From an optimization exercise on the open Yosys and OpenROAD flow, aimed at small area, a short achievable clock period and few clock cycles; shortcuts taken in it are not production practice.
In this exercise RTL edits were held to simulation tests only and were not proved equivalent to the original.
Some runs may be left out. An edit can pass the tests and still lose a function that they never use.

Run 1, register map, names as in the netlist:
The bar under the picture is 100 µm long. Other sequential cells in the stronger gray, the rest of the logic in the fainter gray.
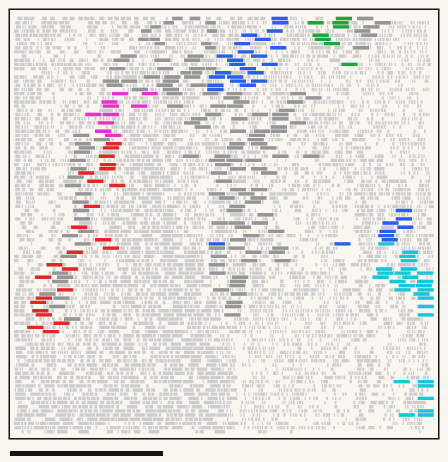
Run 1, clock tree after CTS:
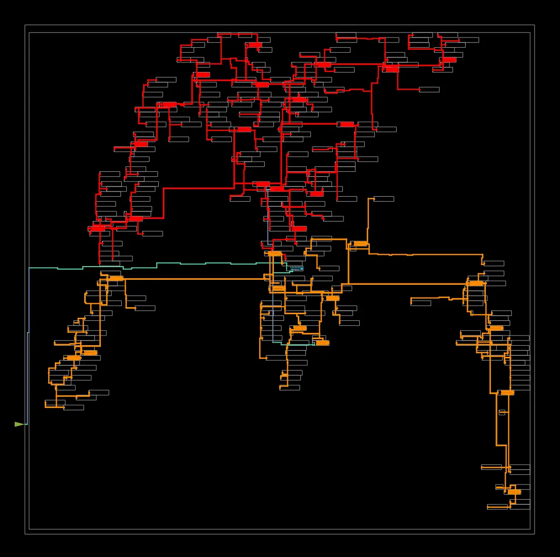
Run 1, signal wires by layer:
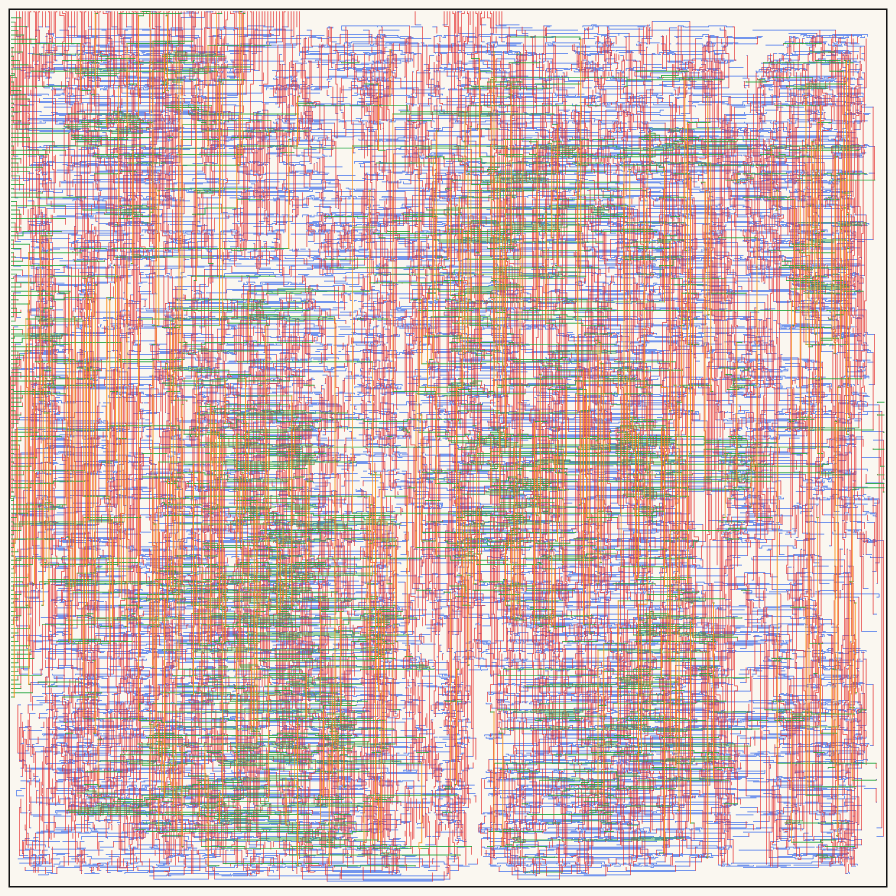
==> flow/design.v, too long to show whole: its modules and the start of the top module <==
// module fmul_core: 785 lines
// module finc: 18 lines
// module fadd_front: 77 lines
// module fadd_back: 32 lines
// module relu: 7 lines
// module feedforward: 205 lines
// module ff_order: 25 lines
// module ff_ctl: 14 lines
module feedforward(
    input [31:0] x1, x2, x3, x4,
    input [31:0] w1, w2, w3, w4,
    input clk,
    input rst,
    output wire [31:0] result,
    output wire done
    );
  // ...
==> flow/run.sh <==
#!/bin/bash
# synth_recipe.tcl (not shown) runs the flow's synth.tcl, then flattens the netlist and writes it again
# the make line also repeats each setting of config.mk as NAME=value (left out here)
make -C /OpenROAD-flow-scripts/flow DESIGN_CONFIG=/design/flow/config.mk WORK_HOME=/design/flow/orfs CLKGATE_MAP_FILE= SYNTH_SCRIPT=/design/flow/synth_recipe.tcl finish
==> flow/config.mk <==
export PLATFORM = sky130hd
export DESIGN_NAME = feedforward
export DESIGN_NICKNAME = feedforward
export VERILOG_FILES = /design/flow/design.v
export SDC_FILE = /design/flow/constraint.sdc
export NUM_CORES = 4
export LEC_CHECK = 0
export ABC_AREA = 1
export CAP_MARGIN = 20
export CORE_MARGIN = 2
export CORE_UTILIZATION = 55
export SETUP_SLACK_MARGIN = 0.6
export SLEW_MARGIN = 20
==> flow/constraint.sdc <==
create_clock -name core_clock -period 10.0 [get_ports {clk}]
set_input_delay 2.0000 -clock core_clock [delete_from_list [all_inputs] [get_ports {clk}]]
set_output_delay 2.0000 -clock core_clock [all_outputs]
set_load 0.01 [all_outputs]
==> summary.md, run 1 <==
| Metric | Value |
|---|---|
| Via count | `~45000` |
| Clk Latency, worst-skew pair | `0.63 ns` |
| Fin. Hold Viols | `0` |
| Layout cells sized above 1 | `0.04516` |
| Synth Area per Inst | `7.030 µm²` |
| Cell Rows | `100` |
| Hold_buf cts | `0` |
| Cell mode on critical path | `a21oi_1` |
| Critical path class | `flip-flop to flip-flop` |
| Final Cycle Share | `0.8829` |
| FMAX | `between 100 and 150 MHz` |
| Final setup vio count | `0` |
| Area growth, synth to finish | `11.69%` |
| DP Wirelength | `136200 µm` |
| Hold path depth | `2` |
| Routed wire per std cell | `24.26 µm` |
| Worst-Margin Slew | `around 1.1 ns` |
| Gr usage total | `0.4287` |
| Post-CTS sizing | `0` |
| Drt first-iter violations | `5415` |
| Core area | `74570 µm²` |
| Setup_tns | `0 ns` |
| NumNets Final | `6793` |
| Max-capacitance violation count | `0` |
| Max-slew violation count | `0` |
| CTS tree | `yes` |
| FF-to-FF path depth | `31` |
| Largest register FFs | `32` |
| First-pass GRT wire length | `257100 µm` |
| Die width | `278.9 µm` |
| CP max FO | `28` |
| Minimum clock period | `a little under 9 ns` |
| Residual DRC | `0` |
| Async SR Flop Fraction | `0` |
| Reg2Reg Setup Slack | `about 1.2 ns` |
| Remaining Overflow, GRT | `0` |
| Post-synthesis sequential element count | `245` |
| Mapped cell area | `41570 µm²` |
| Dpl ws | `0.9110 ns` |
| Status | `complete, no violations` |
| Clock Path Buffers | `3` |
| Worst path slowest cell | `edfxtp_1` |
| Fin util | `0.6226` |
| H-tree depth | `1` |
| DR vias/cell | `6.328` |
| Final worst slack | `1.171 ns` |
| Worst-path clk slew | `0.06 ns` |
| Clock Skew | `0.02064 ns` |
| Post-Syn Instances | `5913` |
| CP startpoint kind | `flip-flop` |
| YS warnings | `5` |
| Yosys cell types | `72` |
| Vias in the first global route | `43043` |
| Critical path data required time | `~10 ns` |
| DRT Pass-1 Iters | `7` |
| Largest net degree at the start of global routing | `95` |
| Crit end category | `flip-flop` |
| I/O pins | `291` |
| Hold Crit Class | `flip-flop to flip-flop` |
| Initial core utilization | `0.5574` |
| Final ANT Viol Nets | `0` |
| WP data arrival | `9.28 ns` |
| Buffers on Ports | `290` |
| Unrepaired setup endpoints after global routing | `no` |
| Syn_nets | `between 6000 and 7000` |
| Crit-path max cell delay | `0.99 ns` |
| Placer Congestion | `1.105` |
| Synth Flop Type | `edfxtp_1` |
| Chip Height | `278.9 µm` |
| Rel. slew slack | `0.2543` |
| Post-CTS setup buffer count | `0` |
| Final WL | `approximately 170000 µm` |
| Sequential area share after synthesis | `0.1734` |
| Initial antenna violation count | `7` |
| Full die area | `77790 µm²` |
| Post-synth EDFFs | `230` |
Testbench counts for the RTL of run 1, summed over its fixed seeds: cycles 3,567.
Notes on 'register map, names as in the netlist' above:
Magenta marks `ex`, sequential cells 10, where top left. Blue marks `sr`, sequential cells 32. Green marks `as_eb`, sequential cells 8, where top right. Cyan marks `as_sum`, sequential cells 28. Red marks `ny`, sequential cells 24.
Another 143 sequential cells are not colored.

Notes on 'clock tree after CTS' above:
CTS buffer count: 31
CTS root buf: clkbuf_16

Notes on 'signal wires by layer' above:
Blue marks met1, wire length 61.3 mm. Green marks met3, wire length 18200 µm. Orange marks met4, wire length 14500 µm. Red marks met2, wire length 76.9 mm.

==> run 1: placed cells by master, fill, tap and decap left out, types with 8 or more instances in the layout <==
cell             count
mux2i_1             13
fa_1               257
clkbuf_1             8
buf_4              119
nor2_1             479
nand4_1             69
or4_1                9
o21ai_1             33
o221ai_1            12
nor2_4               8
xnor2_1             46
xor2_1             476
nand2_2             10
inv_1              779
edfxtp_1           230
ha_1               236
o21a_1              14
dfxtp_1             15
nand3_1            316
a31oi_1             31
inv_2               22
a21oi_1            259
clkdlybuf4s50_1    290
nand2_1           1102
o21bai_1             9
or2_2               15
o22ai_1            347
nor4_1              79
o211ai_1            28
o31ai_1             10
clkbuf_16           31
nor3_1              68
a221oi_1            78
clkinv_1            32
o21ai_0            395
==> run 1: metrics by stage <==
step / hold slack (ns) / instance area (µm²) / cells
after detailed placement: 0.4628 / 45390 / 6978
final: 0.4993 / 46430 / 7043
after global placement: 0.4394 / 45360 / 6977
after floorplan: 0.4293 / 41570 / 5913
after CTS: 0.4950 / 46380 / 7036
after global routing: 0.5212 / 46430 / 7042
==> run 1: kinds of logic (layout without fill, tap and decap cells) <==
| logic type | count (synthesis) | after routing | synth area share |
|---|---|---|---|
| simple gates | 2203 | 2203 | 0.2268 |
| xor+xnor | 527 | 527 | 0.1118 |
| other cells | 1 | 8 | 0.00009021 |
| mux | 14 | 14 | 0.003401 |
| flops | 245 | 245 | 0.1734 |
| fa+ha+maj | 493 | 493 | 0.1948 |
| buf+inv | 1148 | 1302 | 0.1071 |
| compound gates | 1282 | 1282 | 0.1826 |
==> run 1: critical path: cells and delay by family, from the launching register on <==
kind | cells | cell delay (ns)
xor+xnor | 1 | 0.19
simple gates | 5 | 0.73
fa+ha+maj | 5 | 2.14
compound gates | 15 | 3.63
flops | 1 | 0.99
buf+inv | 5 | 0.98
==> run 1: metal layers <==
layer	share of wire	vias up	wire length [µm]	GRT usage
li1	-	20182	-	-
met1	0.36	20623	61270	0.5149
met2	0.45	3031	76890	0.6995
met3	0.11	733	18160	0.07924
met4	0.085	0	14530	0.2932
met5	0	-	0	0
==> run 1: Yosys cell counts, drive strengths merged (28+ instances only) <==
| library cell | n | area, µm² |
|---|---|---|
| inv | 804 | 3028 |
| nor3 | 70 | 350.3 |
| o21ai | 438 | 2237 |
| buf | 70 | 395.4 |
| ha | 236 | 2953 |
| a21oi | 266 | 1335 |
| nor4 | 81 | 506.7 |
| a31oi | 31 | 193.9 |
| o211ai | 28 | 210.2 |
| nand3 | 323 | 1654 |
| clkbuf | 244 | 915.9 |
| edfxtp | 230 | 6907 |
| nor2 | 492 | 1884 |
| clkinv | 30 | 112.6 |
| xnor2 | 47 | 411.6 |
| a221oi | 78 | 683.2 |
| o22ai | 347 | 2171 |
| nand4 | 69 | 431.7 |
| nand2 | 1116 | 4242 |
| xor2 | 480 | 4234 |
| fa | 257 | 5145 |
==> run 1: cell type report <==
type | count | area, µm²
Multi-Input combinational cell | 4520 | 30040
Timing Repair Buffer | 410 | 3824
Clock inverter | 15 | 127.6
Antenna cell | 7 | 17.52
Fill cell | 7018 | 28140
Tap cell | 969 | 1212
Sequential cell | 245 | 7207
Clock buffer | 43 | 860.8
Inverter | 834 | 3143
Run 1, zoomed window:
The bar under the picture is 5 µm long. Window x 129 to 149, y 185 to 205 µm. Cells in gray, sequential cells in the stronger gray; small squares are vias.
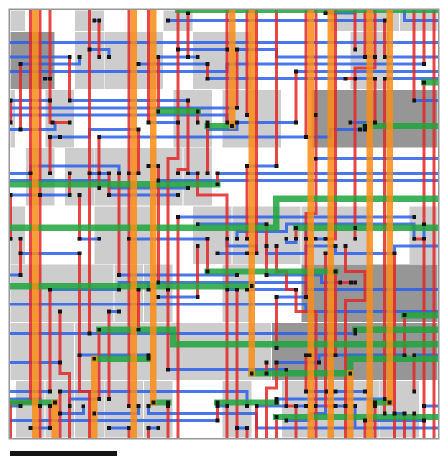

==> inputs of run 2 (changes only) <==
--- a/flow/config.mk
+++ b/flow/config.mk
@@ -5,7 +5,6 @@
 export SDC_FILE = /design/flow/constraint.sdc
 export NUM_CORES = 4
 export LEC_CHECK = 0
-export ABC_AREA = 1
 export CAP_MARGIN = 20
 export CORE_MARGIN = 2
 export CORE_UTILIZATION = 55
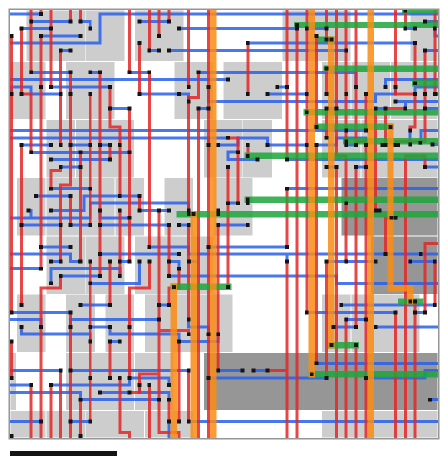
Run 2: zoomed window
The bar under the picture is 5 µm long. Window x 140 to 160, y 200 to 220 µm. Cells in gray, sequential cells in the stronger gray; small squares are vias.
Red marks met2. Orange marks met4. Green marks met3. Blue marks met1.
Most frequent: nor2_1 (7), o21ai_0 (5). Sequential cells in the window: 1. 35 logic cells have their middle in the window.

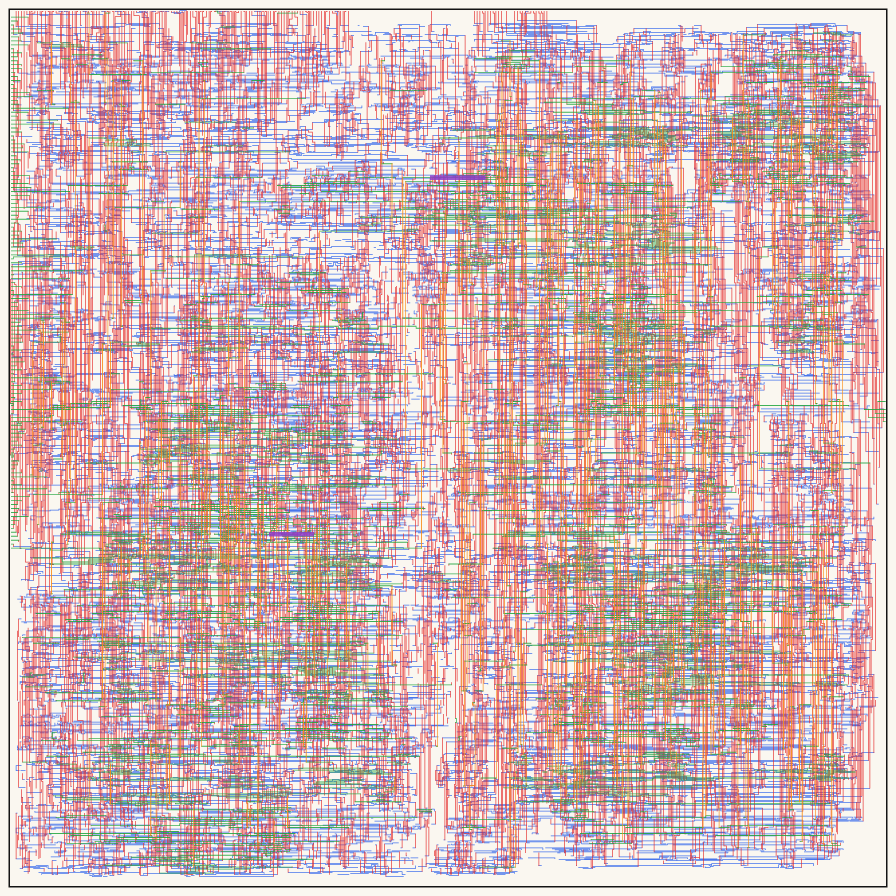
Run 2: signal wires by layer
Purple marks met5, wire length 31.3 µm. Orange marks met4, wire length 15100 µm. Red marks met2, wire length 91.4 mm. Blue marks met1, wire length 73.2 mm. Green marks met3, wire length 21.4 mm.

==> summary.md, run 2 <==
| Metric | Value |
|---|---|
| Most frequent cells after synthesis | `nand2_1 (770), nor2_1 (540), a21oi_1 (494), clkbuf_1 (494), o21ai_0 (480) (was nand2_1 (1103), inv_1 (779), nor2_1 (485))` |
| Max-slew violation count | `0 (unchanged)` |
| Largest register FFs | `32 (unchanged)` |
| Die width | `300.6 µm (was 278.9 µm)` |
| Async SR Flop Fraction | `0 (unchanged)` |
| Full die area | `90370 µm² (was 77790 µm²)` |
| Count leader, synth | `nand2_1 (unchanged)` |
| Via count | `52729 (was 44569)` |
| Chip Height | `300.6 µm (was 278.9 µm)` |
| Max-capacitance violation count | `0 (unchanged)` |
| Hold Crit Class | `flip-flop to flip-flop (unchanged)` |
| Clock Skew | `0.02535 ns (was 0.02064 ns)` |
| NumNets Final | `7225 (was 6793)` |
| DR vias/cell | `6.894 (was 6.328)` |
| Remaining Overflow, GRT | `0 (unchanged)` |
| Reg2Reg Setup Slack | `0.92 ns (was 1.17 ns)` |
| Post-synth EDFFs | `230 (unchanged)` |
| Rel. slew slack | `0.1156 (was 0.2543)` |
| Share of the synthesized area in the top cell type | `0.1427 (was 0.1661)` |
| Routed wire per std cell | `26.29 µm (was 24.26 µm)` |
| Worst-path clk slew | `0.07 ns (was 0.06 ns)` |
| Hold_buf cts | `0 (unchanged)` |
| Commonest non-fill, non-tap cell in the layout | `nand2_1 (unchanged)` |
| Largest net degree at the start of global routing | `135 (was 95)` |
| Final setup vio count | `0 (unchanged)` |
| Synth Area per Inst | `7.433 µm² (was 7.030 µm²)` |
| Final WL | `201100 µm (was 170800 µm)` |
| Area growth, synth to finish | `10.61% (was 11.69%)` |
| Crit end category | `flip-flop (unchanged)` |
| Gr usage total | `0.4280 (was 0.4287)` |
| Yosys top cell by area | `edfxtp_1 (unchanged)` |
| Most frequent cells in the layout | `nand2_1 (769), nor2_1 (525), a21oi_1 (491) (was nand2_1 (1102), inv_1 (779), nor2_1 (479))` |
| Core area | `87020 µm² (was 74570 µm²)` |
| Mapped cell area | `48390 µm² (was 41570 µm²)` |
| Sequential area share after synthesis | `0.1489 (was 0.1734)` |
| Top cells by area, synth | `edfxtp_1 (14%), fa_1 (11%), ha_1 (6.1%), nand2_1 (6.0%), a21oi_1 (5.1%) (was edfxtp_1 (17%), fa_1 (12%), xor2_1 (10%), nand2_1 (10%), ha_1 (7.1%))` |
| Clk Latency, worst-skew pair | `0.58 ns (was 0.63 ns)` |
| First-pass GRT wire length | `301200 µm (was 257100 µm)` |
| Unrepaired setup endpoints after global routing | `yes (was no)` |
| Worst path slowest cell | `fa_1 (was edfxtp_1)` |
| Critical path class | `flip-flop to flip-flop (unchanged)` |
| Final worst slack | `0.9198 ns (was 1.171 ns)` |
| Area taken by flip-flops and latches | `7207 µm² (unchanged)` |
| Buffers on Ports | `290 (unchanged)` |
| I/O pins | `291 (unchanged)` |
| Clock Path Buffers | `3 (unchanged)` |
| CTS buffer count | `27 (was 31)` |
| Residual DRC | `0 (unchanged)` |
| Status | `complete, no violations (unchanged)` |
| Layout cells sized above 1 | `0.08223 (was 0.04516)` |
| Syn_nets | `7261 (was 6664)` |
| DRT Pass-1 Iters | `7 (unchanged)` |
| Minimum clock period | `9.080 ns (was 8.829 ns)` |
| YS warnings | `5 (unchanged)` |
| Hold path depth | `2 (unchanged)` |
| Final Cycle Share | `0.9080 (was 0.8829)` |
| FF-to-FF path depth | `37 (was 31)` |
| Critical path data required time | `10.32 ns (was 10.45 ns)` |
| Initial antenna violation count | `3 (was 7)` |
| Post-Syn Instances | `6510 (was 5913)` |
| Worst-Margin Slew | `1.317 ns (was 1.107 ns)` |
| H-tree depth | `1 (unchanged)` |
| Drt first-iter violations | `6765 (was 5415)` |
| Initial core utilization | `0.5560 (was 0.5574)` |
| Setup_tns | `0 ns (unchanged)` |
| CTS tree | `yes (unchanged)` |
| Dpl ws | `0.4269 ns (was 0.9110 ns)` |
| CTS root buf | `clkbuf_16 (unchanged)` |
| Layout fillers | `8056 (was 7018)` |
| Vias in the first global route | `49095 (was 43043)` |
| Yosys cell types | `118 (was 72)` |
| Cell mode on critical path | `ha_1 (was a21oi_1)` |
| Multi-input logic area | `37790 µm² (was 30040 µm²)` |
| Final ANT Viol Nets | `0 (unchanged)` |
| Fin. Hold Viols | `0 (unchanged)` |
| Synth Flop Type | `edfxtp_1 (unchanged)` |
| WP data arrival | `9.40 ns (was 9.28 ns)` |
| DP Wirelength | `155100 µm (was 136200 µm)` |
| CP max FO | `5 (was 28)` |
| Cell Rows | `108 (was 100)` |
| Placer Congestion | `1.080 (was 1.105)` |
| Ant. Diodes | `0 (was 7)` |
[run 2: changes by cell type after synthesis, moves of 245 or more]
cell,previous run,this run
nand2_1,1103,770
a22oi_1,5,250
o22ai_1,347,47
inv_1,779,333
xor2_1,476,99
clkbuf_1,244,494
[run 2: routing by layer]
layer / track usage / vias up / part of all wire / routed length, µm
met4: 0.2505 / 4 / 0.075 / 15070
met5: 0 / - / 0.00015 / 31
met1: 0.5322 / 24790 / 0.36 / 73220
met2: 0.7006 / 3586 / 0.45 / 91380
met3: 0.07193 / 783 / 0.11 / 21350
li1: - / 23566 / - / -
[run 2: cells by family (layout without fill, tap and decap cells)]
| family | count (synthesis) | in the layout | synth area share |
|---|---|---|---|
| xor+xnor | 310 | 310 | 0.05658 |
| simple gates | 2161 | 2162 | 0.2106 |
| flops | 245 | 245 | 0.1489 |
| fa+ha+maj | 511 | 511 | 0.1711 |
| other cells | 1 | 1 | 0.00007750 |
| mux | 244 | 244 | 0.05544 |
| compound gates | 2074 | 2074 | 0.2807 |
| buf+inv | 964 | 947 | 0.07667 |
[run 2: cell type report]
| type | instances | share of cell area |
|---|---|---|
| clock buffer | 33 | 0.01342 |
| inverter | 347 | 0.02438 |
| clock inverter | 16 | 0.002595 |
| multi-input combinational | 5302 | 0.7060 |
| tap | 1155 | 0.02700 |
| sequential | 245 | 0.1347 |
| timing repair buffer | 551 | 0.09199 |
[run 2: timing repair]
item / CTS / global route
gates resized for setup: 2 / 34
cloned: 1 / 0
endpoints found under the setup margin: 3 / 84
setup buffers: 4 / 16
pin swaps: 2 / 4
[run 2: per-stage QoR]
stage | hold slack (ns) | instances | utilization | instance area, µm²
finish | 0.4752 | 7649 | 0.6150 | 53520
global route | 0.5121 | 7649 | 0.6150 | 53520
CTS | 0.4852 | 7631 | 0.6120 | 53250
detailed placement | 0.4827 | 7577 | 0.6016 | 52350
global placement | 0.4616 | 7577 | 0.6016 | 52350
floorplan | 0.4525 | 6510 | - | 48390
[run 2: critical path, delay by kind of cell, from the launching register on]
| family | cells | cell delay [ns] |
|---|---|---|
| DFF | 1 | 0.48 |
| buffers and inverters | 4 | 0.54 |
| AOI/OAI and AO/OA | 18 | 3.80 |
| and+or+nand+nor | 6 | 1.25 |
| muxes | 1 | 0.32 |
| adders and majority gates | 8 | 2.42 |
Run 2, supply voltage drop heat map:
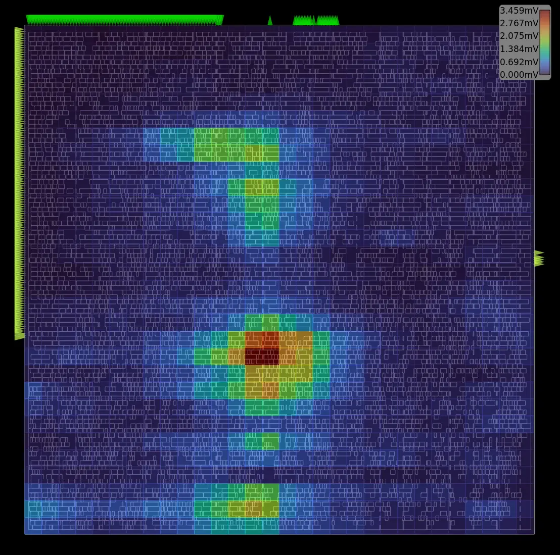

==> inputs of run 3 (changes only) <==
==> flow/flow/run.sh (new file) <==
#!/bin/bash
# The standard layout (standard.sh: ORFS from synthesis to the final
# layout), except that the buffer put on every input and output port is the
# smallest plain buffer, sky130_fd_sc_hd__buf_1, rather than the default.
set -e
export BUFFER_PORTS_ARGS="-buffer_cell sky130_fd_sc_hd__buf_1"
bash standard.sh > standard_flow.log 2>&1
==> flow/standard.sh (new file) <==
#!/bin/bash
# synth_recipe.tcl (not shown) runs the flow's synth.tcl, then flattens the netlist and writes it again
# the make line also repeats each setting of config.mk as NAME=value (left out here)
make -C /OpenROAD-flow-scripts/flow DESIGN_CONFIG=/design/flow/config.mk WORK_HOME=/design/flow/orfs CLKGATE_MAP_FILE= SYNTH_SCRIPT=/design/flow/synth_recipe.tcl "${@:-finish}"
removed: flow/run.sh
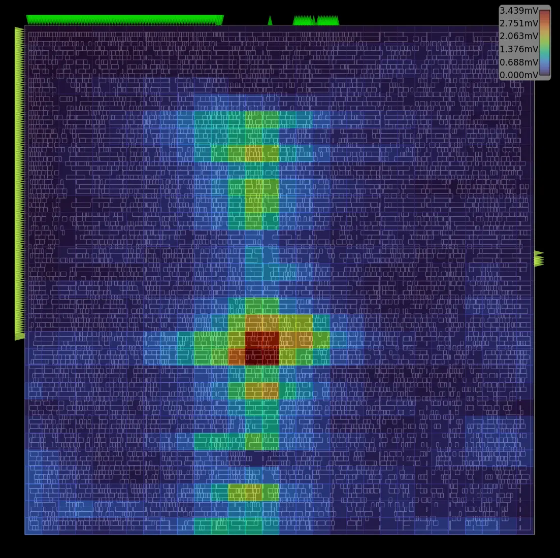
Run 3: supply voltage drop heat map

==> summary.md, run 3 <==
| Metric | Value |
|---|---|
| Via count | `52677 (was 52729)` |
| Layout cells sized above 1 | `0.08065 (was 0.08223)` |
| Die width | `300.6 µm (unchanged)` |
| Final Instance Area | `51840 µm² (was 53520 µm²)` |
| Crit end category | `flip-flop (unchanged)` |
| Non-filler cells, final | `7644 (was 7649)` |
| Crit-path max cell delay | `0.61 ns (was 0.62 ns)` |
| Worst-path clk slew | `0.06 ns (was 0.07 ns)` |
| Synth Area per Inst | `7.433 µm² (unchanged)` |
| Clock Path Buffers | `3 (unchanged)` |
| DP Wirelength | `157500 µm (was 155100 µm)` |
| Post-synth EDFFs | `230 (unchanged)` |
| Synth Area in Compound Gates | `0.2807 (unchanged)` |
| Max-slew violation count | `0 (unchanged)` |
| Final setup vio count | `0 (unchanged)` |
| Status | `complete, no violations (unchanged)` |
| Final ANT Viol Nets | `0 (unchanged)` |
| Clock Skew | `0.02137 ns (was 0.02535 ns)` |
| Yosys top cell by area | `edfxtp_1 (unchanged)` |
| Unrepaired setup endpoints after global routing | `yes (unchanged)` |
| Synth Flop Type | `edfxtp_1 (unchanged)` |
| FF-to-FF path depth | `38 (was 37)` |
| CTS buffer count | `28 (was 27)` |
| Top cells by area, synth | `edfxtp_1 (14%), fa_1 (11%), ha_1 (6.1%), nand2_1 (6.0%), a21oi_1 (5.1%) (unchanged)` |
| CP max FO | `50 (was 5)` |
| Full die area | `90370 µm² (unchanged)` |
| Largest net degree at the start of global routing | `138 (was 135)` |
| Residual DRC | `0 (unchanged)` |
| Most frequent cells after synthesis | `nand2_1 (770), nor2_1 (540), a21oi_1 (494), clkbuf_1 (494), o21ai_0 (480) (unchanged)` |
| Drt first-iter violations | `7113 (was 6765)` |
| Async SR Flop Fraction | `0 (unchanged)` |
| Critical path depth | `38 (was 37)` |
| Commonest non-fill, non-tap cell in the layout | `nand2_1 (unchanged)` |
| CP startpoint kind | `flip-flop (unchanged)` |
| XOR/XNOR share of the synthesized area | `0.05658 (unchanged)` |
| Count leader, synth | `nand2_1 (unchanged)` |
| Largest register FFs | `32 (unchanged)` |
| Buffers on Ports | `290 (unchanged)` |
| Initial core utilization | `0.5560 (unchanged)` |
| DRT Pass-1 Iters | `6 (was 7)` |
| Critical path data required time | `10.34 ns (was 10.32 ns)` |
| Most frequent cells in the layout | `nand2_1 (769), nor2_1 (526), a21oi_1 (492) (was nand2_1 (769), nor2_1 (525), a21oi_1 (491))` |
| Worst path slowest cell | `fa_2 (was fa_1)` |
| CTS tree | `yes (unchanged)` |
| Yosys cell types | `118 (unchanged)` |
| Area growth, synth to finish | `7.126% (was 10.61%)` |
| Critical path class | `flip-flop to flip-flop (unchanged)` |
| Setup_tns | `0 ns (unchanged)` |
| Hold_buf cts | `0 (unchanged)` |
| Dpl cell area | `50580 µm² (was 52350 µm²)` |
| Mapped cell area | `48390 µm² (unchanged)` |
| Post-synthesis sequential element count | `245 (unchanged)` |
| Syn_nets | `7261 (unchanged)` |
| FMAX | `110.3 MHz (was 110.1 MHz)` |
| Fin. Hold Viols | `0 (unchanged)` |
| WP buf/inv | `5 (was 4)` |
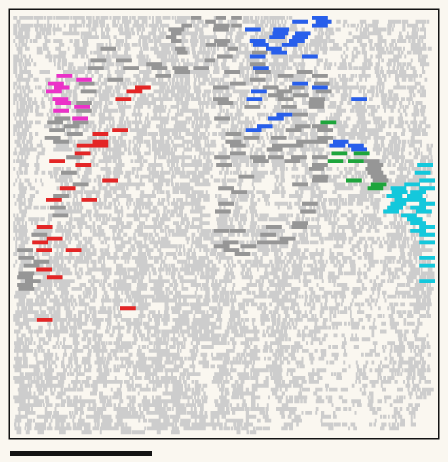
Run 3: register map, names as in the netlist
The bar under the picture is 100 µm long. Other sequential cells in the stronger gray, the rest of the logic in the fainter gray.
Green marks `as_eb`, sequential cells 8. Magenta marks `ex`, sequential cells 10, where top left. Red marks `ny`, sequential cells 24. Cyan marks `as_sum`, sequential cells 28, where right middle. Blue marks `sr`, sequential cells 32.
Another 143 sequential cells are not colored.

[run 3: kinds of logic after synthesis]
family                     Yosys count
adders and majority gates          511
AOI/OAI and AO/OA                 2074
DFF                                245
muxes                              244
buffers and inverters              964
other                                1
xor gates and xnor gates           310
and+or+nand+nor                   2161
[run 3: worst register-to-register path, delay by kind of cell, from the launching register on]
kind	cells	cell delay, ns
AO/OA/AOI/OAI	18	3.89
adder cells (fa/ha/maj)	8	2.45
buffers and inverters	5	0.79
multiplexers	2	0.63
AND/OR/NAND/NOR	5	0.60
flip-flops	1	0.45
[run 3: layout make-up]
type | instances | area (µm²) | share of cell area
antenna | 4 | 10.01 | 0.0001931
clock inverter | 24 | 327.8 | 0.006324
sequential | 245 | 7207 | 0.1390
tap | 1155 | 1445 | 0.02788
multi-input combinational | 5301 | 37790 | 0.7291
clock buffer | 28 | 700.7 | 0.01352
inverter | 347 | 1303 | 0.02513
timing repair buffer | 540 | 3052 | 0.05887
[run 3: what timing repair did]
action / CTS / global route
resized for setup: 3 / 19
pin swaps: 1 / 0
setup buffers: 2 / 13
endpoints found under the setup margin: 4 / 43
[run 3: metrics by stage]
stage / util / setup WS [ns]
global route: 0.5956 / 0.4759
global placement: 0.5809 / 0.6449
finish: 0.5957 / 0.9369
detailed placement: 0.5812 / 0.4413
floorplan: - / 0.9066
CTS: 0.5934 / 0.6608
[run 3: layer usage]
layer  track usage  share of wire
met5             0              0
met4        0.2708          0.078
met3       0.07922           0.11
met2        0.6983           0.45
met1        0.5304           0.36
Run 3, routed metal per tile:
The die is cut into 30 by 30 equal tiles; black is low, pale yellow is high, scaled to the fullest tile. Values are wire area over tile area, all layers added.
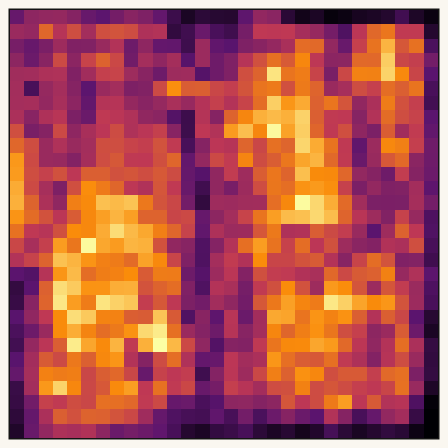

==> inputs of run 4 (changes only) <==
--- a/flow/design.v
+++ b/flow/design.v
@@ -810,9 +810,7 @@
     input         yu,
     output [27:0] sum,
     output [7:0]  eb,      
-    output        sign,
-    output [4:0]  lim,     
-    output        nolim    
+    output        sign
     );
     wire [31:0] px, py;
     finc #(31) ix(.x(xa), .c(xu), .z(px));
@@ -872,9 +870,6 @@
     wire [26:0] mb  = swap ? my : mx;
     assign eb   = swap ? ey : ex;
     assign sign = swap ? ys : xs;
-    wire [7:0] ebm1 = eb - 8'd1;
-    assign lim   = ebm1[4:0];
-    assign nolim = ebm1 > 8'd25;
     wire sub = xs ^ ys;
     assign sum = {1'b0, mb} + ({1'b0, sa} ^ {28{sub}}) + {27'd0, sub};
 endmodule
@@ -882,10 +877,11 @@
     input  [27:0] sum,
     input  [7:0]  eb,
     input         sign,
-    input  [4:0]  lim,
-    input         nolim,
     output [31:0] z
     );
+    wire [7:0]  ebm1  = eb - 8'd1;
+    wire [4:0]  lim   = ebm1[4:0];
+    wire        nolim = ebm1 > 8'd25;
     wire [9:0]  e0  = {2'b00, eb} + {9'd0, sum[27]};
     wire [25:0] v   = sum[27] ? sum[27:2] : sum[26:1];
     wire        st  = sum[27] ? (sum[1] | sum[0]) : sum[0];
@@ -962,8 +958,6 @@
     reg [27:0] as_sum;
     reg [7:0]  as_eb;
     reg        as_sign, as_za;
-    reg [4:0]  as_lim;
-    reg        as_nolim;
     reg [31:0] sr;
     reg        sg1;      
     reg        za_fin;   
@@ -1007,13 +1001,11 @@
     wire [27:0] fsum;
     wire [7:0]  feb;
     wire        fsign;
-    wire [4:0]  flim;
-    wire        fnolim;
     fadd_front ff(.xs(ua_s), .xa(oaa), .xu(ua_u), .ys(ub_s), .ya(oba), .yu(ub_u),
-                  .sum(fsum), .eb(feb), .sign(fsign), .lim(flim), .nolim(fnolim));
+                  .sum(fsum), .eb(feb), .sign(fsign));
     wire opa_zero = ((oaa == 31'd0) & ~ua_u) | ((&oaa) & ua_u);
     wire [31:0] sz;
-    fadd_back fb(.sum(as_sum), .eb(as_eb), .sign(as_sign), .lim(as_lim), .nolim(as_nolim), .z(sz));
+    fadd_back fb(.sum(as_sum), .eb(as_eb), .sign(as_sign), .z(sz));
     wire outz = (sr[30:0] == 0);
     wire ovr  = !nz[0] && outz && (!nz[1] || za_fin);
     relu rl(.x({ovr ? sg1 : sr[31], sr[30:0]}), .z(result));
@@ -1110,8 +1102,6 @@
             as_eb    <= feb;
             as_sign  <= fsign;
             as_za    <= opa_zero;
-            as_lim   <= flim;
-            as_nolim <= fnolim;
         end
     end
     always @(posedge clk) begin
--- a/flow/config.mk
+++ b/flow/config.mk
@@ -5,6 +5,7 @@
 export SDC_FILE = /design/flow/constraint.sdc
 export NUM_CORES = 4
 export LEC_CHECK = 0
+export ABC_AREA = 1
 export CAP_MARGIN = 20
 export CORE_MARGIN = 2
 export CORE_UTILIZATION = 55
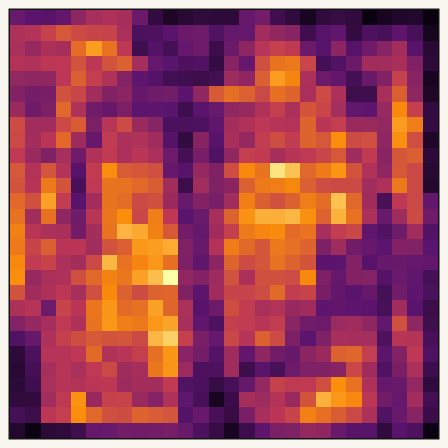
Run 4: routed metal per tile
The die is cut into 28 by 28 equal tiles; black is low, pale yellow is high, scaled to the fullest tile. Values are wire area over tile area, all layers added.
The mean over all tiles is 0.38. 36% of the tiles are over half the peak. The fullest tile reaches 0.88.

==> summary.md, run 4 <==
| Metric | Value |
|---|---|
| Status | `complete, no violations (unchanged)` |
| DP Wirelength | `133600 µm (was 157500 µm)` |
| Crit path max-delay family | `compound AO/OA/AOI/OAI gates (unchanged)` |
| Syn_nets | `6612 (was 7261)` |
| FMAX | `115.9 MHz (was 110.3 MHz)` |
| CTS tree | `yes (unchanged)` |
| Worst path slowest cell | `fa_1 (was fa_2)` |
| Multi-input logic area | `29870 µm² (was 37790 µm²)` |
| Adder-Cell Fraction of Synth Area | `0.1953 (was 0.1711)` |
| WP data arrival | `8.95 ns (was 9.40 ns)` |
| Unrepaired setup endpoints after global routing | `no (was yes)` |
| Residual DRC | `0 (unchanged)` |
| Crit end category | `flip-flop (unchanged)` |
| Async SR Flop Fraction | `0 (unchanged)` |
| Final Cycle Share | `0.8629 (was 0.9063)` |
| WP buf/inv | `5 (unchanged)` |
| Clock Skew | `0.03556 ns (was 0.02137 ns)` |
| Final ANT Viol Nets | `0 (unchanged)` |
| Setup_tns | `0 ns (unchanged)` |
| Cell mode on critical path | `nand2_1 (was ha_1)` |
| Core area | `74320 µm² (was 87020 µm²)` |
| Commonest non-fill, non-tap cell in the layout | `nand2_1 (unchanged)` |
| Final Instance Area | `44410 µm² (was 51840 µm²)` |
| Critical path class | `flip-flop to flip-flop (unchanged)` |
| H-tree depth | `1 (unchanged)` |
| Rel. slew slack | `0.2017 (was 0.1772)` |
| Placer Congestion | `1.083 (was 1.034)` |
| CP startpoint kind | `flip-flop (unchanged)` |
| Cell Rows | `100 (was 108)` |
| Worst-path clk slew | `0.06 ns (about the same)` |
| Max-slew violation count | `0 (unchanged)` |
| Most frequent cells in the layout | `nand2_1 (1104), inv_1 (800), xor2_1 (470) (was nand2_1 (769), nor2_1 (526), a21oi_1 (492))` |
| CTS buffer count | `30 (was 28)` |
| CTS root buf | `clkbuf_16 (unchanged)` |
| Largest register FFs | `32 (unchanged)` |
| Synth Flop Type | `edfxtp_1 (unchanged)` |
| Final setup vio count | `0 (unchanged)` |
| YS warnings | `5 (unchanged)` |
| Most frequent cells after synthesis | `nand2_1 (1105), inv_1 (801), xor2_1 (471) (was nand2_1 (770), nor2_1 (540), a21oi_1 (494), clkbuf_1 (494), o21ai_0 (480))` |
| Share of the synthesized area in the top cell type | `0.1630 (was 0.1427)` |
| Layout fillers | `7227 (was 8196)` |
| Buffers on Ports | `290 (unchanged)` |
| I/O pins | `291 (unchanged)` |
| Initial core utilization | `0.5554 (was 0.5560)` |
| Crit-path max cell delay | `0.57 ns (was 0.61 ns)` |
| Dpl cell area | `43340 µm² (was 50580 µm²)` |
| Area growth, synth to finish | `7.578% (was 7.126%)` |
| Mapped cell area | `41280 µm² (was 48390 µm²)` |
| Minimum clock period | `8.629 ns (was 9.063 ns)` |
| Layout cells sized above 1 | `0.05085 (was 0.08065)` |
| Post-synthesis sequential element count | `239 (was 245)` |
| CP max FO | `25 (was 50)` |
| Post-Synth Simple-Gate Area | `0.2276 (was 0.2106)` |
| Largest family of logic cells by synthesized area | `simple AND/OR/NAND/NOR gates (was compound AO/OA/AOI/OAI gates)` |
| Reg2Reg Setup Slack | `1.37 ns (was 0.94 ns)` |
| Worst-Margin Slew | `1.186 ns (was 1.230 ns)` |
| Post-synthesis mux area share | `0.003880 (was 0.05544)` |
| Remaining Overflow, GRT | `0 (unchanged)` |
| DR vias/cell | `6.215 (was 6.891)` |
| Max-capacitance violation count | `0 (unchanged)` |
| XOR/XNOR share of the synthesized area | `0.1107 (was 0.05658)` |
| Critical path data required time | `10.32 ns (was 10.34 ns)` |
| Sequential area share after synthesis | `0.1702 (was 0.1489)` |
| Full die area | `77260 µm² (was 90370 µm²)` |
| Yosys cell types | `79 (was 118)` |
| Top cells by area, synth | `edfxtp_1 (16%), fa_1 (12%), nand2_1 (10%), xor2_1 (10%), inv_1 (7.3%) (was edfxtp_1 (14%), fa_1 (11%), ha_1 (6.1%), nand2_1 (6.0%), a21oi_1 (5.1%))` |
| Yosys top cell by area | `edfxtp_1 (unchanged)` |
| Drt first-iter violations | `5441 (was 7113)` |
| Initial antenna violation count | `9 (was 3)` |
| Chip Height | `278.0 µm (was 300.6 µm)` |
| Largest net degree at the start of global routing | `100 (was 138)` |
| Hold path depth | `2 (unchanged)` |
| Hold_buf cts | `0 (unchanged)` |
| Synth Area per Inst | `7.039 µm² (was 7.433 µm²)` |
| Clock Path Buffers | `3 (unchanged)` |
| Hold Crit Class | `flip-flop to flip-flop (unchanged)` |
| Post-Syn Instances | `5864 (was 6510)` |
| First-pass GRT wire length | `249000 µm (was 302100 µm)` |
| Count leader, synth | `nand2_1 (unchanged)` |
| NumNets Final | `6761 (was 7214)` |
Testbench counts for the RTL of run 4, summed over its fixed seeds: cycles 3,567.
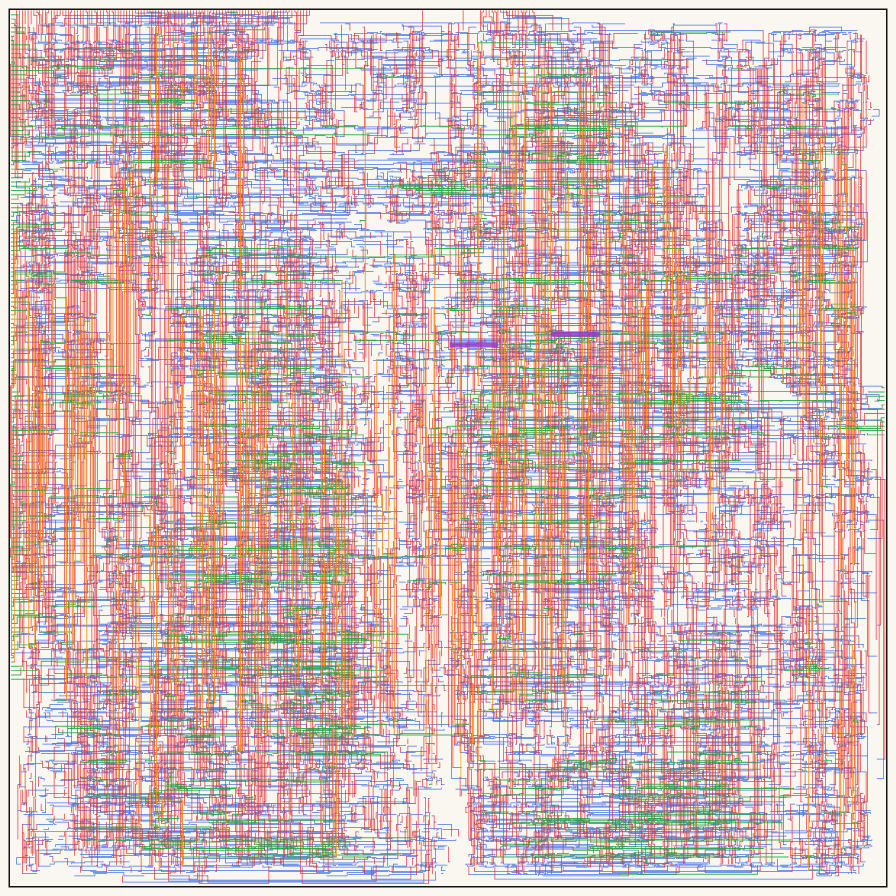
Run 4: signal wires by layer
via count: 43581
Routed wire per std cell: 23.76 µm
final WL: 166600 µm
gr usage total: 0.4187

run 4: changes by cell type after synthesis, sizes merged, moves of 248 or more:
cell,change
o22ai,+296
inv,+485
xor2,+373
a22oi,-248
clkbuf,-263
nand2,+349
run 4: logic make-up (layout without fill, tap and decap cells):
family / count (synthesis) / in the layout
fa+ha+maj: 490 / 490
other cells: 1 / 7
compound gates: 1261 / 1261
xor+xnor: 521 / 521
buf+inv: 1167 / 1340
simple gates: 2169 / 2169
mux: 16 / 16
flops: 239 / 239
run 4: metal layers:
layer / up-vias / wire length [µm] / global-route usage
li1: 20050 / - / -
met1: 20092 / 60650 / 0.5035
met2: 2753 / 75180 / 0.6869
met3: 682 / 16030 / 0.07127
met4: 4 / 14720 / 0.2865
met5: - / 27 / 0
run 4: what timing repair did:
action / in CTS / in global routing
endpoints found under the hold margin: 0 / 0
setup buffers: 0 / 11
resized for setup: 0 / 6
setup endpoints to repair: 0 / 74
run 4: final cells by class:
class	count	area share
multi-input combinational	4458	0.6728
sequential	239	0.1582
inverter	854	0.07233
timing repair buffer	428	0.04793
tap	969	0.02730
clock buffer	33	0.01716
clock inverter	23	0.003691
antenna	6	0.0003381
timing repair inverter	2	0.0002254
run 4: stage by stage:
step | setup WS (ns) | hold WS [ns] | cells | utilization
after CTS | 0.7275 | 0.4840 | 6993 | 0.5957
after global routing | 0.6495 | 0.4968 | 7011 | 0.5974
final | 1.371 | 0.4754 | 7012 | 0.5975
after floorplan | 2.085 | 0.4395 | 5864 | -
after global placement | 0.8830 | 0.4535 | 6937 | 0.5831
after detailed placement | 0.7619 | 0.4748 | 6937 | 0.5832
run 4: tightest hold or removal path, stage by stage, from the launching register on:
cell and delay, ns:
dfxtp_1 0.32, nand2_1 0.06, a21oi_1 0.05
Run 4, supply voltage drop heat map:
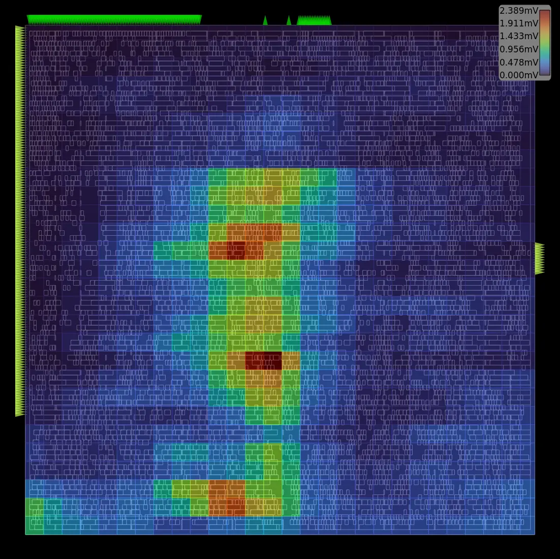

==> inputs of run 5 (changes only) <==
--- a/flow/config.mk
+++ b/flow/config.mk
@@ -8,6 +8,6 @@
 export ABC_AREA = 1
 export CAP_MARGIN = 20
 export CORE_MARGIN = 2
-export CORE_UTILIZATION = 55
+export CORE_UTILIZATION = 65
 export SETUP_SLACK_MARGIN = 0.6
 export SLEW_MARGIN = 20
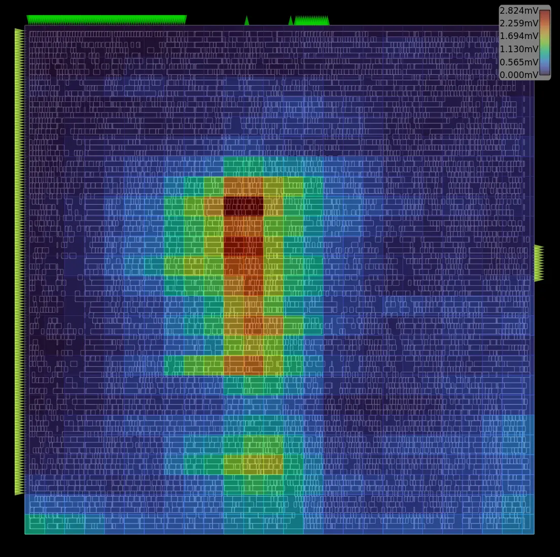
Run 5: supply voltage drop heat map

==> summary.md, run 5 <==
| Metric | Value |
|---|---|
| CTS buffer count | `29 (was 30)` |
| Reg2Reg Setup Slack | `1.09 ns (was 1.37 ns)` |
| H-tree depth | `1 (unchanged)` |
| Status | `complete, no violations (unchanged)` |
| Hold_buf cts | `0 (unchanged)` |
| Chip Height | `256 µm (was 278.0 µm)` |
| Async SR Flop Fraction | `0 (unchanged)` |
| WP buf/inv | `3 (was 5)` |
| Clock Path Buffers | `3 (unchanged)` |
| Crit-path max cell delay | `0.89 ns (was 0.57 ns)` |
| Layout fillers | `5521 (was 7227)` |
| Initial antenna violation count | `10 (was 9)` |
| CTS root buf | `clkbuf_16 (unchanged)` |
| Max-slew violation count | `0 (unchanged)` |
| Final Cycle Share | `0.8914 (was 0.8629)` |
| Max-capacitance violation count | `0 (unchanged)` |
| YS warnings | `5 (unchanged)` |
| Largest net degree at the start of global routing | `100 (unchanged)` |
| Vias in the first global route | `42573 (was 41596)` |
| Core area | `62970 µm² (was 74320 µm²)` |
| Sequential area share after synthesis | `0.1702 (unchanged)` |
| WP data arrival | `9.37 ns (was 8.95 ns)` |
| Most frequent cells in the layout | `nand2_1 (1104), inv_1 (798), xor2_1 (470) (was nand2_1 (1104), inv_1 (800), xor2_1 (470))` |
| Clk Latency, worst-skew pair | `0.61 ns (about the same)` |
| Critical path class | `flip-flop to flip-flop (unchanged)` |
| Residual DRC | `0 (unchanged)` |
| Yosys top cell by area | `edfxtp_1 (unchanged)` |
| Hold path depth | `2 (unchanged)` |
| CP max FO | `27 (was 25)` |
| Critical path data required time | `10.46 ns (was 10.32 ns)` |
| CP startpoint kind | `flip-flop (unchanged)` |
| Final setup vio count | `0 (unchanged)` |
| Count leader, synth | `nand2_1 (unchanged)` |
| Buffers on Ports | `290 (unchanged)` |
| Share of the synthesized area in the top cell type | `0.1630 (unchanged)` |
| Hold Crit Class | `flip-flop to flip-flop (unchanged)` |
| Die width | `256 µm (was 278.0 µm)` |
| Largest register FFs | `32 (unchanged)` |
| Area growth, synth to finish | `7.314% (was 7.578%)` |
| Drt first-iter violations | `6502 (was 5441)` |
| Worst path slowest cell | `clkinv_1 (was fa_1)` |
| FMAX | `112.2 MHz (was 115.9 MHz)` |
| CTS tree | `yes (unchanged)` |
| Cell mode on critical path | `nand2_1 (unchanged)` |
| FF-to-FF path depth | `32 (was 34)` |
| Commonest non-fill, non-tap cell in the layout | `nand2_1 (unchanged)` |
| Layout cells sized above 1 | `0.05155 (was 0.05085)` |
| Top cells by area, synth | `edfxtp_1 (16%), fa_1 (12%), nand2_1 (10%), xor2_1 (10%), inv_1 (7.3%) (unchanged)` |
| Final ANT Viol Nets | `0 (unchanged)` |
| Fin. Hold Viols | `0 (unchanged)` |
| Unrepaired setup endpoints after global routing | `yes (was no)` |
| Yosys cell types | `79 (unchanged)` |
| Area taken by flip-flops and latches | `7027 µm² (unchanged)` |
| Crit end category | `flip-flop (unchanged)` |
| Worst-path clk slew | `0.07 ns (was 0.06 ns)` |
| Worst-Margin Slew | `1.153 ns (was 1.186 ns)` |
| Crit path max-delay family | `compound AO/OA/AOI/OAI gates (unchanged)` |
| Critical path depth | `32 (was 34)` |
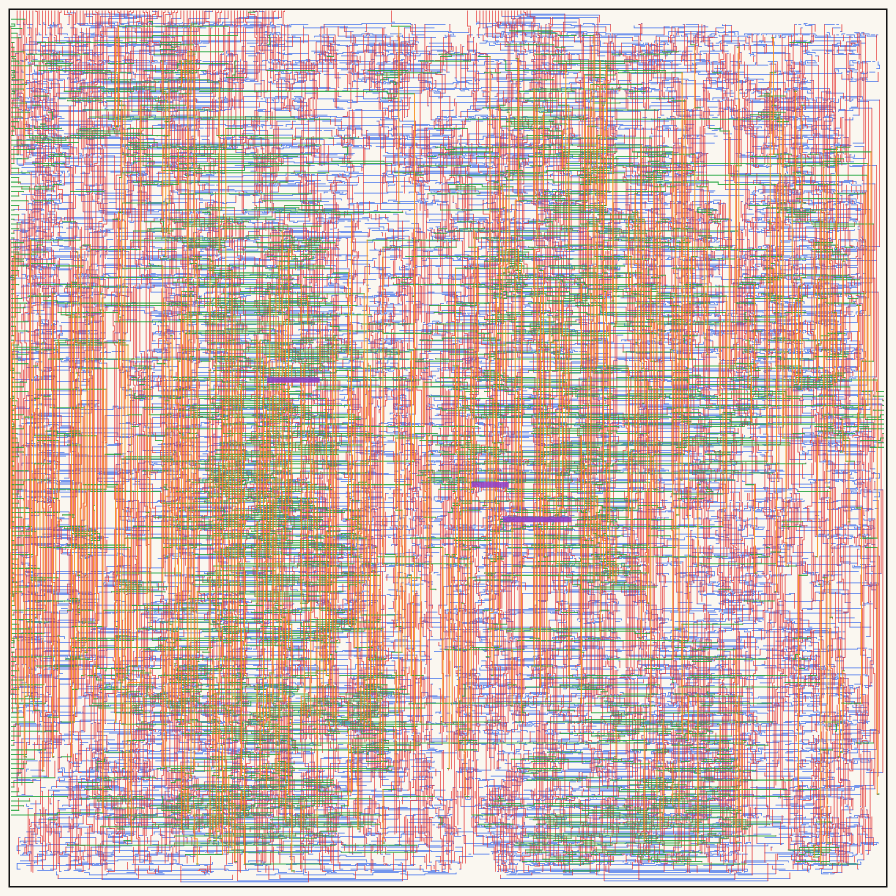
Run 5: signal wires by layer
via count: 45091
Routed wire per std cell: 24.01 µm
gr usage total: 0.4867
final WL: 165300 µm

==> run 5: cell counts after synthesis <==
Identical to the previous run, type by type.
==> run 5: repair_timing <==
item / in CTS / in global routing
resized for setup: 0 / 9
endpoints found under the setup margin: 0 / 80
setup buffers: 0 / 14
==> run 5: logic make-up after synthesis <==
logic type,count (synthesis),share of synthesized area
other cells,1,0.00009085
mux,16,0.003880
buf+inv,1167,0.1090
xor+xnor,521,0.1107
simple gates,2169,0.2276
fa+ha+maj,490,0.1953
flops,239,0.1702
compound gates,1261,0.1833
==> run 5: through the flow <==
step	cell area, µm²	setup slack [ns]	hold slack, ns	std cells
after floorplan	41280	2.085	0.4395	5864
after global placement	43100	0.9602	0.4582	6804
after detailed placement	43110	0.9151	0.4620	6805
after CTS	44060	0.8894	0.4763	6859
after global routing	44290	0.5770	0.4977	6886
final	44300	1.086	0.4759	6887
==> run 5: worst min-delay path: cells and delay by family, from the launching register on <==
family           cells  cell delay [ns]
flip-flops           1             0.31
AO/OA/AOI/OAI        1             0.05
AND/OR/NAND/NOR      1             0.06
==> run 5: cell type report <==
cell class / instances / share of cell area
antenna: 8 / 0.0004519
clock buffer: 40 / 0.01825
clock inverter: 14 / 0.003277
inverter: 854 / 0.07268
multi-input combinational: 4458 / 0.6745
sequential: 239 / 0.1586
tap: 846 / 0.02390
timing repair buffer: 426 / 0.04810
timing repair inverter: 2 / 0.0002260
==> run 5: metal layers <==
| layer | up-vias | GRT usage | part of all wire | routed length, µm |
|---|---|---|---|---|
| met1 | 20285 | 0.5519 | 0.33 | 55060 |
| met5 | - | 0.002924 | 0.00025 | 41 |
| met3 | 1050 | 0.1372 | 0.13 | 21050 |
| met4 | 6 | 0.4089 | 0.11 | 17910 |
| li1 | 20049 | - | - | - |
| met2 | 3701 | 0.7621 | 0.43 | 71270 |
Run 5, zoomed window:
The bar under the picture is 5 µm long. Window x 118 to 138, y 169 to 189 µm. Cells in gray, sequential cells in the stronger gray; small squares are vias.
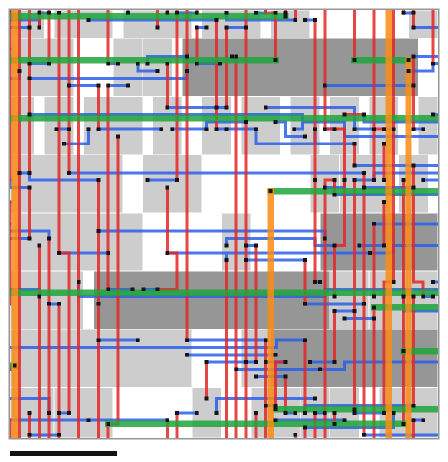

==> inputs of run 6 (changes only) <==
--- a/flow/config.mk
+++ b/flow/config.mk
@@ -8,6 +8,6 @@
 export ABC_AREA = 1
 export CAP_MARGIN = 20
 export CORE_MARGIN = 2
-export CORE_UTILIZATION = 65
-export SETUP_SLACK_MARGIN = 0.6
+export CORE_UTILIZATION = 55
+export SETUP_SLACK_MARGIN = 2.5
 export SLEW_MARGIN = 20
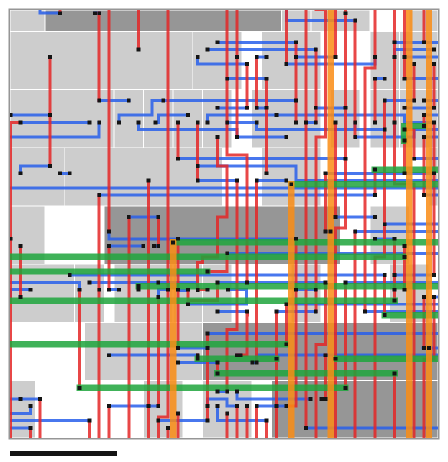
Run 6: zoomed window
The bar under the picture is 5 µm long. Window x 129 to 149, y 185 to 205 µm. Cells in gray, sequential cells in the stronger gray; small squares are vias.

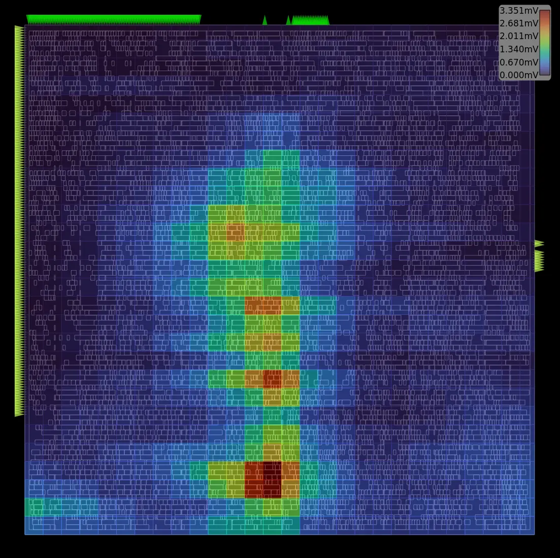
Run 6: supply voltage drop heat map

==> summary.md, run 6 <==
| Metric | Value |
|---|---|
| Crit-path max cell delay | `0.59 ns (was 0.89 ns)` |
| Dpl cell area | `43310 µm² (was 43110 µm²)` |
| Worst-Margin Slew | `1.042 ns (was 1.153 ns)` |
| Cell Rows | `100 (was 92)` |
| Fin. Hold Viols | `0 (unchanged)` |
| Post-synth EDFFs | `224 (unchanged)` |
| Remaining Overflow, GRT | `0 (unchanged)` |
| Critical path class | `flip-flop to flip-flop (unchanged)` |
| Chip Height | `278.0 µm (was 256 µm)` |
| Dpl ws | `1.005 ns (was 0.9151 ns)` |
| Drt first-iter violations | `5587 (was 6502)` |
| CTS root buf | `clkbuf_16 (unchanged)` |
| FF-to-FF path depth | `35 (was 32)` |
| Final setup vio count | `0 (unchanged)` |
| Initial antenna violation count | `6 (was 10)` |
| DP Wirelength | `133700 µm (was 128100 µm)` |
| Gr usage total | `0.4317 (was 0.4867)` |
| Synth Area per Inst | `7.039 µm² (unchanged)` |
| Hold_buf cts | `0 (unchanged)` |
| CP startpoint kind | `flip-flop (unchanged)` |
| NumNets Final | `6959 (was 6758)` |
| Worst path slowest cell | `fa_1 (was clkinv_1)` |
| Worst-path clk slew | `0.06 ns (was 0.07 ns)` |
| FMAX | `132.1 MHz (was 112.2 MHz)` |
| Setup_tns | `0 ns (unchanged)` |
| Unrepaired setup endpoints after global routing | `yes (unchanged)` |
| Syn_nets | `6612 (unchanged)` |
| Sequential area share after synthesis | `0.1702 (unchanged)` |
| Max-capacitance violation count | `0 (unchanged)` |
| Rel. slew slack | `0.3030 (was 0.2241)` |
| Mapped cell area | `41280 µm² (unchanged)` |
| CTS buffer count | `29 (unchanged)` |
| Final worst slack | `2.430 ns (was 1.086 ns)` |
| Layout cells sized above 1 | `0.1230 (was 0.05155)` |
| Async SR Flop Fraction | `0 (unchanged)` |
| Yosys top cell by area | `edfxtp_1 (unchanged)` |
| Buffers on Ports | `290 (unchanged)` |
| H-tree depth | `1 (unchanged)` |
| Full die area | `77260 µm² (was 65540 µm²)` |
| Most frequent cells after synthesis | `nand2_1 (1105), inv_1 (801), xor2_1 (471) (unchanged)` |
| Commonest non-fill, non-tap cell in the layout | `nand2_1 (unchanged)` |
| Via count | `45553 (was 45091)` |
| Critical path data required time | `10.34 ns (was 10.46 ns)` |
| Die width | `278.0 µm (was 256 µm)` |
| Most frequent cells in the layout | `nand2_1 (1061), inv_1 (766), xor2_1 (459) (was nand2_1 (1104), inv_1 (798), xor2_1 (470))` |
| Reg2Reg Setup Slack | `2.43 ns (was 1.09 ns)` |
| Minimum clock period | `7.570 ns (was 8.914 ns)` |
| I/O pins | `291 (unchanged)` |
| DRT Pass-1 Iters | `14 (was 9)` |
| Initial core utilization | `0.5554 (was 0.6556)` |
| WP data arrival | `7.91 ns (was 9.37 ns)` |
| Clock Skew | `0.03020 ns (was 0.02534 ns)` |
| Yosys cell types | `79 (unchanged)` |
| YS warnings | `5 (unchanged)` |
| Post-Syn Instances | `5864 (unchanged)` |
| Hold Crit Class | `flip-flop to flip-flop (unchanged)` |
| Sinks on Clock Net | `239 (unchanged)` |
| CP max FO | `6 (was 27)` |
| Count leader, synth | `nand2_1 (unchanged)` |
| Residual DRC | `0 (unchanged)` |
| Synth Flop Type | `edfxtp_1 (unchanged)` |
| Cell mode on critical path | `fa_1 (was nand2_1)` |
| Top cells by area, synth | `edfxtp_1 (16%), fa_1 (12%), nand2_1 (10%), xor2_1 (10%), inv_1 (7.3%) (unchanged)` |
| Final Cycle Share | `0.7570 (was 0.8914)` |
| Fin util | `0.6421 (was 0.7035)` |
| Final WL | `177200 µm (was 165300 µm)` |
| Final Instance Area | `47720 µm² (was 44300 µm²)` |
| Status | `complete, no violations (unchanged)` |
| Area growth, synth to finish | `15.61% (was 7.314%)` |
| Final ANT Viol Nets | `0 (unchanged)` |
| Hold path depth | `2 (unchanged)` |
| Post-synthesis sequential element count | `239 (unchanged)` |
| Routed wire per std cell | `24.59 µm (was 24.01 µm)` |
| Core area | `74320 µm² (was 62970 µm²)` |
| Max-slew violation count | `0 (unchanged)` |
| First-pass GRT wire length | `255000 µm (was 247000 µm)` |
| Vias in the first global route | `42334 (was 42573)` |
| DR vias/cell | `6.321 (was 6.547)` |
| Largest register FFs | `32 (unchanged)` |
| Largest net degree at the start of global routing | `100 (unchanged)` |
| Placer Congestion | `1.076 (was 1.114)` |
| Clock Path Buffers | `3 (unchanged)` |
| Clk Latency, worst-skew pair | `0.60 ns (was 0.61 ns)` |
| Share of the synthesized area in the top cell type | `0.1630 (unchanged)` |
| CTS tree | `yes (unchanged)` |
| Crit end category | `flip-flop (unchanged)` |
run 6: cell counts after synthesis:
Identical to the previous run, type by type.
run 6: kinds of logic after synthesis:
family / count (synthesis) / share of synthesized area
flops: 239 / 0.1702
other cells: 1 / 0.00009085
buf+inv: 1167 / 0.1090
mux: 16 / 0.003880
xor+xnor: 521 / 0.1107
fa+ha+maj: 490 / 0.1953
compound gates: 1261 / 0.1833
simple gates: 2169 / 0.2276
run 6: routing by layer:
| layer | part of all wire | wire (µm) | vias to the layer above | track usage |
|---|---|---|---|---|
| met5 | 0.00019 | 33 | - | 0 |
| met4 | 0.10 | 17680 | 6 | 0.3353 |
| met3 | 0.10 | 18550 | 911 | 0.09385 |
| met2 | 0.44 | 78390 | 3105 | 0.6896 |
| met1 | 0.35 | 62550 | 21081 | 0.5063 |
| li1 | - | - | 20450 | - |
run 6: worst max-delay path, delay by kind of cell, from the launching register on:
kind	cells	cell delay, ns
AOI/OAI and AO/OA	12	1.92
adders and majority gates	6	2.82
DFF	1	0.41
and+or+nand+nor	10	0.82
xor gates and xnor gates	2	0.27
buffers and inverters	5	1.05
run 6: what timing repair did:
item / 4_1_cts / 5_1_grt
cloned: 6 / 14
setup buffers: 71 / 124
resized for setup: 97 / 360
setup endpoints to repair: 101 / 102
pin swaps: 27 / 163
run 6: cell type report:
class / instances / area [µm²]
Multi-Input combinational cell: 4462 / 31230
Timing Repair inverter: 3 / 18.77
Clock inverter: 22 / 251.5
Inverter: 854 / 3313
Timing Repair Buffer: 622 / 3921
Antenna cell: 4 / 10.01
Clock buffer: 32 / 737.0
Sequential cell: 239 / 7027
Tap cell: 969 / 1212
Fill cell: 6805 / 26600
run 6: metrics by stage:
stage | cells | hold WS (ns)
floorplan | 5864 | 0.4395
global placement | 6933 | 0.4542
detailed placement | 6933 | 0.4569
CTS | 7064 | 0.4649
global route | 7206 | 0.4782
finish | 7207 | 0.4663
Run 6, signal wires by layer:
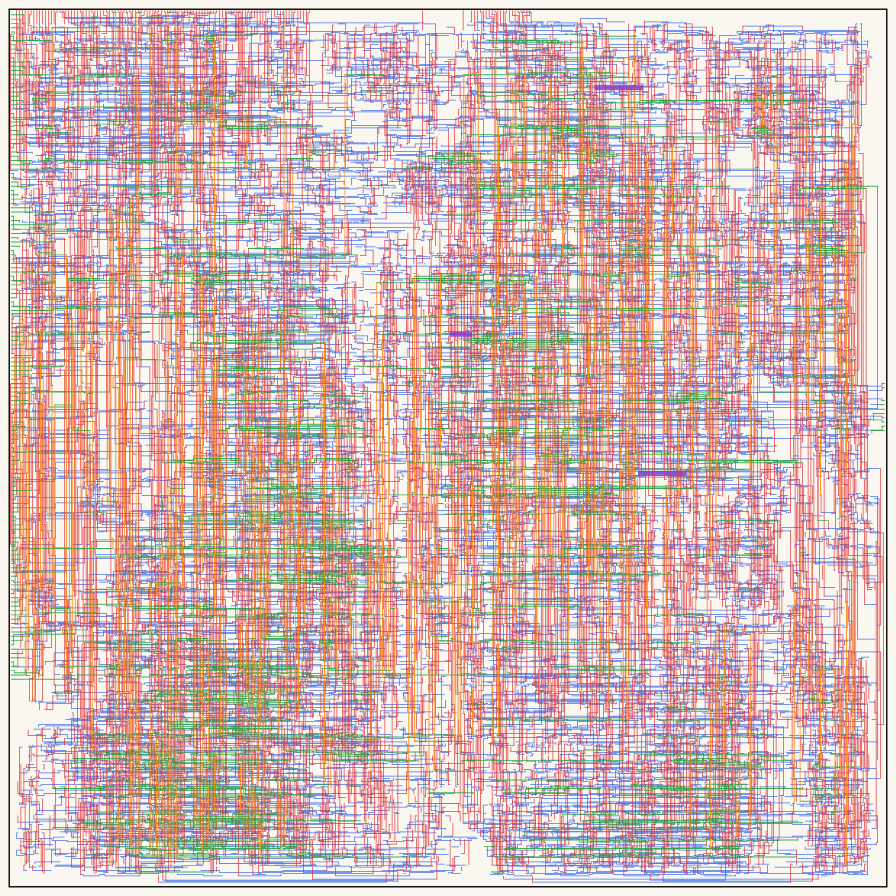

==> inputs of run 7 (changes only) <==
--- a/flow/config.mk
+++ b/flow/config.mk
@@ -9,5 +9,5 @@
 export CAP_MARGIN = 20
 export CORE_MARGIN = 2
 export CORE_UTILIZATION = 55
-export SETUP_SLACK_MARGIN = 2.5
+export SETUP_SLACK_MARGIN = 1.5
 export SLEW_MARGIN = 20
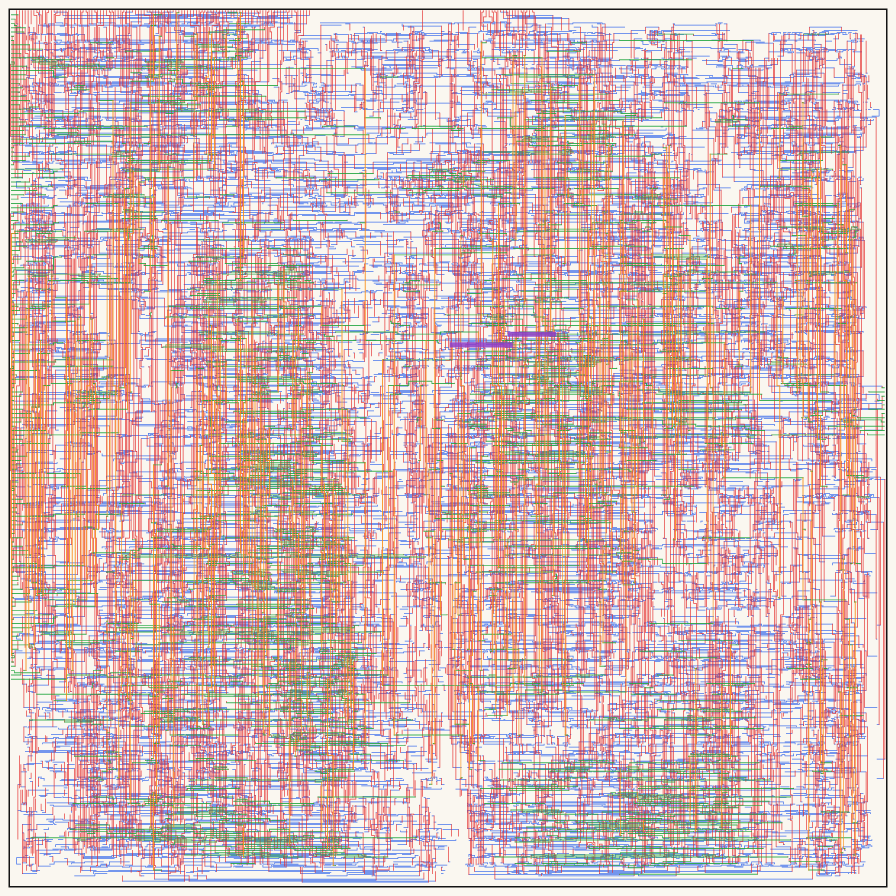
Run 7: signal wires by layer
Blue marks met1, wire length 61.0 mm. Orange marks met4, wire length 14700 µm. Green marks met3, wire length 16100 µm. Purple marks met5, wire length 32.2 µm. Red marks met2, wire length 75.9 mm.

==> summary.md, run 7 <==
| Metric | Value |
|---|---|
| Drt first-iter violations | `5449 (was 5587)` |
| Initial core utilization | `0.5554 (unchanged)` |
| CP startpoint kind | `flip-flop (unchanged)` |
| Hold Crit Class | `flip-flop to flip-flop (unchanged)` |
| Mapped cell area | `41280 µm² (unchanged)` |
| Final setup vio count | `0 (unchanged)` |
| Count leader, synth | `nand2_1 (unchanged)` |
| Buffers on Ports | `290 (unchanged)` |
| CTS tree | `yes (unchanged)` |
| Max-capacitance violation count | `0 (unchanged)` |
| Sinks on Clock Net | `239 (unchanged)` |
| Cell Rows | `100 (unchanged)` |
| Syn_nets | `6612 (unchanged)` |
| CTS root buf | `clkbuf_16 (unchanged)` |
| WP data arrival | `8.55 ns (was 7.91 ns)` |
| Critical path class | `flip-flop to flip-flop (unchanged)` |
| Post-synthesis sequential element count | `239 (unchanged)` |
| Gr usage total | `0.4196 (was 0.4317)` |
| Initial antenna violation count | `7 (was 6)` |
| Status | `complete, no violations (unchanged)` |
| Hold_buf cts | `0 (unchanged)` |
| Residual DRC | `0 (unchanged)` |
| Most frequent cells after synthesis | `nand2_1 (1105), inv_1 (801), xor2_1 (471) (unchanged)` |
| I/O pins | `291 (unchanged)` |
| Clk Latency, worst-skew pair | `0.61 ns (was 0.60 ns)` |
| Top cells by area, synth | `edfxtp_1 (16%), fa_1 (12%), nand2_1 (10%), xor2_1 (10%), inv_1 (7.3%) (unchanged)` |
| Worst-path clk slew | `0.06 ns (about the same)` |
| Chip Height | `278.0 µm (unchanged)` |
| Die width | `278.0 µm (unchanged)` |
| Placer Congestion | `1.083 (was 1.076)` |
| Final WL | `167600 µm (was 177200 µm)` |
| Hold path depth | `2 (unchanged)` |
| NumNets Final | `6785 (was 6959)` |
| Synth Area per Inst | `7.039 µm² (unchanged)` |
| Commonest non-fill, non-tap cell in the layout | `nand2_1 (unchanged)` |
| Clock Path Buffers | `3 (unchanged)` |
| Synth Flop Type | `edfxtp_1 (unchanged)` |
| Layout cells sized above 1 | `0.05923 (was 0.1230)` |
| Fin. Hold Viols | `0 (unchanged)` |
| Crit-path max cell delay | `0.70 ns (was 0.59 ns)` |
| Async SR Flop Fraction | `0 (unchanged)` |
| Critical path data required time | `10.45 ns (was 10.34 ns)` |
| Area growth, synth to finish | `8.472% (was 15.61%)` |
| Post-Syn Instances | `5864 (unchanged)` |
| Worst path slowest cell | `edfxtp_1 (was fa_1)` |
| Crit end category | `flip-flop (unchanged)` |
| First-pass GRT wire length | `249600 µm (was 255000 µm)` |
| FMAX | `123.4 MHz (was 132.1 MHz)` |
| Max-slew violation count | `0 (unchanged)` |
| DP Cell Count | `6937 (was 6933)` |
| Remaining Overflow, GRT | `0 (unchanged)` |
| Final Cycle Share | `0.8101 (was 0.7570)` |
| FF-to-FF path depth | `29 (was 35)` |
| Largest register FFs | `32 (unchanged)` |
| Largest net degree at the start of global routing | `100 (unchanged)` |
| Yosys cell types | `79 (unchanged)` |
| DRT Pass-1 Iters | `7 (was 14)` |
| Worst-Margin Slew | `1.213 ns (was 1.042 ns)` |
| Routed wire per std cell | `23.82 µm (was 24.59 µm)` |
| Fin util | `0.6024 (was 0.6421)` |
| Setup_tns | `0 ns (unchanged)` |
| Non-filler cells, final | `7038 (was 7207)` |
| Minimum clock period | `8.101 ns (was 7.570 ns)` |
| Share of the synthesized area in the top cell type | `0.1630 (unchanged)` |
| YS warnings | `5 (unchanged)` |
| Vias in the first global route | `41659 (was 42334)` |
| Full die area | `77260 µm² (unchanged)` |
| Via count | `43660 (was 45553)` |
| Sequential area share after synthesis | `0.1702 (unchanged)` |
| CP max FO | `23 (was 6)` |
| H-tree depth | `1 (unchanged)` |
| Cell mode on critical path | `fa_1 (unchanged)` |
| DP Wirelength | `133600 µm (was 133700 µm)` |
| Unrepaired setup endpoints after global routing | `no (was yes)` |
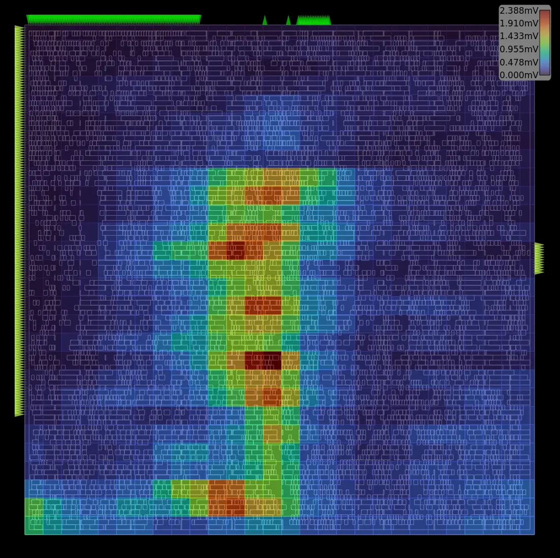
Run 7: supply voltage drop heat map

## run 7: cell counts after synthesis
Identical to the previous run, type by type.
## run 7: cell families after synthesis
kind of cell               after synthesis  synth area share
buffers and inverters                 1167            0.1090
adders and majority gates              490            0.1953
DFF                                    239            0.1702
muxes                                   16          0.003880
and+or+nand+nor                       2169            0.2276
xor gates and xnor gates               521            0.1107
AOI/OAI and AO/OA                     1261            0.1833
other                                    1        0.00009085
## run 7: critical path: cells and delay by family, from the launching register on
family	cells	cell delay, ns
fa+ha+maj	6	3.00
compound gates	12	2.56
buf+inv	6	1.02
flops	1	0.70
xor+xnor	2	0.37
simple gates	3	0.31
## run 7: final cells by class
class / instances / area [µm²]
Timing Repair inverter: 2 / 12.51
Inverter: 854 / 3219
Sequential cell: 239 / 7027
Timing Repair Buffer: 451 / 2327
Tap cell: 969 / 1212
Clock buffer: 33 / 762.0
Multi-Input combinational cell: 4459 / 30030
Antenna cell: 8 / 20.02
Fill cell: 7196 / 29550
Clock inverter: 23 / 163.9
## run 7: what timing repair did
action                     4_1_cts  5_1_grt
setup buffers                    8       26
cloned                           2        1
pin swaps                        0        4
setup endpoints to repair       74       99
gates resized for setup          7       46
## run 7: per-stage QoR
stage          cell area, µm²  hold slack [ns]  worst slack (ns)
4_1_cts                 44370           0.4840             1.472
2_1_floorplan           41280           0.4395             2.085
5_1_grt                 44770           0.4968             1.439
6_report                44770           0.4752             1.899
3_3_place_gp            43340           0.4535            0.8830
3_5_place_dp            43340           0.4748            0.7619
## run 7: per-layer routing
metal / global-route usage / vias to the layer above / share of wire / wire [µm]
met2: 0.6850 / 2701 / 0.45 / 75890
li1: - / 20086 / - / -
met3: 0.07429 / 663 / 0.096 / 16070
met1: 0.5034 / 20206 / 0.36 / 60950
met5: 0 / - / 0.00019 / 32
met4: 0.2930 / 4 / 0.087 / 14660
Run 7, clock tree after CTS:
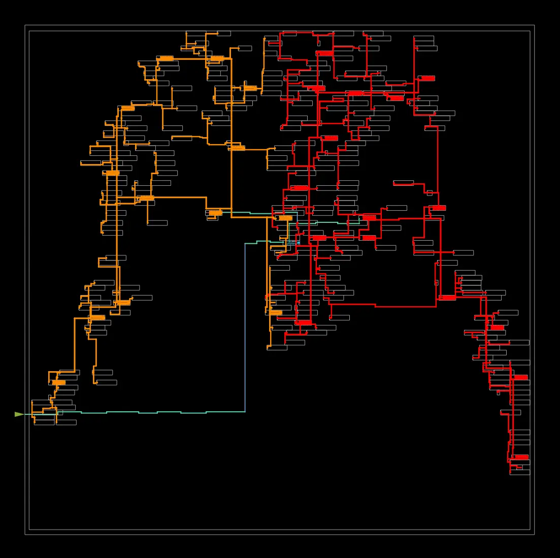

==> inputs of run 8 (changes only) <==
--- a/flow/config.mk
+++ b/flow/config.mk
@@ -9,5 +9,5 @@
 export CAP_MARGIN = 20
 export CORE_MARGIN = 2
 export CORE_UTILIZATION = 55
-export SETUP_SLACK_MARGIN = 1.5
+export SETUP_SLACK_MARGIN = 3.5
 export SLEW_MARGIN = 20
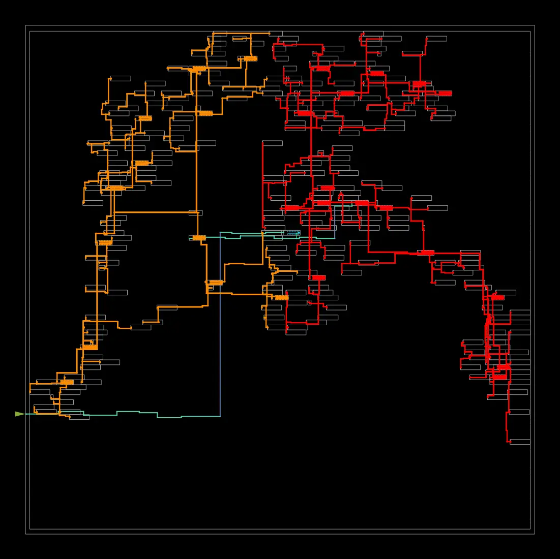
Run 8: clock tree after CTS
H-tree depth: 1
Seq cells: 239
Sinks on Clock Net: 239
CTS buffer count: 29

==> summary.md, run 8 <==
| Metric | Value |
|---|---|
| Status | `failed layout checks (was complete, no violations)` |
| Fail Reasons | `max-capacitance violations, max-slew violations` |
| Final WL | `198900 µm (was 167600 µm)` |
| Setup_tns | `0 ns (unchanged)` |
| Remaining Overflow, GRT | `0 (unchanged)` |
| Final ANT Viol Nets | `0 (unchanged)` |
| Clock Path Buffers | `3 (unchanged)` |
| Critical path data required time | `10.32 ns (was 10.45 ns)` |
| Placer Congestion | `1.093 (was 1.083)` |
| Initial antenna violation count | `11 (was 7)` |
| YS warnings | `5 (unchanged)` |
| Via count | `48440 (was 43660)` |
| Max-capacitance violation count | `1 (was 0)` |
| Routed wire per std cell | `26.96 µm (was 23.82 µm)` |
| I/O pins | `291 (unchanged)` |
| Chip Height | `278.0 µm (unchanged)` |
| Worst path slowest cell | `o21ai_0 (was edfxtp_1)` |
| Yosys cell types | `79 (unchanged)` |
| Clock Skew | `0.02540 ns (was 0.03148 ns)` |
| CTS root buf | `clkbuf_16 (unchanged)` |
| Reg2Reg Setup Slack | `0.79 ns (was 1.90 ns)` |
| Unrepaired setup endpoints after global routing | `yes (was no)` |
| Full die area | `77260 µm² (unchanged)` |
| CP max FO | `99 (was 23)` |
| CP startpoint kind | `flip-flop (unchanged)` |
| FMAX | `108.5 MHz (was 123.4 MHz)` |
| Max-slew violation count | `2 (was 0)` |
| Clk Latency, worst-skew pair | `0.61 ns (about the same)` |
| Async SR Flop Fraction | `0 (unchanged)` |
| Fin. Hold Viols | `0 (unchanged)` |
| DP Wirelength | `132100 µm (was 133600 µm)` |
| GRT met1 Usage | `0.5329 (was 0.5034)` |
| Hold Crit Class | `flip-flop to flip-flop (unchanged)` |
| Post-synth EDFFs | `224 (unchanged)` |
| Rel. slew slack | `-0.8091 (was 0.1838)` |
| Gr usage total | `0.4462 (was 0.4196)` |
| Buffers on Ports | `290 (unchanged)` |
| Syn_nets | `6612 (unchanged)` |
| Cell Rows | `100 (unchanged)` |
| First-pass GRT wire length | `265700 µm (was 249600 µm)` |
| Most frequent cells in the layout | `nand2_1 (1010), inv_1 (752), xor2_1 (431) (was nand2_1 (1103), inv_1 (794), xor2_1 (470))` |
| DR vias/cell | `6.565 (was 6.203)` |
| Fin util | `0.6914 (was 0.6024)` |
| WP buf/inv | `6 (unchanged)` |
| Worst-path clk slew | `0.07 ns (was 0.06 ns)` |
| Critical path depth | `28 (was 29)` |
| Mapped cell area | `41280 µm² (unchanged)` |
| Hold_buf cts | `0 (unchanged)` |
| NumNets Final | `7127 (was 6785)` |
| Layout fillers | `6113 (was 7196)` |
| Yosys top cell by area | `edfxtp_1 (unchanged)` |
| Synth Area per Inst | `7.039 µm² (unchanged)` |
| Die width | `278.0 µm (unchanged)` |
| Drt first-iter violations | `7341 (was 5449)` |
| Sequential area share after synthesis | `0.1702 (unchanged)` |
| Multi-input logic area | `33210 µm² (was 30030 µm²)` |
| Post-Syn Instances | `5864 (unchanged)` |
| Critical path class | `flip-flop to flip-flop (unchanged)` |
| Hold path depth | `2 (unchanged)` |
| Minimum clock period | `9.212 ns (was 8.101 ns)` |
| Most Crowded Layer GR | `met2 (unchanged)` |
| Core area | `74320 µm² (unchanged)` |
| FF-to-FF path depth | `28 (was 29)` |
| Residual DRC | `0 (unchanged)` |
| Final Cycle Share | `0.9212 (was 0.8101)` |
| WP data arrival | `9.53 ns (was 8.55 ns)` |
| Top cells by area, synth | `edfxtp_1 (16%), fa_1 (12%), nand2_1 (10%), xor2_1 (10%), inv_1 (7.3%) (unchanged)` |
| Share of the synthesized area in the top cell type | `0.1630 (unchanged)` |
| Crit-path max cell delay | `2.10 ns (was 0.70 ns)` |
| Commonest non-fill, non-tap cell in the layout | `nand2_1 (unchanged)` |
| Largest net degree at the start of global routing | `100 (unchanged)` |
| Grt met2 use | `0.7269 (was 0.6850)` |
| Worst-Margin Slew | `2.685 ns (was 1.213 ns)` |
| Vias in the first global route | `44308 (was 41659)` |
| Area taken by flip-flops and latches | `7027 µm² (unchanged)` |
| Synth Flop Type | `edfxtp_1 (unchanged)` |
| Met3 Track Usage GR | `0.09058 (was 0.07429)` |
| Post-synthesis sequential element count | `239 (unchanged)` |
| Initial core utilization | `0.5554 (unchanged)` |
| DRT Pass-1 Iters | `14 (was 7)` |
| Crit path max-delay family | `simple AND/OR/NAND/NOR gates (was adder cells)` |
| Area growth, synth to finish | `24.48% (was 8.472%)` |
| Largest register FFs | `32 (unchanged)` |
| Final setup vio count | `0 (unchanged)` |
| Layout cells sized above 1 | `0.1882 (was 0.05923)` |
| Crit end category | `flip-flop (unchanged)` |
| CTS tree | `yes (unchanged)` |
| Count leader, synth | `nand2_1 (unchanged)` |
| Most frequent cells after synthesis | `nand2_1 (1105), inv_1 (801), xor2_1 (471) (unchanged)` |
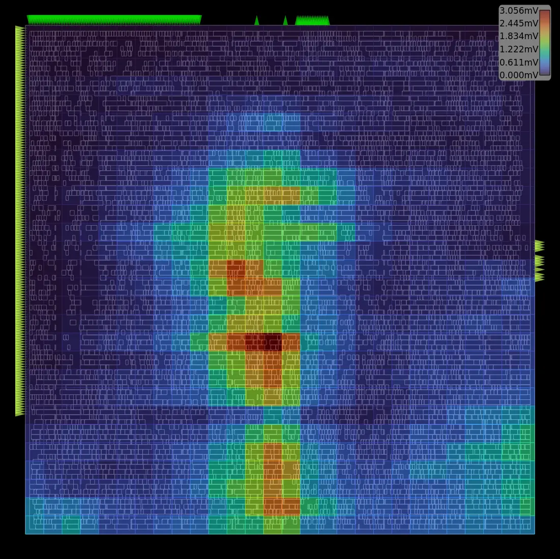
Run 8: supply voltage drop heat map

run 8: changes by cell type in the layout (fill, tap and decap cells not counted), sizes merged:
cell      delta
clkinv       +3
nand2        +4
clkinvlp     +2
buf        +334
bufbuf       +2
inv          -5
clkbuf       +1
bufinv       +1
xor2         -1
run 8: worst register-to-register path, delay by kind of cell (launching register included):
family	cells	cell delay (ns)
DFF	1	0.50
AOI/OAI and AO/OA	3	2.65
buffers and inverters	6	1.02
xor gates and xnor gates	2	0.52
and+or+nand+nor	15	3.54
adders and majority gates	2	0.68
run 8: logic make-up after synthesis:
family | Yosys count | share of synthesized area
simple gates | 2169 | 0.2276
compound gates | 1261 | 0.1833
buf+inv | 1167 | 0.1090
xor+xnor | 521 | 0.1107
fa+ha+maj | 490 | 0.1953
flops | 239 | 0.1702
mux | 16 | 0.003880
other cells | 1 | 0.00009085
run 8: routing by layer:
metal,vias to the layer above,routed length [µm]
met5,-,586
met4,20,20320
met3,1313,26410
met2,3950,85060
met1,22363,66540
li1,20794,-
run 8: final cells by class:
class                      instances  area share
timing repair buffer             791      0.1101
sequential                       239      0.1368
multi-input combinational       4462      0.6464
antenna                            8   0.0003896
clock buffer                      30     0.01420
timing repair inverter             2   0.0002435
clock inverter                    24    0.003896
inverter                         854     0.06443
tap                              969     0.02360
run 8: timing repair:
| action | 4_1_cts | 5_1_grt |
|---|---|---|
| setup buffers | 266 | 97 |
| endpoints found under the setup margin | 111 | 115 |
| endpoints found under the hold margin | 0 | 0 |
| resized for setup | 466 | 468 |
| pin swaps | 165 | 216 |
| gates cloned | 15 | 5 |
run 8: through the flow:
| step | hold slack [ns] | worst slack, ns | std cells | area, µm² |
|---|---|---|---|---|
| after detailed placement | 0.4606 | 1.342 | 6932 | 43430 |
| after floorplan | 0.4395 | 2.942 | 5864 | 41550 |
| final | 0.4691 | 0.7876 | 7379 | 51380 |
| after global routing | 0.5160 | 0.9598 | 7376 | 51380 |
| after CTS | 0.4691 | 2.679 | 7267 | 48300 |
| after global placement | 0.4506 | 1.527 | 6932 | 43430 |
Run 8, signal wires by layer:
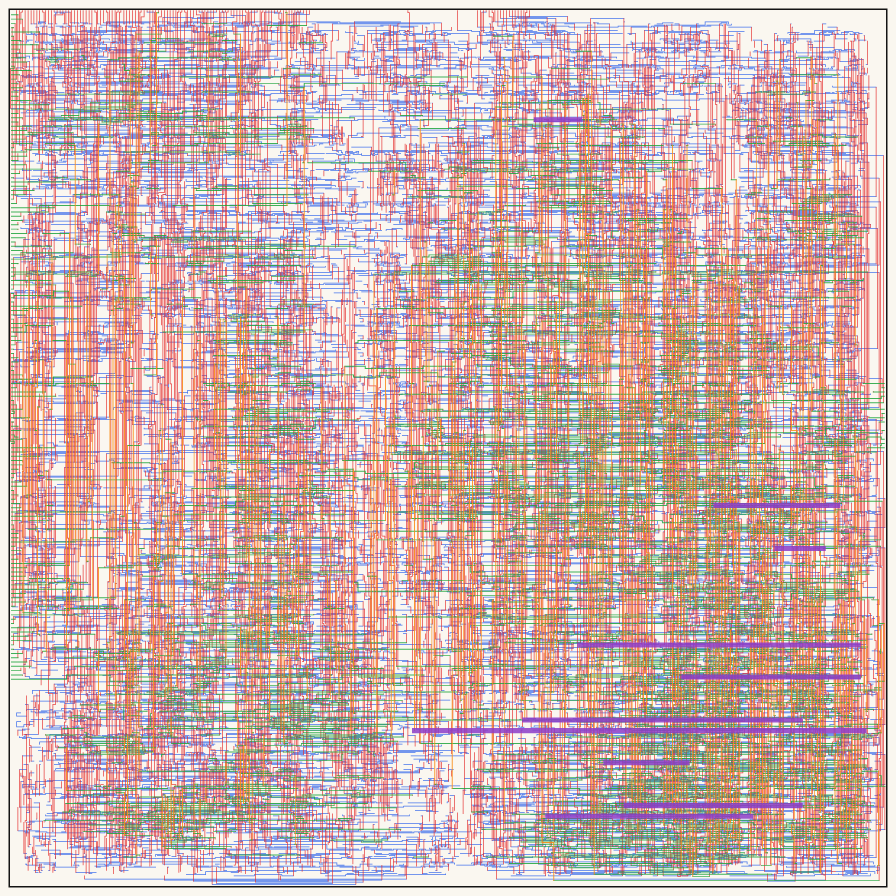

==> inputs of run 9 (changes only) <==
--- a/flow/config.mk
+++ b/flow/config.mk
@@ -8,6 +8,6 @@
 export ABC_AREA = 1
 export CAP_MARGIN = 20
 export CORE_MARGIN = 2
-export CORE_UTILIZATION = 55
-export SETUP_SLACK_MARGIN = 3.5
+export CORE_UTILIZATION = 45
+export SETUP_SLACK_MARGIN = 2.5
 export SLEW_MARGIN = 20
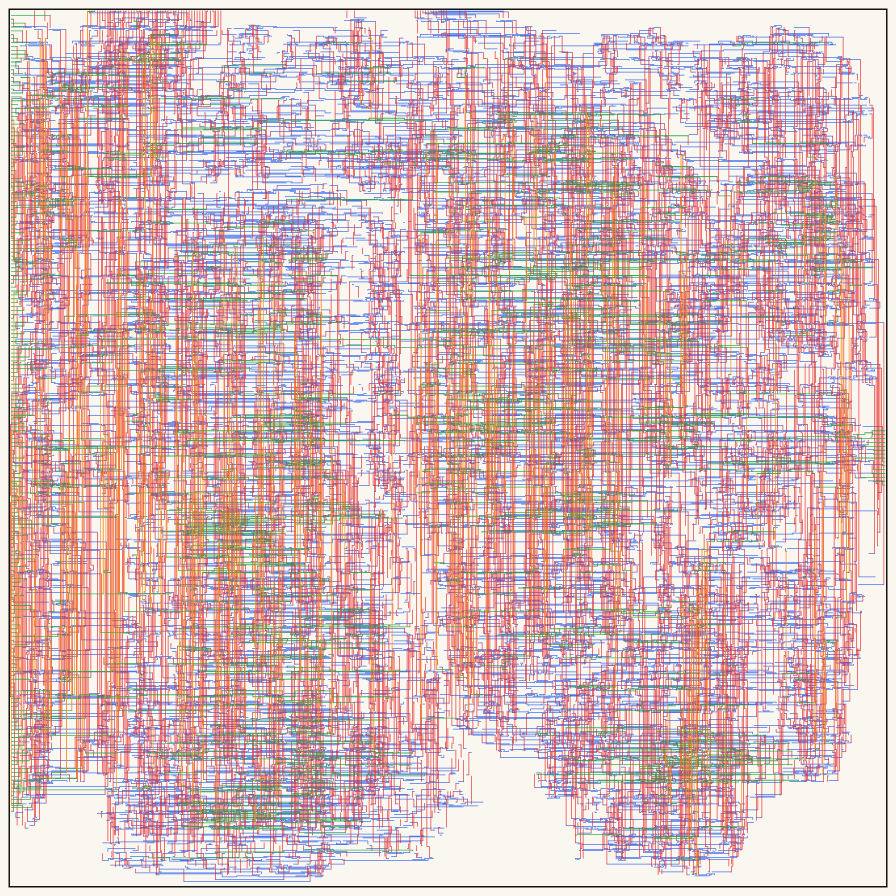
Run 9: signal wires by layer
Green marks met3, wire length 14600 µm. Orange marks met4, wire length 15400 µm. Blue marks met1, wire length 67.5 mm. Red marks met2, wire length 83.5 mm.

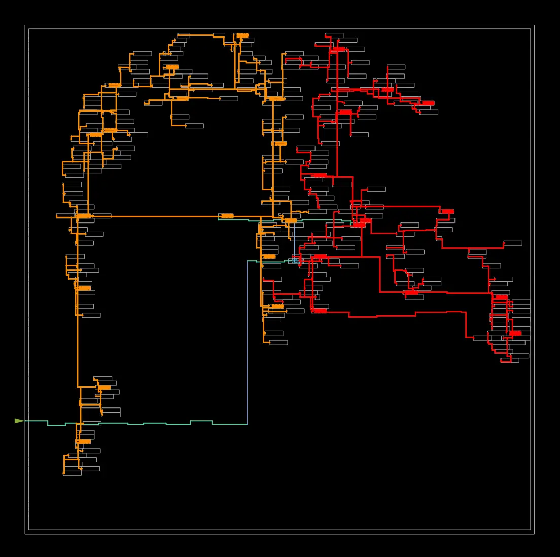
Run 9: clock tree after CTS
CTS buffer count: 30

==> summary.md, run 9 <==
| Metric | Value |
|---|---|
| Post-Syn Instances | `5864 (unchanged)` |
| Chip Height | `306.9 µm (was 278.0 µm)` |
| Post-synthesis sequential element count | `239 (unchanged)` |
| Critical path class | `flip-flop to flip-flop (unchanged)` |
| Cell mode on critical path | `nand2_1` |
| Routed wire per std cell | `24.57 µm (was 26.96 µm)` |
| First-pass GRT wire length | `263200 µm (was 265700 µm)` |
| Full die area | `94170 µm² (was 77260 µm²)` |
| Syn_nets | `6612 (unchanged)` |
| Synth Area per Inst | `7.039 µm² (unchanged)` |
| CP startpoint kind | `flip-flop (unchanged)` |
| Final Cycle Share | `0.7326 (was 0.9212)` |
| Final WL | `180900 µm (was 198900 µm)` |
| Layout cells sized above 1 | `0.1054 (was 0.1882)` |
| NumNets Final | `6892 (was 7127)` |
| Critical path data required time | `10.33 ns (was 10.32 ns)` |
| Top cells by area, synth | `edfxtp_1 (16%), fa_1 (12%), nand2_1 (10%), xor2_1 (10%), inv_1 (7.3%) (unchanged)` |
| Worst path slowest cell | `edfxtp_1 (was o21ai_0)` |
| Final setup vio count | `0 (unchanged)` |
| Mapped cell area | `41280 µm² (unchanged)` |
| Gr usage total | `0.3707 (was 0.4462)` |
| Most frequent cells in the layout | `nand2_1 (1080), inv_1 (775), xor2_1 (461) (was nand2_1 (1010), inv_1 (752), xor2_1 (431))` |
| Max-capacitance violation count | `0 (was 1)` |
| Worst-path clk slew | `0.06 ns (was 0.07 ns)` |
| Max-slew violation count | `0 (was 2)` |
| Setup_tns | `0 ns (unchanged)` |
| Largest register FFs | `32 (unchanged)` |
| Sinks on Clock Net | `239 (unchanged)` |
| Residual DRC | `0 (unchanged)` |
| Crit-path max cell delay | `0.51 ns (was 2.10 ns)` |
| Largest net degree at the start of global routing | `99 (was 100)` |
| Drt first-iter violations | `5012 (was 7341)` |
| Hold path depth | `2 (unchanged)` |
| Share of the synthesized area in the top cell type | `0.1630 (unchanged)` |
| Clock Path Buffers | `3 (unchanged)` |
| Rel. slew slack | `0.2285 (was -0.8091)` |
| Crit end category | `flip-flop (unchanged)` |
| Fin. Hold Viols | `0 (unchanged)` |
| Final ANT Viol Nets | `0 (unchanged)` |
| I/O pins | `291 (unchanged)` |
| H-tree depth | `1 (unchanged)` |
| CTS tree | `yes (unchanged)` |
| Via count | `44032 (was 48440)` |
| DR vias/cell | `5.980 (was 6.565)` |
| Yosys top cell by area | `edfxtp_1 (unchanged)` |
| Minimum clock period | `7.326 ns (was 9.212 ns)` |
| DRT Pass-1 Iters | `7 (was 14)` |
| Layout fillers | `9332 (was 6113)` |
| Status | `complete, no violations (was failed layout checks)` |
| Dpl cell area | `43610 µm² (was 43430 µm²)` |
| Core area | `91250 µm² (was 74320 µm²)` |
| Reg2Reg Setup Slack | `2.67 ns (was 0.79 ns)` |
| WP data arrival | `7.66 ns (was 9.53 ns)` |
| CTS root buf | `clkbuf_16 (unchanged)` |
| Remaining Overflow, GRT | `0 (unchanged)` |
| Post-synth EDFFs | `224 (unchanged)` |
| Area growth, synth to finish | `14.02% (was 24.48%)` |
| Sequential area share after synthesis | `0.1702 (unchanged)` |
| Clk Latency, worst-skew pair | `0.61 ns (about the same)` |
| Initial core utilization | `0.4524 (was 0.5554)` |
| YS warnings | `5 (unchanged)` |
| Placer Congestion | `1.049 (was 1.093)` |
| Hold Crit Class | `flip-flop to flip-flop (unchanged)` |
| Final Instance Area | `47070 µm² (was 51380 µm²)` |
| Unrepaired setup endpoints after global routing | `yes (unchanged)` |
| Cell Rows | `111 (was 100)` |
| DP Wirelength | `142000 µm (was 132100 µm)` |
| Worst-Margin Slew | `1.148 ns (was 2.685 ns)` |
| Vias in the first global route | `41685 (was 44308)` |
| Count leader, synth | `nand2_1 (unchanged)` |
| Synth Flop Type | `edfxtp_1 (unchanged)` |
[run 9: layer usage]
layer  up-vias  GRT usage  share of wire
met1     20596     0.4462           0.37
met5         -          0              0
met4         0     0.2605          0.085
met2      2503     0.6132           0.46
li1      20351          -              -
met3       582    0.05024          0.081
[run 9: metrics by stage]
stage | util | setup WS, ns | instances | hold WS, ns
2_1_floorplan | - | 2.502 | 5864 | 0.4395
3_3_place_gp | 0.4779 | 1.279 | 7151 | 0.4593
3_5_place_dp | 0.4779 | 1.200 | 7151 | 0.4661
4_1_cts | 0.5004 | 2.510 | 7288 | 0.4765
5_1_grt | 0.5158 | 2.360 | 7362 | 0.5051
6_report | 0.5158 | 2.674 | 7363 | 0.4741
[run 9: what timing repair did]
item	in CTS	in global routing
buffers inserted	75	55
gates resized for setup	120	220
pin swaps	45	70
cloned	6	9
endpoints found under the hold margin	0	0
endpoints found under the setup margin	99	102
hold buffers	0	0
[run 9: layout make-up]
type | instances | area, µm² | share of cell area
Timing Repair Buffer | 554 | 3294 | 0.07000
Antenna cell | 9 | 22.52 | 0.0004785
Tap cell | 1186 | 1484 | 0.03153
Multi-Input combinational cell | 4463 | 30940 | 0.6575
Sequential cell | 239 | 7027 | 0.1493
Inverter | 854 | 3273 | 0.06954
Clock buffer | 38 | 810.8 | 0.01723
Clock inverter | 18 | 195.2 | 0.004147
Timing Repair inverter | 2 | 15.01 | 0.0003190
[run 9: kinds of logic (layout without fill, tap and decap cells)]
kind of cell             Yosys count  count (layout)  synth area share
AND/OR/NAND/NOR                 2169            2173            0.2276
flip-flops                       239             239            0.1702
adder cells (fa/ha/maj)          490             490            0.1953
buffers and inverters           1167            1466            0.1090
AO/OA/AOI/OAI                   1261            1261            0.1833
other                              1              10        0.00009085
multiplexers                      16              16          0.003880
XOR/XNOR                         521             522            0.1107
[run 9: worst max-delay path: cells and delay by family (launching register included)]
family	cells	cell delay, ns
buf+inv	6	0.65
simple gates	18	2.04
compound gates	14	2.32
flops	1	0.51
xor+xnor	3	0.41
mux	1	0.12
fa+ha+maj	3	0.97
Run 9, routed metal per tile:
The die is cut into 31 by 31 equal tiles; black is low, pale yellow is high, scaled to the fullest tile. Values are wire area over tile area, all layers added.
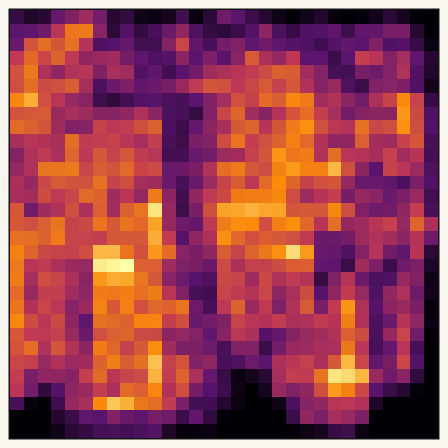

==> inputs of run 10 (changes only) <==
--- a/flow/config.mk
+++ b/flow/config.mk
@@ -8,6 +8,6 @@
 export ABC_AREA = 1
 export CAP_MARGIN = 20
 export CORE_MARGIN = 2
-export CORE_UTILIZATION = 45
+export CORE_UTILIZATION = 35
 export SETUP_SLACK_MARGIN = 2.5
 export SLEW_MARGIN = 20
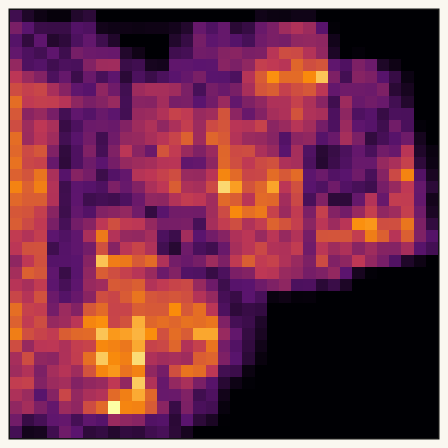
Run 10: routed metal per tile
The die is cut into 35 by 35 equal tiles; black is low, pale yellow is high, scaled to the fullest tile. Values are wire area over tile area, all layers added.
gr usage total: 0.2800
via count: 44032
final WL: 176900 µm
Routed wire per std cell: 22.90 µm

==> summary.md, run 10 <==
| Metric | Value |
|---|---|
| Hold path depth | `2 (unchanged)` |
| Worst path slowest cell | `fa_1 (was edfxtp_1)` |
| Buffers on Ports | `290 (unchanged)` |
| Post-synthesis sequential element count | `239 (unchanged)` |
| Minimum clock period | `7.280 ns (was 7.326 ns)` |
| FMAX | `137.4 MHz (was 136.5 MHz)` |
| Critical path data required time | `10.43 ns (was 10.33 ns)` |
| Post-Syn Instances | `5864 (unchanged)` |
| Clock Skew | `0.02796 ns (was 0.03199 ns)` |
| Crit path max-delay family | `adder cells (was compound AO/OA/AOI/OAI gates)` |
| Rel. slew slack | `0.3296 (was 0.2285)` |
| Final worst slack | `2.720 ns (was 2.674 ns)` |
| Dpl ws | `1.070 ns (was 1.200 ns)` |
| Share of the synthesized area in the top cell type | `0.1630 (unchanged)` |
| Yosys top cell by area | `edfxtp_1 (unchanged)` |
| Cell mode on critical path | `fa_1 (was nand2_1)` |
| Critical path class | `flip-flop to flip-flop (unchanged)` |
| Fin. Hold Viols | `0 (unchanged)` |
| Synth Area per Inst | `7.039 µm² (unchanged)` |
| NumNets Final | `6925 (was 6892)` |
| CTS root buf | `clkbuf_16 (unchanged)` |
| Commonest non-fill, non-tap cell in the layout | `nand2_1 (unchanged)` |
| Max-capacitance violation count | `0 (unchanged)` |
| Clock Path Buffers | `3 (unchanged)` |
| CTS tree | `yes (unchanged)` |
| Worst-Margin Slew | `0.9948 ns (was 1.148 ns)` |
| Mapped cell area | `41280 µm² (unchanged)` |
| CP startpoint kind | `flip-flop (unchanged)` |
| Critical path depth | `36 (was 45)` |
| Synth Flop Type | `edfxtp_1 (unchanged)` |
| Vias in the first global route | `41887 (was 41685)` |
| Status | `complete, no violations (unchanged)` |
| Worst-path clk slew | `0.06 ns (about the same)` |
| Post-synth EDFFs | `224 (unchanged)` |
| Unrepaired setup endpoints after global routing | `yes (unchanged)` |
| YS warnings | `5 (unchanged)` |
| Full die area | `120700 µm² (was 94170 µm²)` |
| H-tree depth | `1 (unchanged)` |
| Most frequent cells in the layout | `nand2_1 (1081), inv_1 (778), xor2_1 (461) (was nand2_1 (1080), inv_1 (775), xor2_1 (461))` |
| Die width | `347.4 µm (was 306.9 µm)` |
| Drt first-iter violations | `4580 (was 5012)` |
| Most frequent cells after synthesis | `nand2_1 (1105), inv_1 (801), xor2_1 (471) (unchanged)` |
| Final Cycle Share | `0.7280 (was 0.7326)` |
| Sinks on Clock Net | `239 (unchanged)` |
| Count leader, synth | `nand2_1 (unchanged)` |
| Layout cells sized above 1 | `0.1117 (was 0.1054)` |
| Residual DRC | `0 (unchanged)` |
| Final setup vio count | `0 (unchanged)` |
| Crit end category | `flip-flop (unchanged)` |
| Largest net degree at the start of global routing | `99 (unchanged)` |
| Max-slew violation count | `0 (unchanged)` |
| DR vias/cell | `5.700 (was 5.980)` |
| Sequential area share after synthesis | `0.1702 (unchanged)` |
| Async SR Flop Fraction | `0 (unchanged)` |
| DRT Pass-1 Iters | `6 (was 7)` |
| Yosys cell types | `79 (unchanged)` |
| Core area | `116500 µm² (was 91250 µm²)` |
| DP Wirelength | `141600 µm (was 142000 µm)` |
| Setup_tns | `0 ns (unchanged)` |
| Cell Rows | `125 (was 111)` |
| Initial core utilization | `0.3543 (was 0.4524)` |
| Top cells by area, synth | `edfxtp_1 (16%), fa_1 (12%), nand2_1 (10%), xor2_1 (10%), inv_1 (7.3%) (unchanged)` |
| Placer Congestion | `1.038 (was 1.049)` |
| Chip Height | `347.4 µm (was 306.9 µm)` |
| Area growth, synth to finish | `16.04% (was 14.02%)` |
| Clk Latency, worst-skew pair | `0.60 ns (was 0.61 ns)` |
| Syn_nets | `6612 (unchanged)` |
| WP data arrival | `7.71 ns (was 7.66 ns)` |
| Initial antenna violation count | `7 (was 10)` |
| Reg2Reg Setup Slack | `2.72 ns (was 2.67 ns)` |
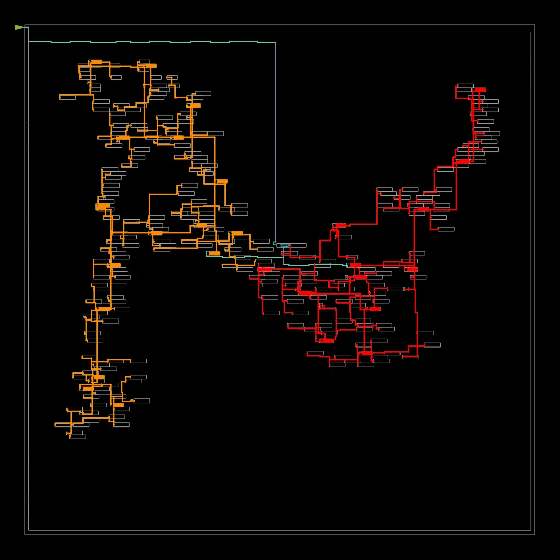
Run 10: clock tree after CTS
CTS buffer count: 29

-- run 10: cell types whose count changed in the layout (fill, tap and decap cells not counted), moves of 5 or more --
cell / previous run / this run
o21ai_0: 299 / 310
nor2_4: 25 / 30
nor2_1: 394 / 388
ha_4: 6 / 14
buf_4: 234 / 258
o22ai_1: 331 / 326
ha_1: 221 / 214
buf_12: 4 / 11
o21ai_1: 70 / 57
diode_2: 9 / 4
buf_6: 15 / 20
-- run 10: area by class of cell --
cell class	instances	area, µm²
Fill cell	12217	68620
Multi-Input combinational cell	4462	31100
Sequential cell	239	7027
Timing Repair Buffer	590	3649
Inverter	854	3278
Tap cell	1524	1907
Clock buffer	32	737.0
Clock inverter	19	187.7
Antenna cell	4	10.01
Timing Repair inverter	1	5.005
-- run 10: kinds of logic (layout without fill, tap and decap cells) --
kind of cell             Yosys count  count (layout)  synth area share
buffers and inverters           1167            1496            0.1090
AND/OR/NAND/NOR                 2169            2172            0.2276
other                              1               5        0.00009085
AO/OA/AOI/OAI                   1261            1262            0.1833
adder cells (fa/ha/maj)          490             490            0.1953
XOR/XNOR                         521             521            0.1107
multiplexers                      16              16          0.003880
flip-flops                       239             239            0.1702
-- run 10: metal layers --
layer | global-route usage | wire length [µm] | vias up
met3 | 0.05819 | 17180 | 463
met5 | 0 | 35 | -
li1 | - | - | 20359
met1 | 0.3552 | 70150 | 20812
met4 | 0.1316 | 10170 | 6
met2 | 0.4545 | 79380 | 2392
-- run 10: per-stage QoR --
step / instances / util / hold WS (ns) / area, µm²
CTS: 7621 / 0.3952 / 0.4765 / 46050
floorplan: 5864 / - / 0.4395 / 41300
detailed placement: 7481 / 0.3775 / 0.4669 / 43980
finish: 7725 / 0.4111 / 0.4812 / 47900
global route: 7725 / 0.4111 / 0.5192 / 47900
global placement: 7480 / 0.3772 / 0.4608 / 43950
-- run 10: worst reg2reg max path, delay by kind of cell (launching register included) --
kind                       cells  cell delay [ns]
AOI/OAI and AO/OA             15             2.24
xor gates and xnor gates       2             0.40
adders and majority gates      6             2.66
buffers and inverters          5             0.70
DFF                            1             0.43
and+or+nand+nor                8             0.67
-- run 10: timing repair --
| item | CTS | global route |
|---|---|---|
| pin swaps | 47 | 117 |
| gates cloned | 5 | 6 |
| gates resized for setup | 129 | 255 |
| setup endpoints to repair | 103 | 102 |
| setup buffers | 84 | 93 |
| hold buffers | 0 | 0 |
Run 10, signal wires by layer:
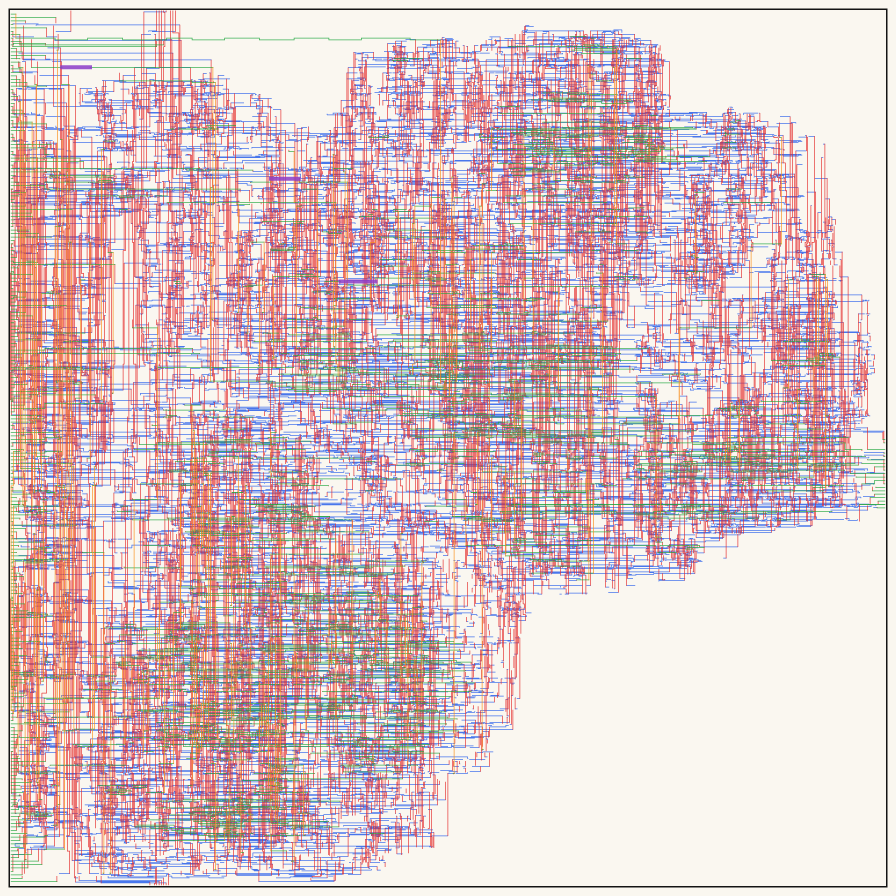

==> inputs of run 11 (changes only) <==
--- a/flow/config.mk
+++ b/flow/config.mk
@@ -8,6 +8,6 @@
 export ABC_AREA = 1
 export CAP_MARGIN = 20
 export CORE_MARGIN = 2
-export CORE_UTILIZATION = 35
+export CORE_UTILIZATION = 40
 export SETUP_SLACK_MARGIN = 2.5
 export SLEW_MARGIN = 20
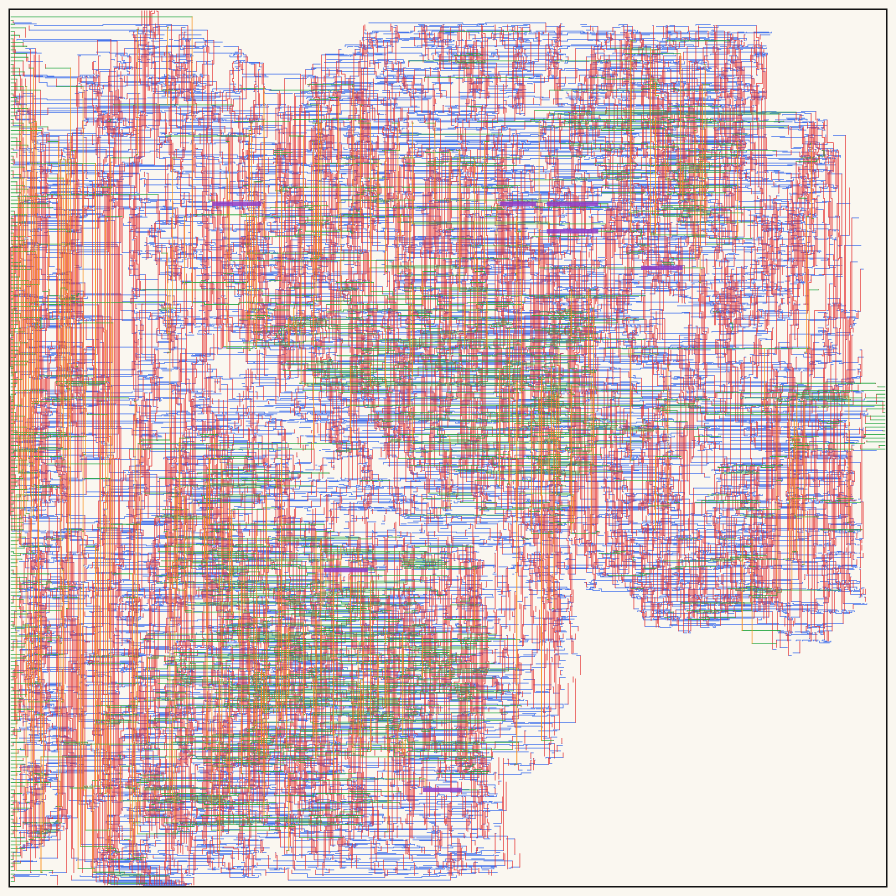
Run 11: signal wires by layer
gr usage total: 0.3231
via count: 44518
Routed wire per std cell: 23.71 µm
final WL: 180500 µm

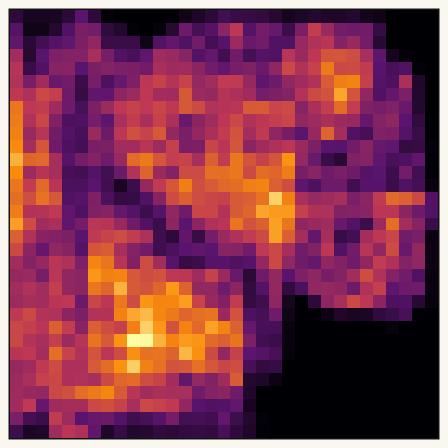
Run 11: routed metal per tile
The die is cut into 33 by 33 equal tiles; black is low, pale yellow is high, scaled to the fullest tile. Values are wire area over tile area, all layers added.
The fullest tile reaches 0.87. The mean over all tiles is 0.30. The emptiest ninth of the die: bottom right. 25% of the tiles are over half the peak.

==> summary.md, run 11 <==
| Metric | Value |
|---|---|
| Full die area | `105800 µm² (was 120700 µm²)` |
| Max-slew violation count | `0 (unchanged)` |
| Largest net degree at the start of global routing | `99 (unchanged)` |
| M1 WL | `70750 µm (was 70150 µm)` |
| Clk Latency, worst-skew pair | `0.62 ns (was 0.60 ns)` |
| Met2 wire len | `79430 µm (was 79380 µm)` |
| Placer Congestion | `1.065 (was 1.038)` |
| Hold path depth | `2 (unchanged)` |
| Post-Syn Instances | `5864 (unchanged)` |
| WP buf/inv | `8 (was 5)` |
| Unrepaired setup endpoints after global routing | `yes (unchanged)` |
| Core area | `102000 µm² (was 116500 µm²)` |
| DRT Pass-1 Iters | `6 (unchanged)` |
| Worst Hold Slack | `0.4733 ns (was 0.4812 ns)` |
| Worst path slowest cell | `fa_2 (was fa_1)` |
| CTS root buf | `clkbuf_16 (unchanged)` |
| Hold Crit Class | `flip-flop to flip-flop (unchanged)` |
| Final ANT Viol Nets | `0 (unchanged)` |
| Status | `complete, no violations (unchanged)` |
| Crit-path max cell delay | `0.59 ns (was 0.54 ns)` |
| Top cells by area, synth | `edfxtp_1 (16%), fa_1 (12%), nand2_1 (10%), xor2_1 (10%), inv_1 (7.3%) (unchanged)` |
| Fin util | `0.4773 (was 0.4111)` |
| Count leader, synth | `nand2_1 (unchanged)` |
| Sinks on Clock Net | `239 (unchanged)` |
| Worst-path clk slew | `0.06 ns (about the same)` |
| Fin. Hold Viols | `0 (unchanged)` |
| DP Wirelength | `141500 µm (was 141600 µm)` |
| Met3 routed WL | `18370 µm (was 17180 µm)` |
| Post-synth EDFFs | `224 (unchanged)` |
| Syn_nets | `6612 (unchanged)` |
| Minimum clock period | `7.494 ns (was 7.280 ns)` |
| Synth Area per Inst | `7.039 µm² (unchanged)` |
| Sequential area share after synthesis | `0.1702 (unchanged)` |
| Max-capacitance violation count | `0 (unchanged)` |
| Most frequent cells in the layout | `nand2_1 (1050), inv_1 (772), xor2_1 (456) (was nand2_1 (1081), inv_1 (778), xor2_1 (461))` |
| Share of the synthesized area in the top cell type | `0.1630 (unchanged)` |
| Critical path data required time | `10.32 ns (was 10.43 ns)` |
| Die width | `325.2 µm (was 347.4 µm)` |
| Critical path depth | `38 (was 36)` |
| Cell Rows | `117 (was 125)` |
| Reg2Reg Setup Slack | `2.51 ns (was 2.72 ns)` |
## run 11: cell type report
cell class | instances | area, µm²
diodes | 4 | 10.01
clock buffers | 44 | 853.3
clock inverters | 12 | 126.4
fillers | 10367 | 53340
inverters | 854 | 3304
multi-input cells | 4463 | 31630
flip-flops and latches | 239 | 7027
well taps | 1368 | 1712
repair buffers | 629 | 4026
repair inverters | 1 | 7.507
## run 11: per-stage QoR
stage	area, µm²	setup WS [ns]	instances
2_1_floorplan	41300	2.502	5864
3_3_place_gp	43760	1.020	7323
3_5_place_dp	43770	0.8726	7324
4_1_cts	46480	2.384	7503
5_1_grt	48700	2.216	7613
6_report	48700	2.506	7614
## run 11: logic make-up after synthesis
kind of cell / count (synthesis) / share of synthesized area
and+or+nand+nor: 2169 / 0.2276
AOI/OAI and AO/OA: 1261 / 0.1833
buffers and inverters: 1167 / 0.1090
xor gates and xnor gates: 521 / 0.1107
adders and majority gates: 490 / 0.1953
DFF: 239 / 0.1702
muxes: 16 / 0.003880
other: 1 / 0.00009085
## run 11: routing by layer
| layer | up-vias | GRT usage |
|---|---|---|
| li1 | 20464 | - |
| met1 | 20904 | 0.4168 |
| met2 | 2594 | 0.5126 |
| met3 | 542 | 0.06635 |
| met4 | 14 | 0.1609 |
| met5 | - | 0 |
## run 11: tightest hold or removal path, stage by stage, from the launching register on
cell     delay (ns)
dfxtp_1        0.31
nand2_1        0.06
a21oi_1        0.05
## run 11: repair_timing
| action | CTS | global route |
|---|---|---|
| gates cloned | 12 | 4 |
| hold buffers | 0 | 0 |
| setup endpoints to repair | 103 | 96 |
| buffers inserted | 111 | 101 |
| pin swaps | 64 | 153 |
| gates resized for setup | 198 | 343 |
Run 11, supply voltage drop heat map:
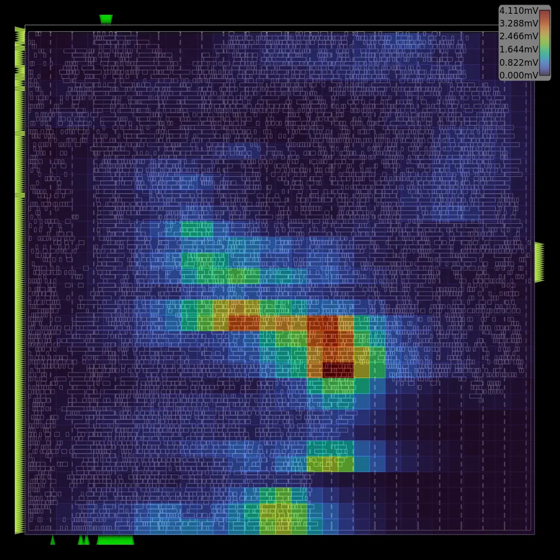

==> inputs of run 12 (changes only) <==
--- a/flow/config.mk
+++ b/flow/config.mk
@@ -9,5 +9,5 @@
 export CAP_MARGIN = 20
 export CORE_MARGIN = 2
 export CORE_UTILIZATION = 40
-export SETUP_SLACK_MARGIN = 2.5
+export SETUP_SLACK_MARGIN = 3.0
 export SLEW_MARGIN = 20
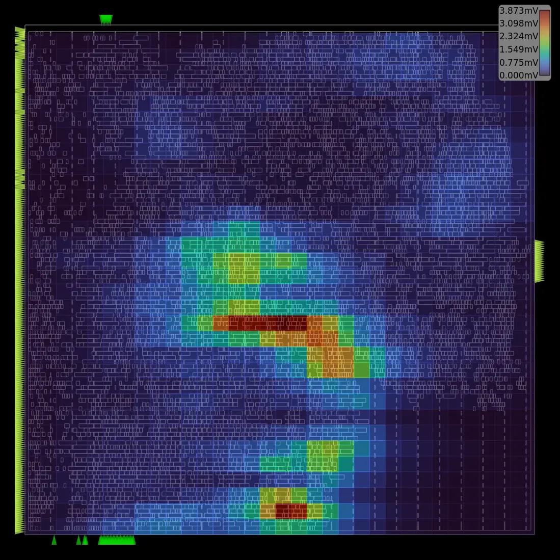
Run 12: supply voltage drop heat map

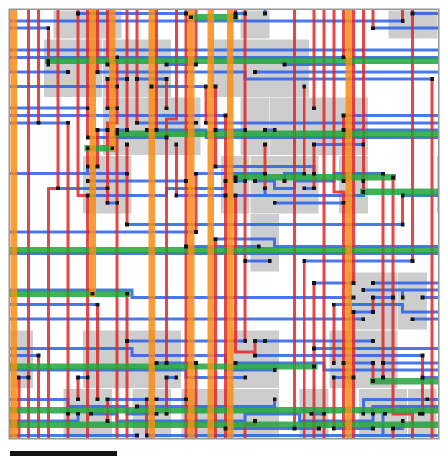
Run 12: zoomed window
The bar under the picture is 5 µm long. Window x 153 to 173, y 218 to 238 µm. Cells in gray, sequential cells in the stronger gray; small squares are vias.
Red marks met2. Orange marks met4. Green marks met3. Blue marks met1.
Sequential cells in the window: 0. Most frequent: nand4_1 (5), ha_1 (4), inv_1 (3). 23 logic cells have their middle in the window.

==> summary.md, run 12 <==
| Metric | Value |
|---|---|
| Status | `complete, no violations (unchanged)` |
| Buffers on Ports | `290 (unchanged)` |
| Full die area | `105800 µm² (unchanged)` |
| Max-capacitance violation count | `0 (unchanged)` |
| WP data arrival | `8.03 ns (was 7.82 ns)` |
| Final Cycle Share | `0.7566 (was 0.7494)` |
| CP startpoint kind | `flip-flop (unchanged)` |
| Syn_nets | `6612 (unchanged)` |
| Critical path data required time | `10.46 ns (was 10.32 ns)` |
| Unrepaired setup endpoints after global routing | `yes (unchanged)` |
| Worst path slowest cell | `fa_1 (was fa_2)` |
| DP Wirelength | `142200 µm (was 141500 µm)` |
| I/O pins | `291 (unchanged)` |
| Most frequent cells in the layout | `nand2_1 (1007), inv_1 (750), xor2_1 (443) (was nand2_1 (1050), inv_1 (772), xor2_1 (456))` |
| DRT Pass-1 Iters | `9 (was 6)` |
| Initial antenna violation count | `15 (was 12)` |
| Clock Skew | `0.06823 ns (was 0.06804 ns)` |
| Worst-Margin Slew | `1.276 ns (was 1.196 ns)` |
| First-pass GRT wire length | `274200 µm (was 263900 µm)` |
| Largest net degree at the start of global routing | `90 (was 99)` |
| Max-slew violation count | `0 (unchanged)` |
| Post-Syn Instances | `5864 (unchanged)` |
| Worst-path clk slew | `0.06 ns (about the same)` |
| Commonest non-fill, non-tap cell in the layout | `nand2_1 (unchanged)` |
| Critical path class | `flip-flop to flip-flop (unchanged)` |
| NumNets Final | `7112 (was 6966)` |
| Yosys cell types | `79 (unchanged)` |
| Crit-path max cell delay | `0.57 ns (was 0.59 ns)` |
| Fin util | `0.5054 (was 0.4773)` |
| Hold Crit Class | `flip-flop to flip-flop (unchanged)` |
| Sequential area share after synthesis | `0.1702 (unchanged)` |
| DP Cell Count | `7323 (was 7324)` |
| FF-to-FF path depth | `41 (was 38)` |
| Via count | `46248 (was 44518)` |
| Fin. Hold Viols | `0 (unchanged)` |
| Yosys top cell by area | `edfxtp_1 (unchanged)` |
| Largest register FFs | `32 (unchanged)` |
| Hold path depth | `2 (unchanged)` |
| Minimum clock period | `7.566 ns (was 7.494 ns)` |
| Placer Congestion | `1.076 (was 1.065)` |
| CP max FO | `7 (unchanged)` |
| Rel. slew slack | `0.1405 (was 0.1956)` |
| Clock Path Buffers | `3 (unchanged)` |
| Initial core utilization | `0.4045 (unchanged)` |
| Gr usage total | `0.3369 (was 0.3231)` |
| Final Instance Area | `51570 µm² (was 48700 µm²)` |
-- run 12: cell counts after synthesis --
No cell type changed its count.
-- run 12: kinds of logic after synthesis --
group / share of synthesized area
mux: 0.003880
compound gates: 0.1833
buf+inv: 0.1090
simple gates: 0.2276
fa+ha+maj: 0.1953
flops: 0.1702
other cells: 0.00009085
xor+xnor: 0.1107
-- run 12: worst max-delay path, delay by kind of cell, from the launching register on --
family | cells | cell delay, ns
buffers and inverters | 8 | 1.05
xor gates and xnor gates | 2 | 0.49
and+or+nand+nor | 11 | 0.96
DFF | 1 | 0.49
adders and majority gates | 5 | 2.20
AOI/OAI and AO/OA | 15 | 2.18
-- run 12: cell type report --
type | count | area (µm²) | share of cell area
tap | 1368 | 1712 | 0.03319
clock inverter | 15 | 155.1 | 0.003008
clock buffer | 39 | 784.5 | 0.01521
antenna | 10 | 25.02 | 0.0004852
multi-input combinational | 4464 | 33010 | 0.6400
timing repair inverter | 5 | 38.79 | 0.0007521
sequential | 239 | 7027 | 0.1363
timing repair buffer | 770 | 5498 | 0.1066
inverter | 854 | 3324 | 0.06446
-- run 12: what timing repair did --
item / 4_1_cts / 5_1_grt
gates resized for setup: 424 / 473
buffers inserted: 232 / 123
setup endpoints to repair: 104 / 106
gates cloned: 18 / 4
pin swaps: 118 / 212
-- run 12: stage by stage --
step,worst slack (ns),hold slack [ns]
CTS,2.671,0.5045
global placement,1.406,0.4939
finish,2.434,0.5056
detailed placement,1.196,0.4965
floorplan,2.942,0.4395
global route,2.257,0.5222
-- run 12: layer usage --
layer,up-vias,global-route usage,wire length (µm)
met5,-,0,57
li1,20762,-,-
met3,566,0.07104,19960
met2,2890,0.5323,83620
met1,22022,0.4312,72740
met4,8,0.1789,12580

-- static timing again, ports no longer ideal --
The results above use ideal ports. As a check the final layouts listed here were re-extracted and re-timed, cells and wires unchanged.
Step 1 sets driving cells, clkbuf_16 on the clock port and buf_2 on the other inputs (assumed; they add their load-dependent delay and slew).
Step 2, shift: input delay + t, output delay - t, t = (earliest + latest rising clock arrival at the registers) / 2. This alone moves slack from input paths to output paths.
a / b / c = ideal ports / drivers / drivers and shift; a / b = the first two.
run	shift t [ns]	setup slack, ns	hold slack, ns	clock arrival spread, ns	worst slew at a driven data input, ns
run 1	0.686	1.171 / 1.171 / 1.171	0.499 / 0.499 / 0.499	0.021 / 0.021	0.13
run 2	0.639	0.920 / 0.920 / 0.920	0.475 / 0.475 / 0.475	0.025 / 0.026	0.11
run 3	0.649	0.937 / 0.937 / 0.937	0.478 / 0.478 / 0.478	0.021 / 0.021	0.13
run 4	0.655	1.371 / 1.371 / 1.371	0.475 / 0.475 / 0.475	0.035 / 0.036	0.16
run 5	0.673	1.086 / 1.086 / 1.086	0.476 / 0.476 / 0.476	0.026 / 0.026	0.14
run 6	0.654	2.430 / 2.430 / 2.430	0.466 / 0.466 / 0.466	0.030 / 0.030	0.14
run 7	0.657	1.899 / 1.899 / 1.899	0.475 / 0.475 / 0.475	0.032 / 0.032	0.15
run 8	0.664	0.788 / 0.788 / 0.788	0.469 / 0.469 / 0.469	0.025 / 0.026	0.14
run 9	0.671	2.674 / 2.674 / 2.614	0.474 / 0.474 / 0.474	0.034 / 0.033	0.13
run 10	0.663	2.720 / 2.720 / 2.720	0.481 / 0.481 / 0.481	0.028 / 0.028	0.13
run 11	0.661	2.506 / 2.506 / 2.301	0.473 / 0.473 / 0.473	0.069 / 0.068	0.15
run 12	0.666	2.434 / 2.434 / 2.434	0.506 / 0.506 / 0.506	0.069 / 0.068	0.19
The setup slack of run 11, which loses most, moves by 0.000 ns with the drivers and by -0.205 ns with both steps.
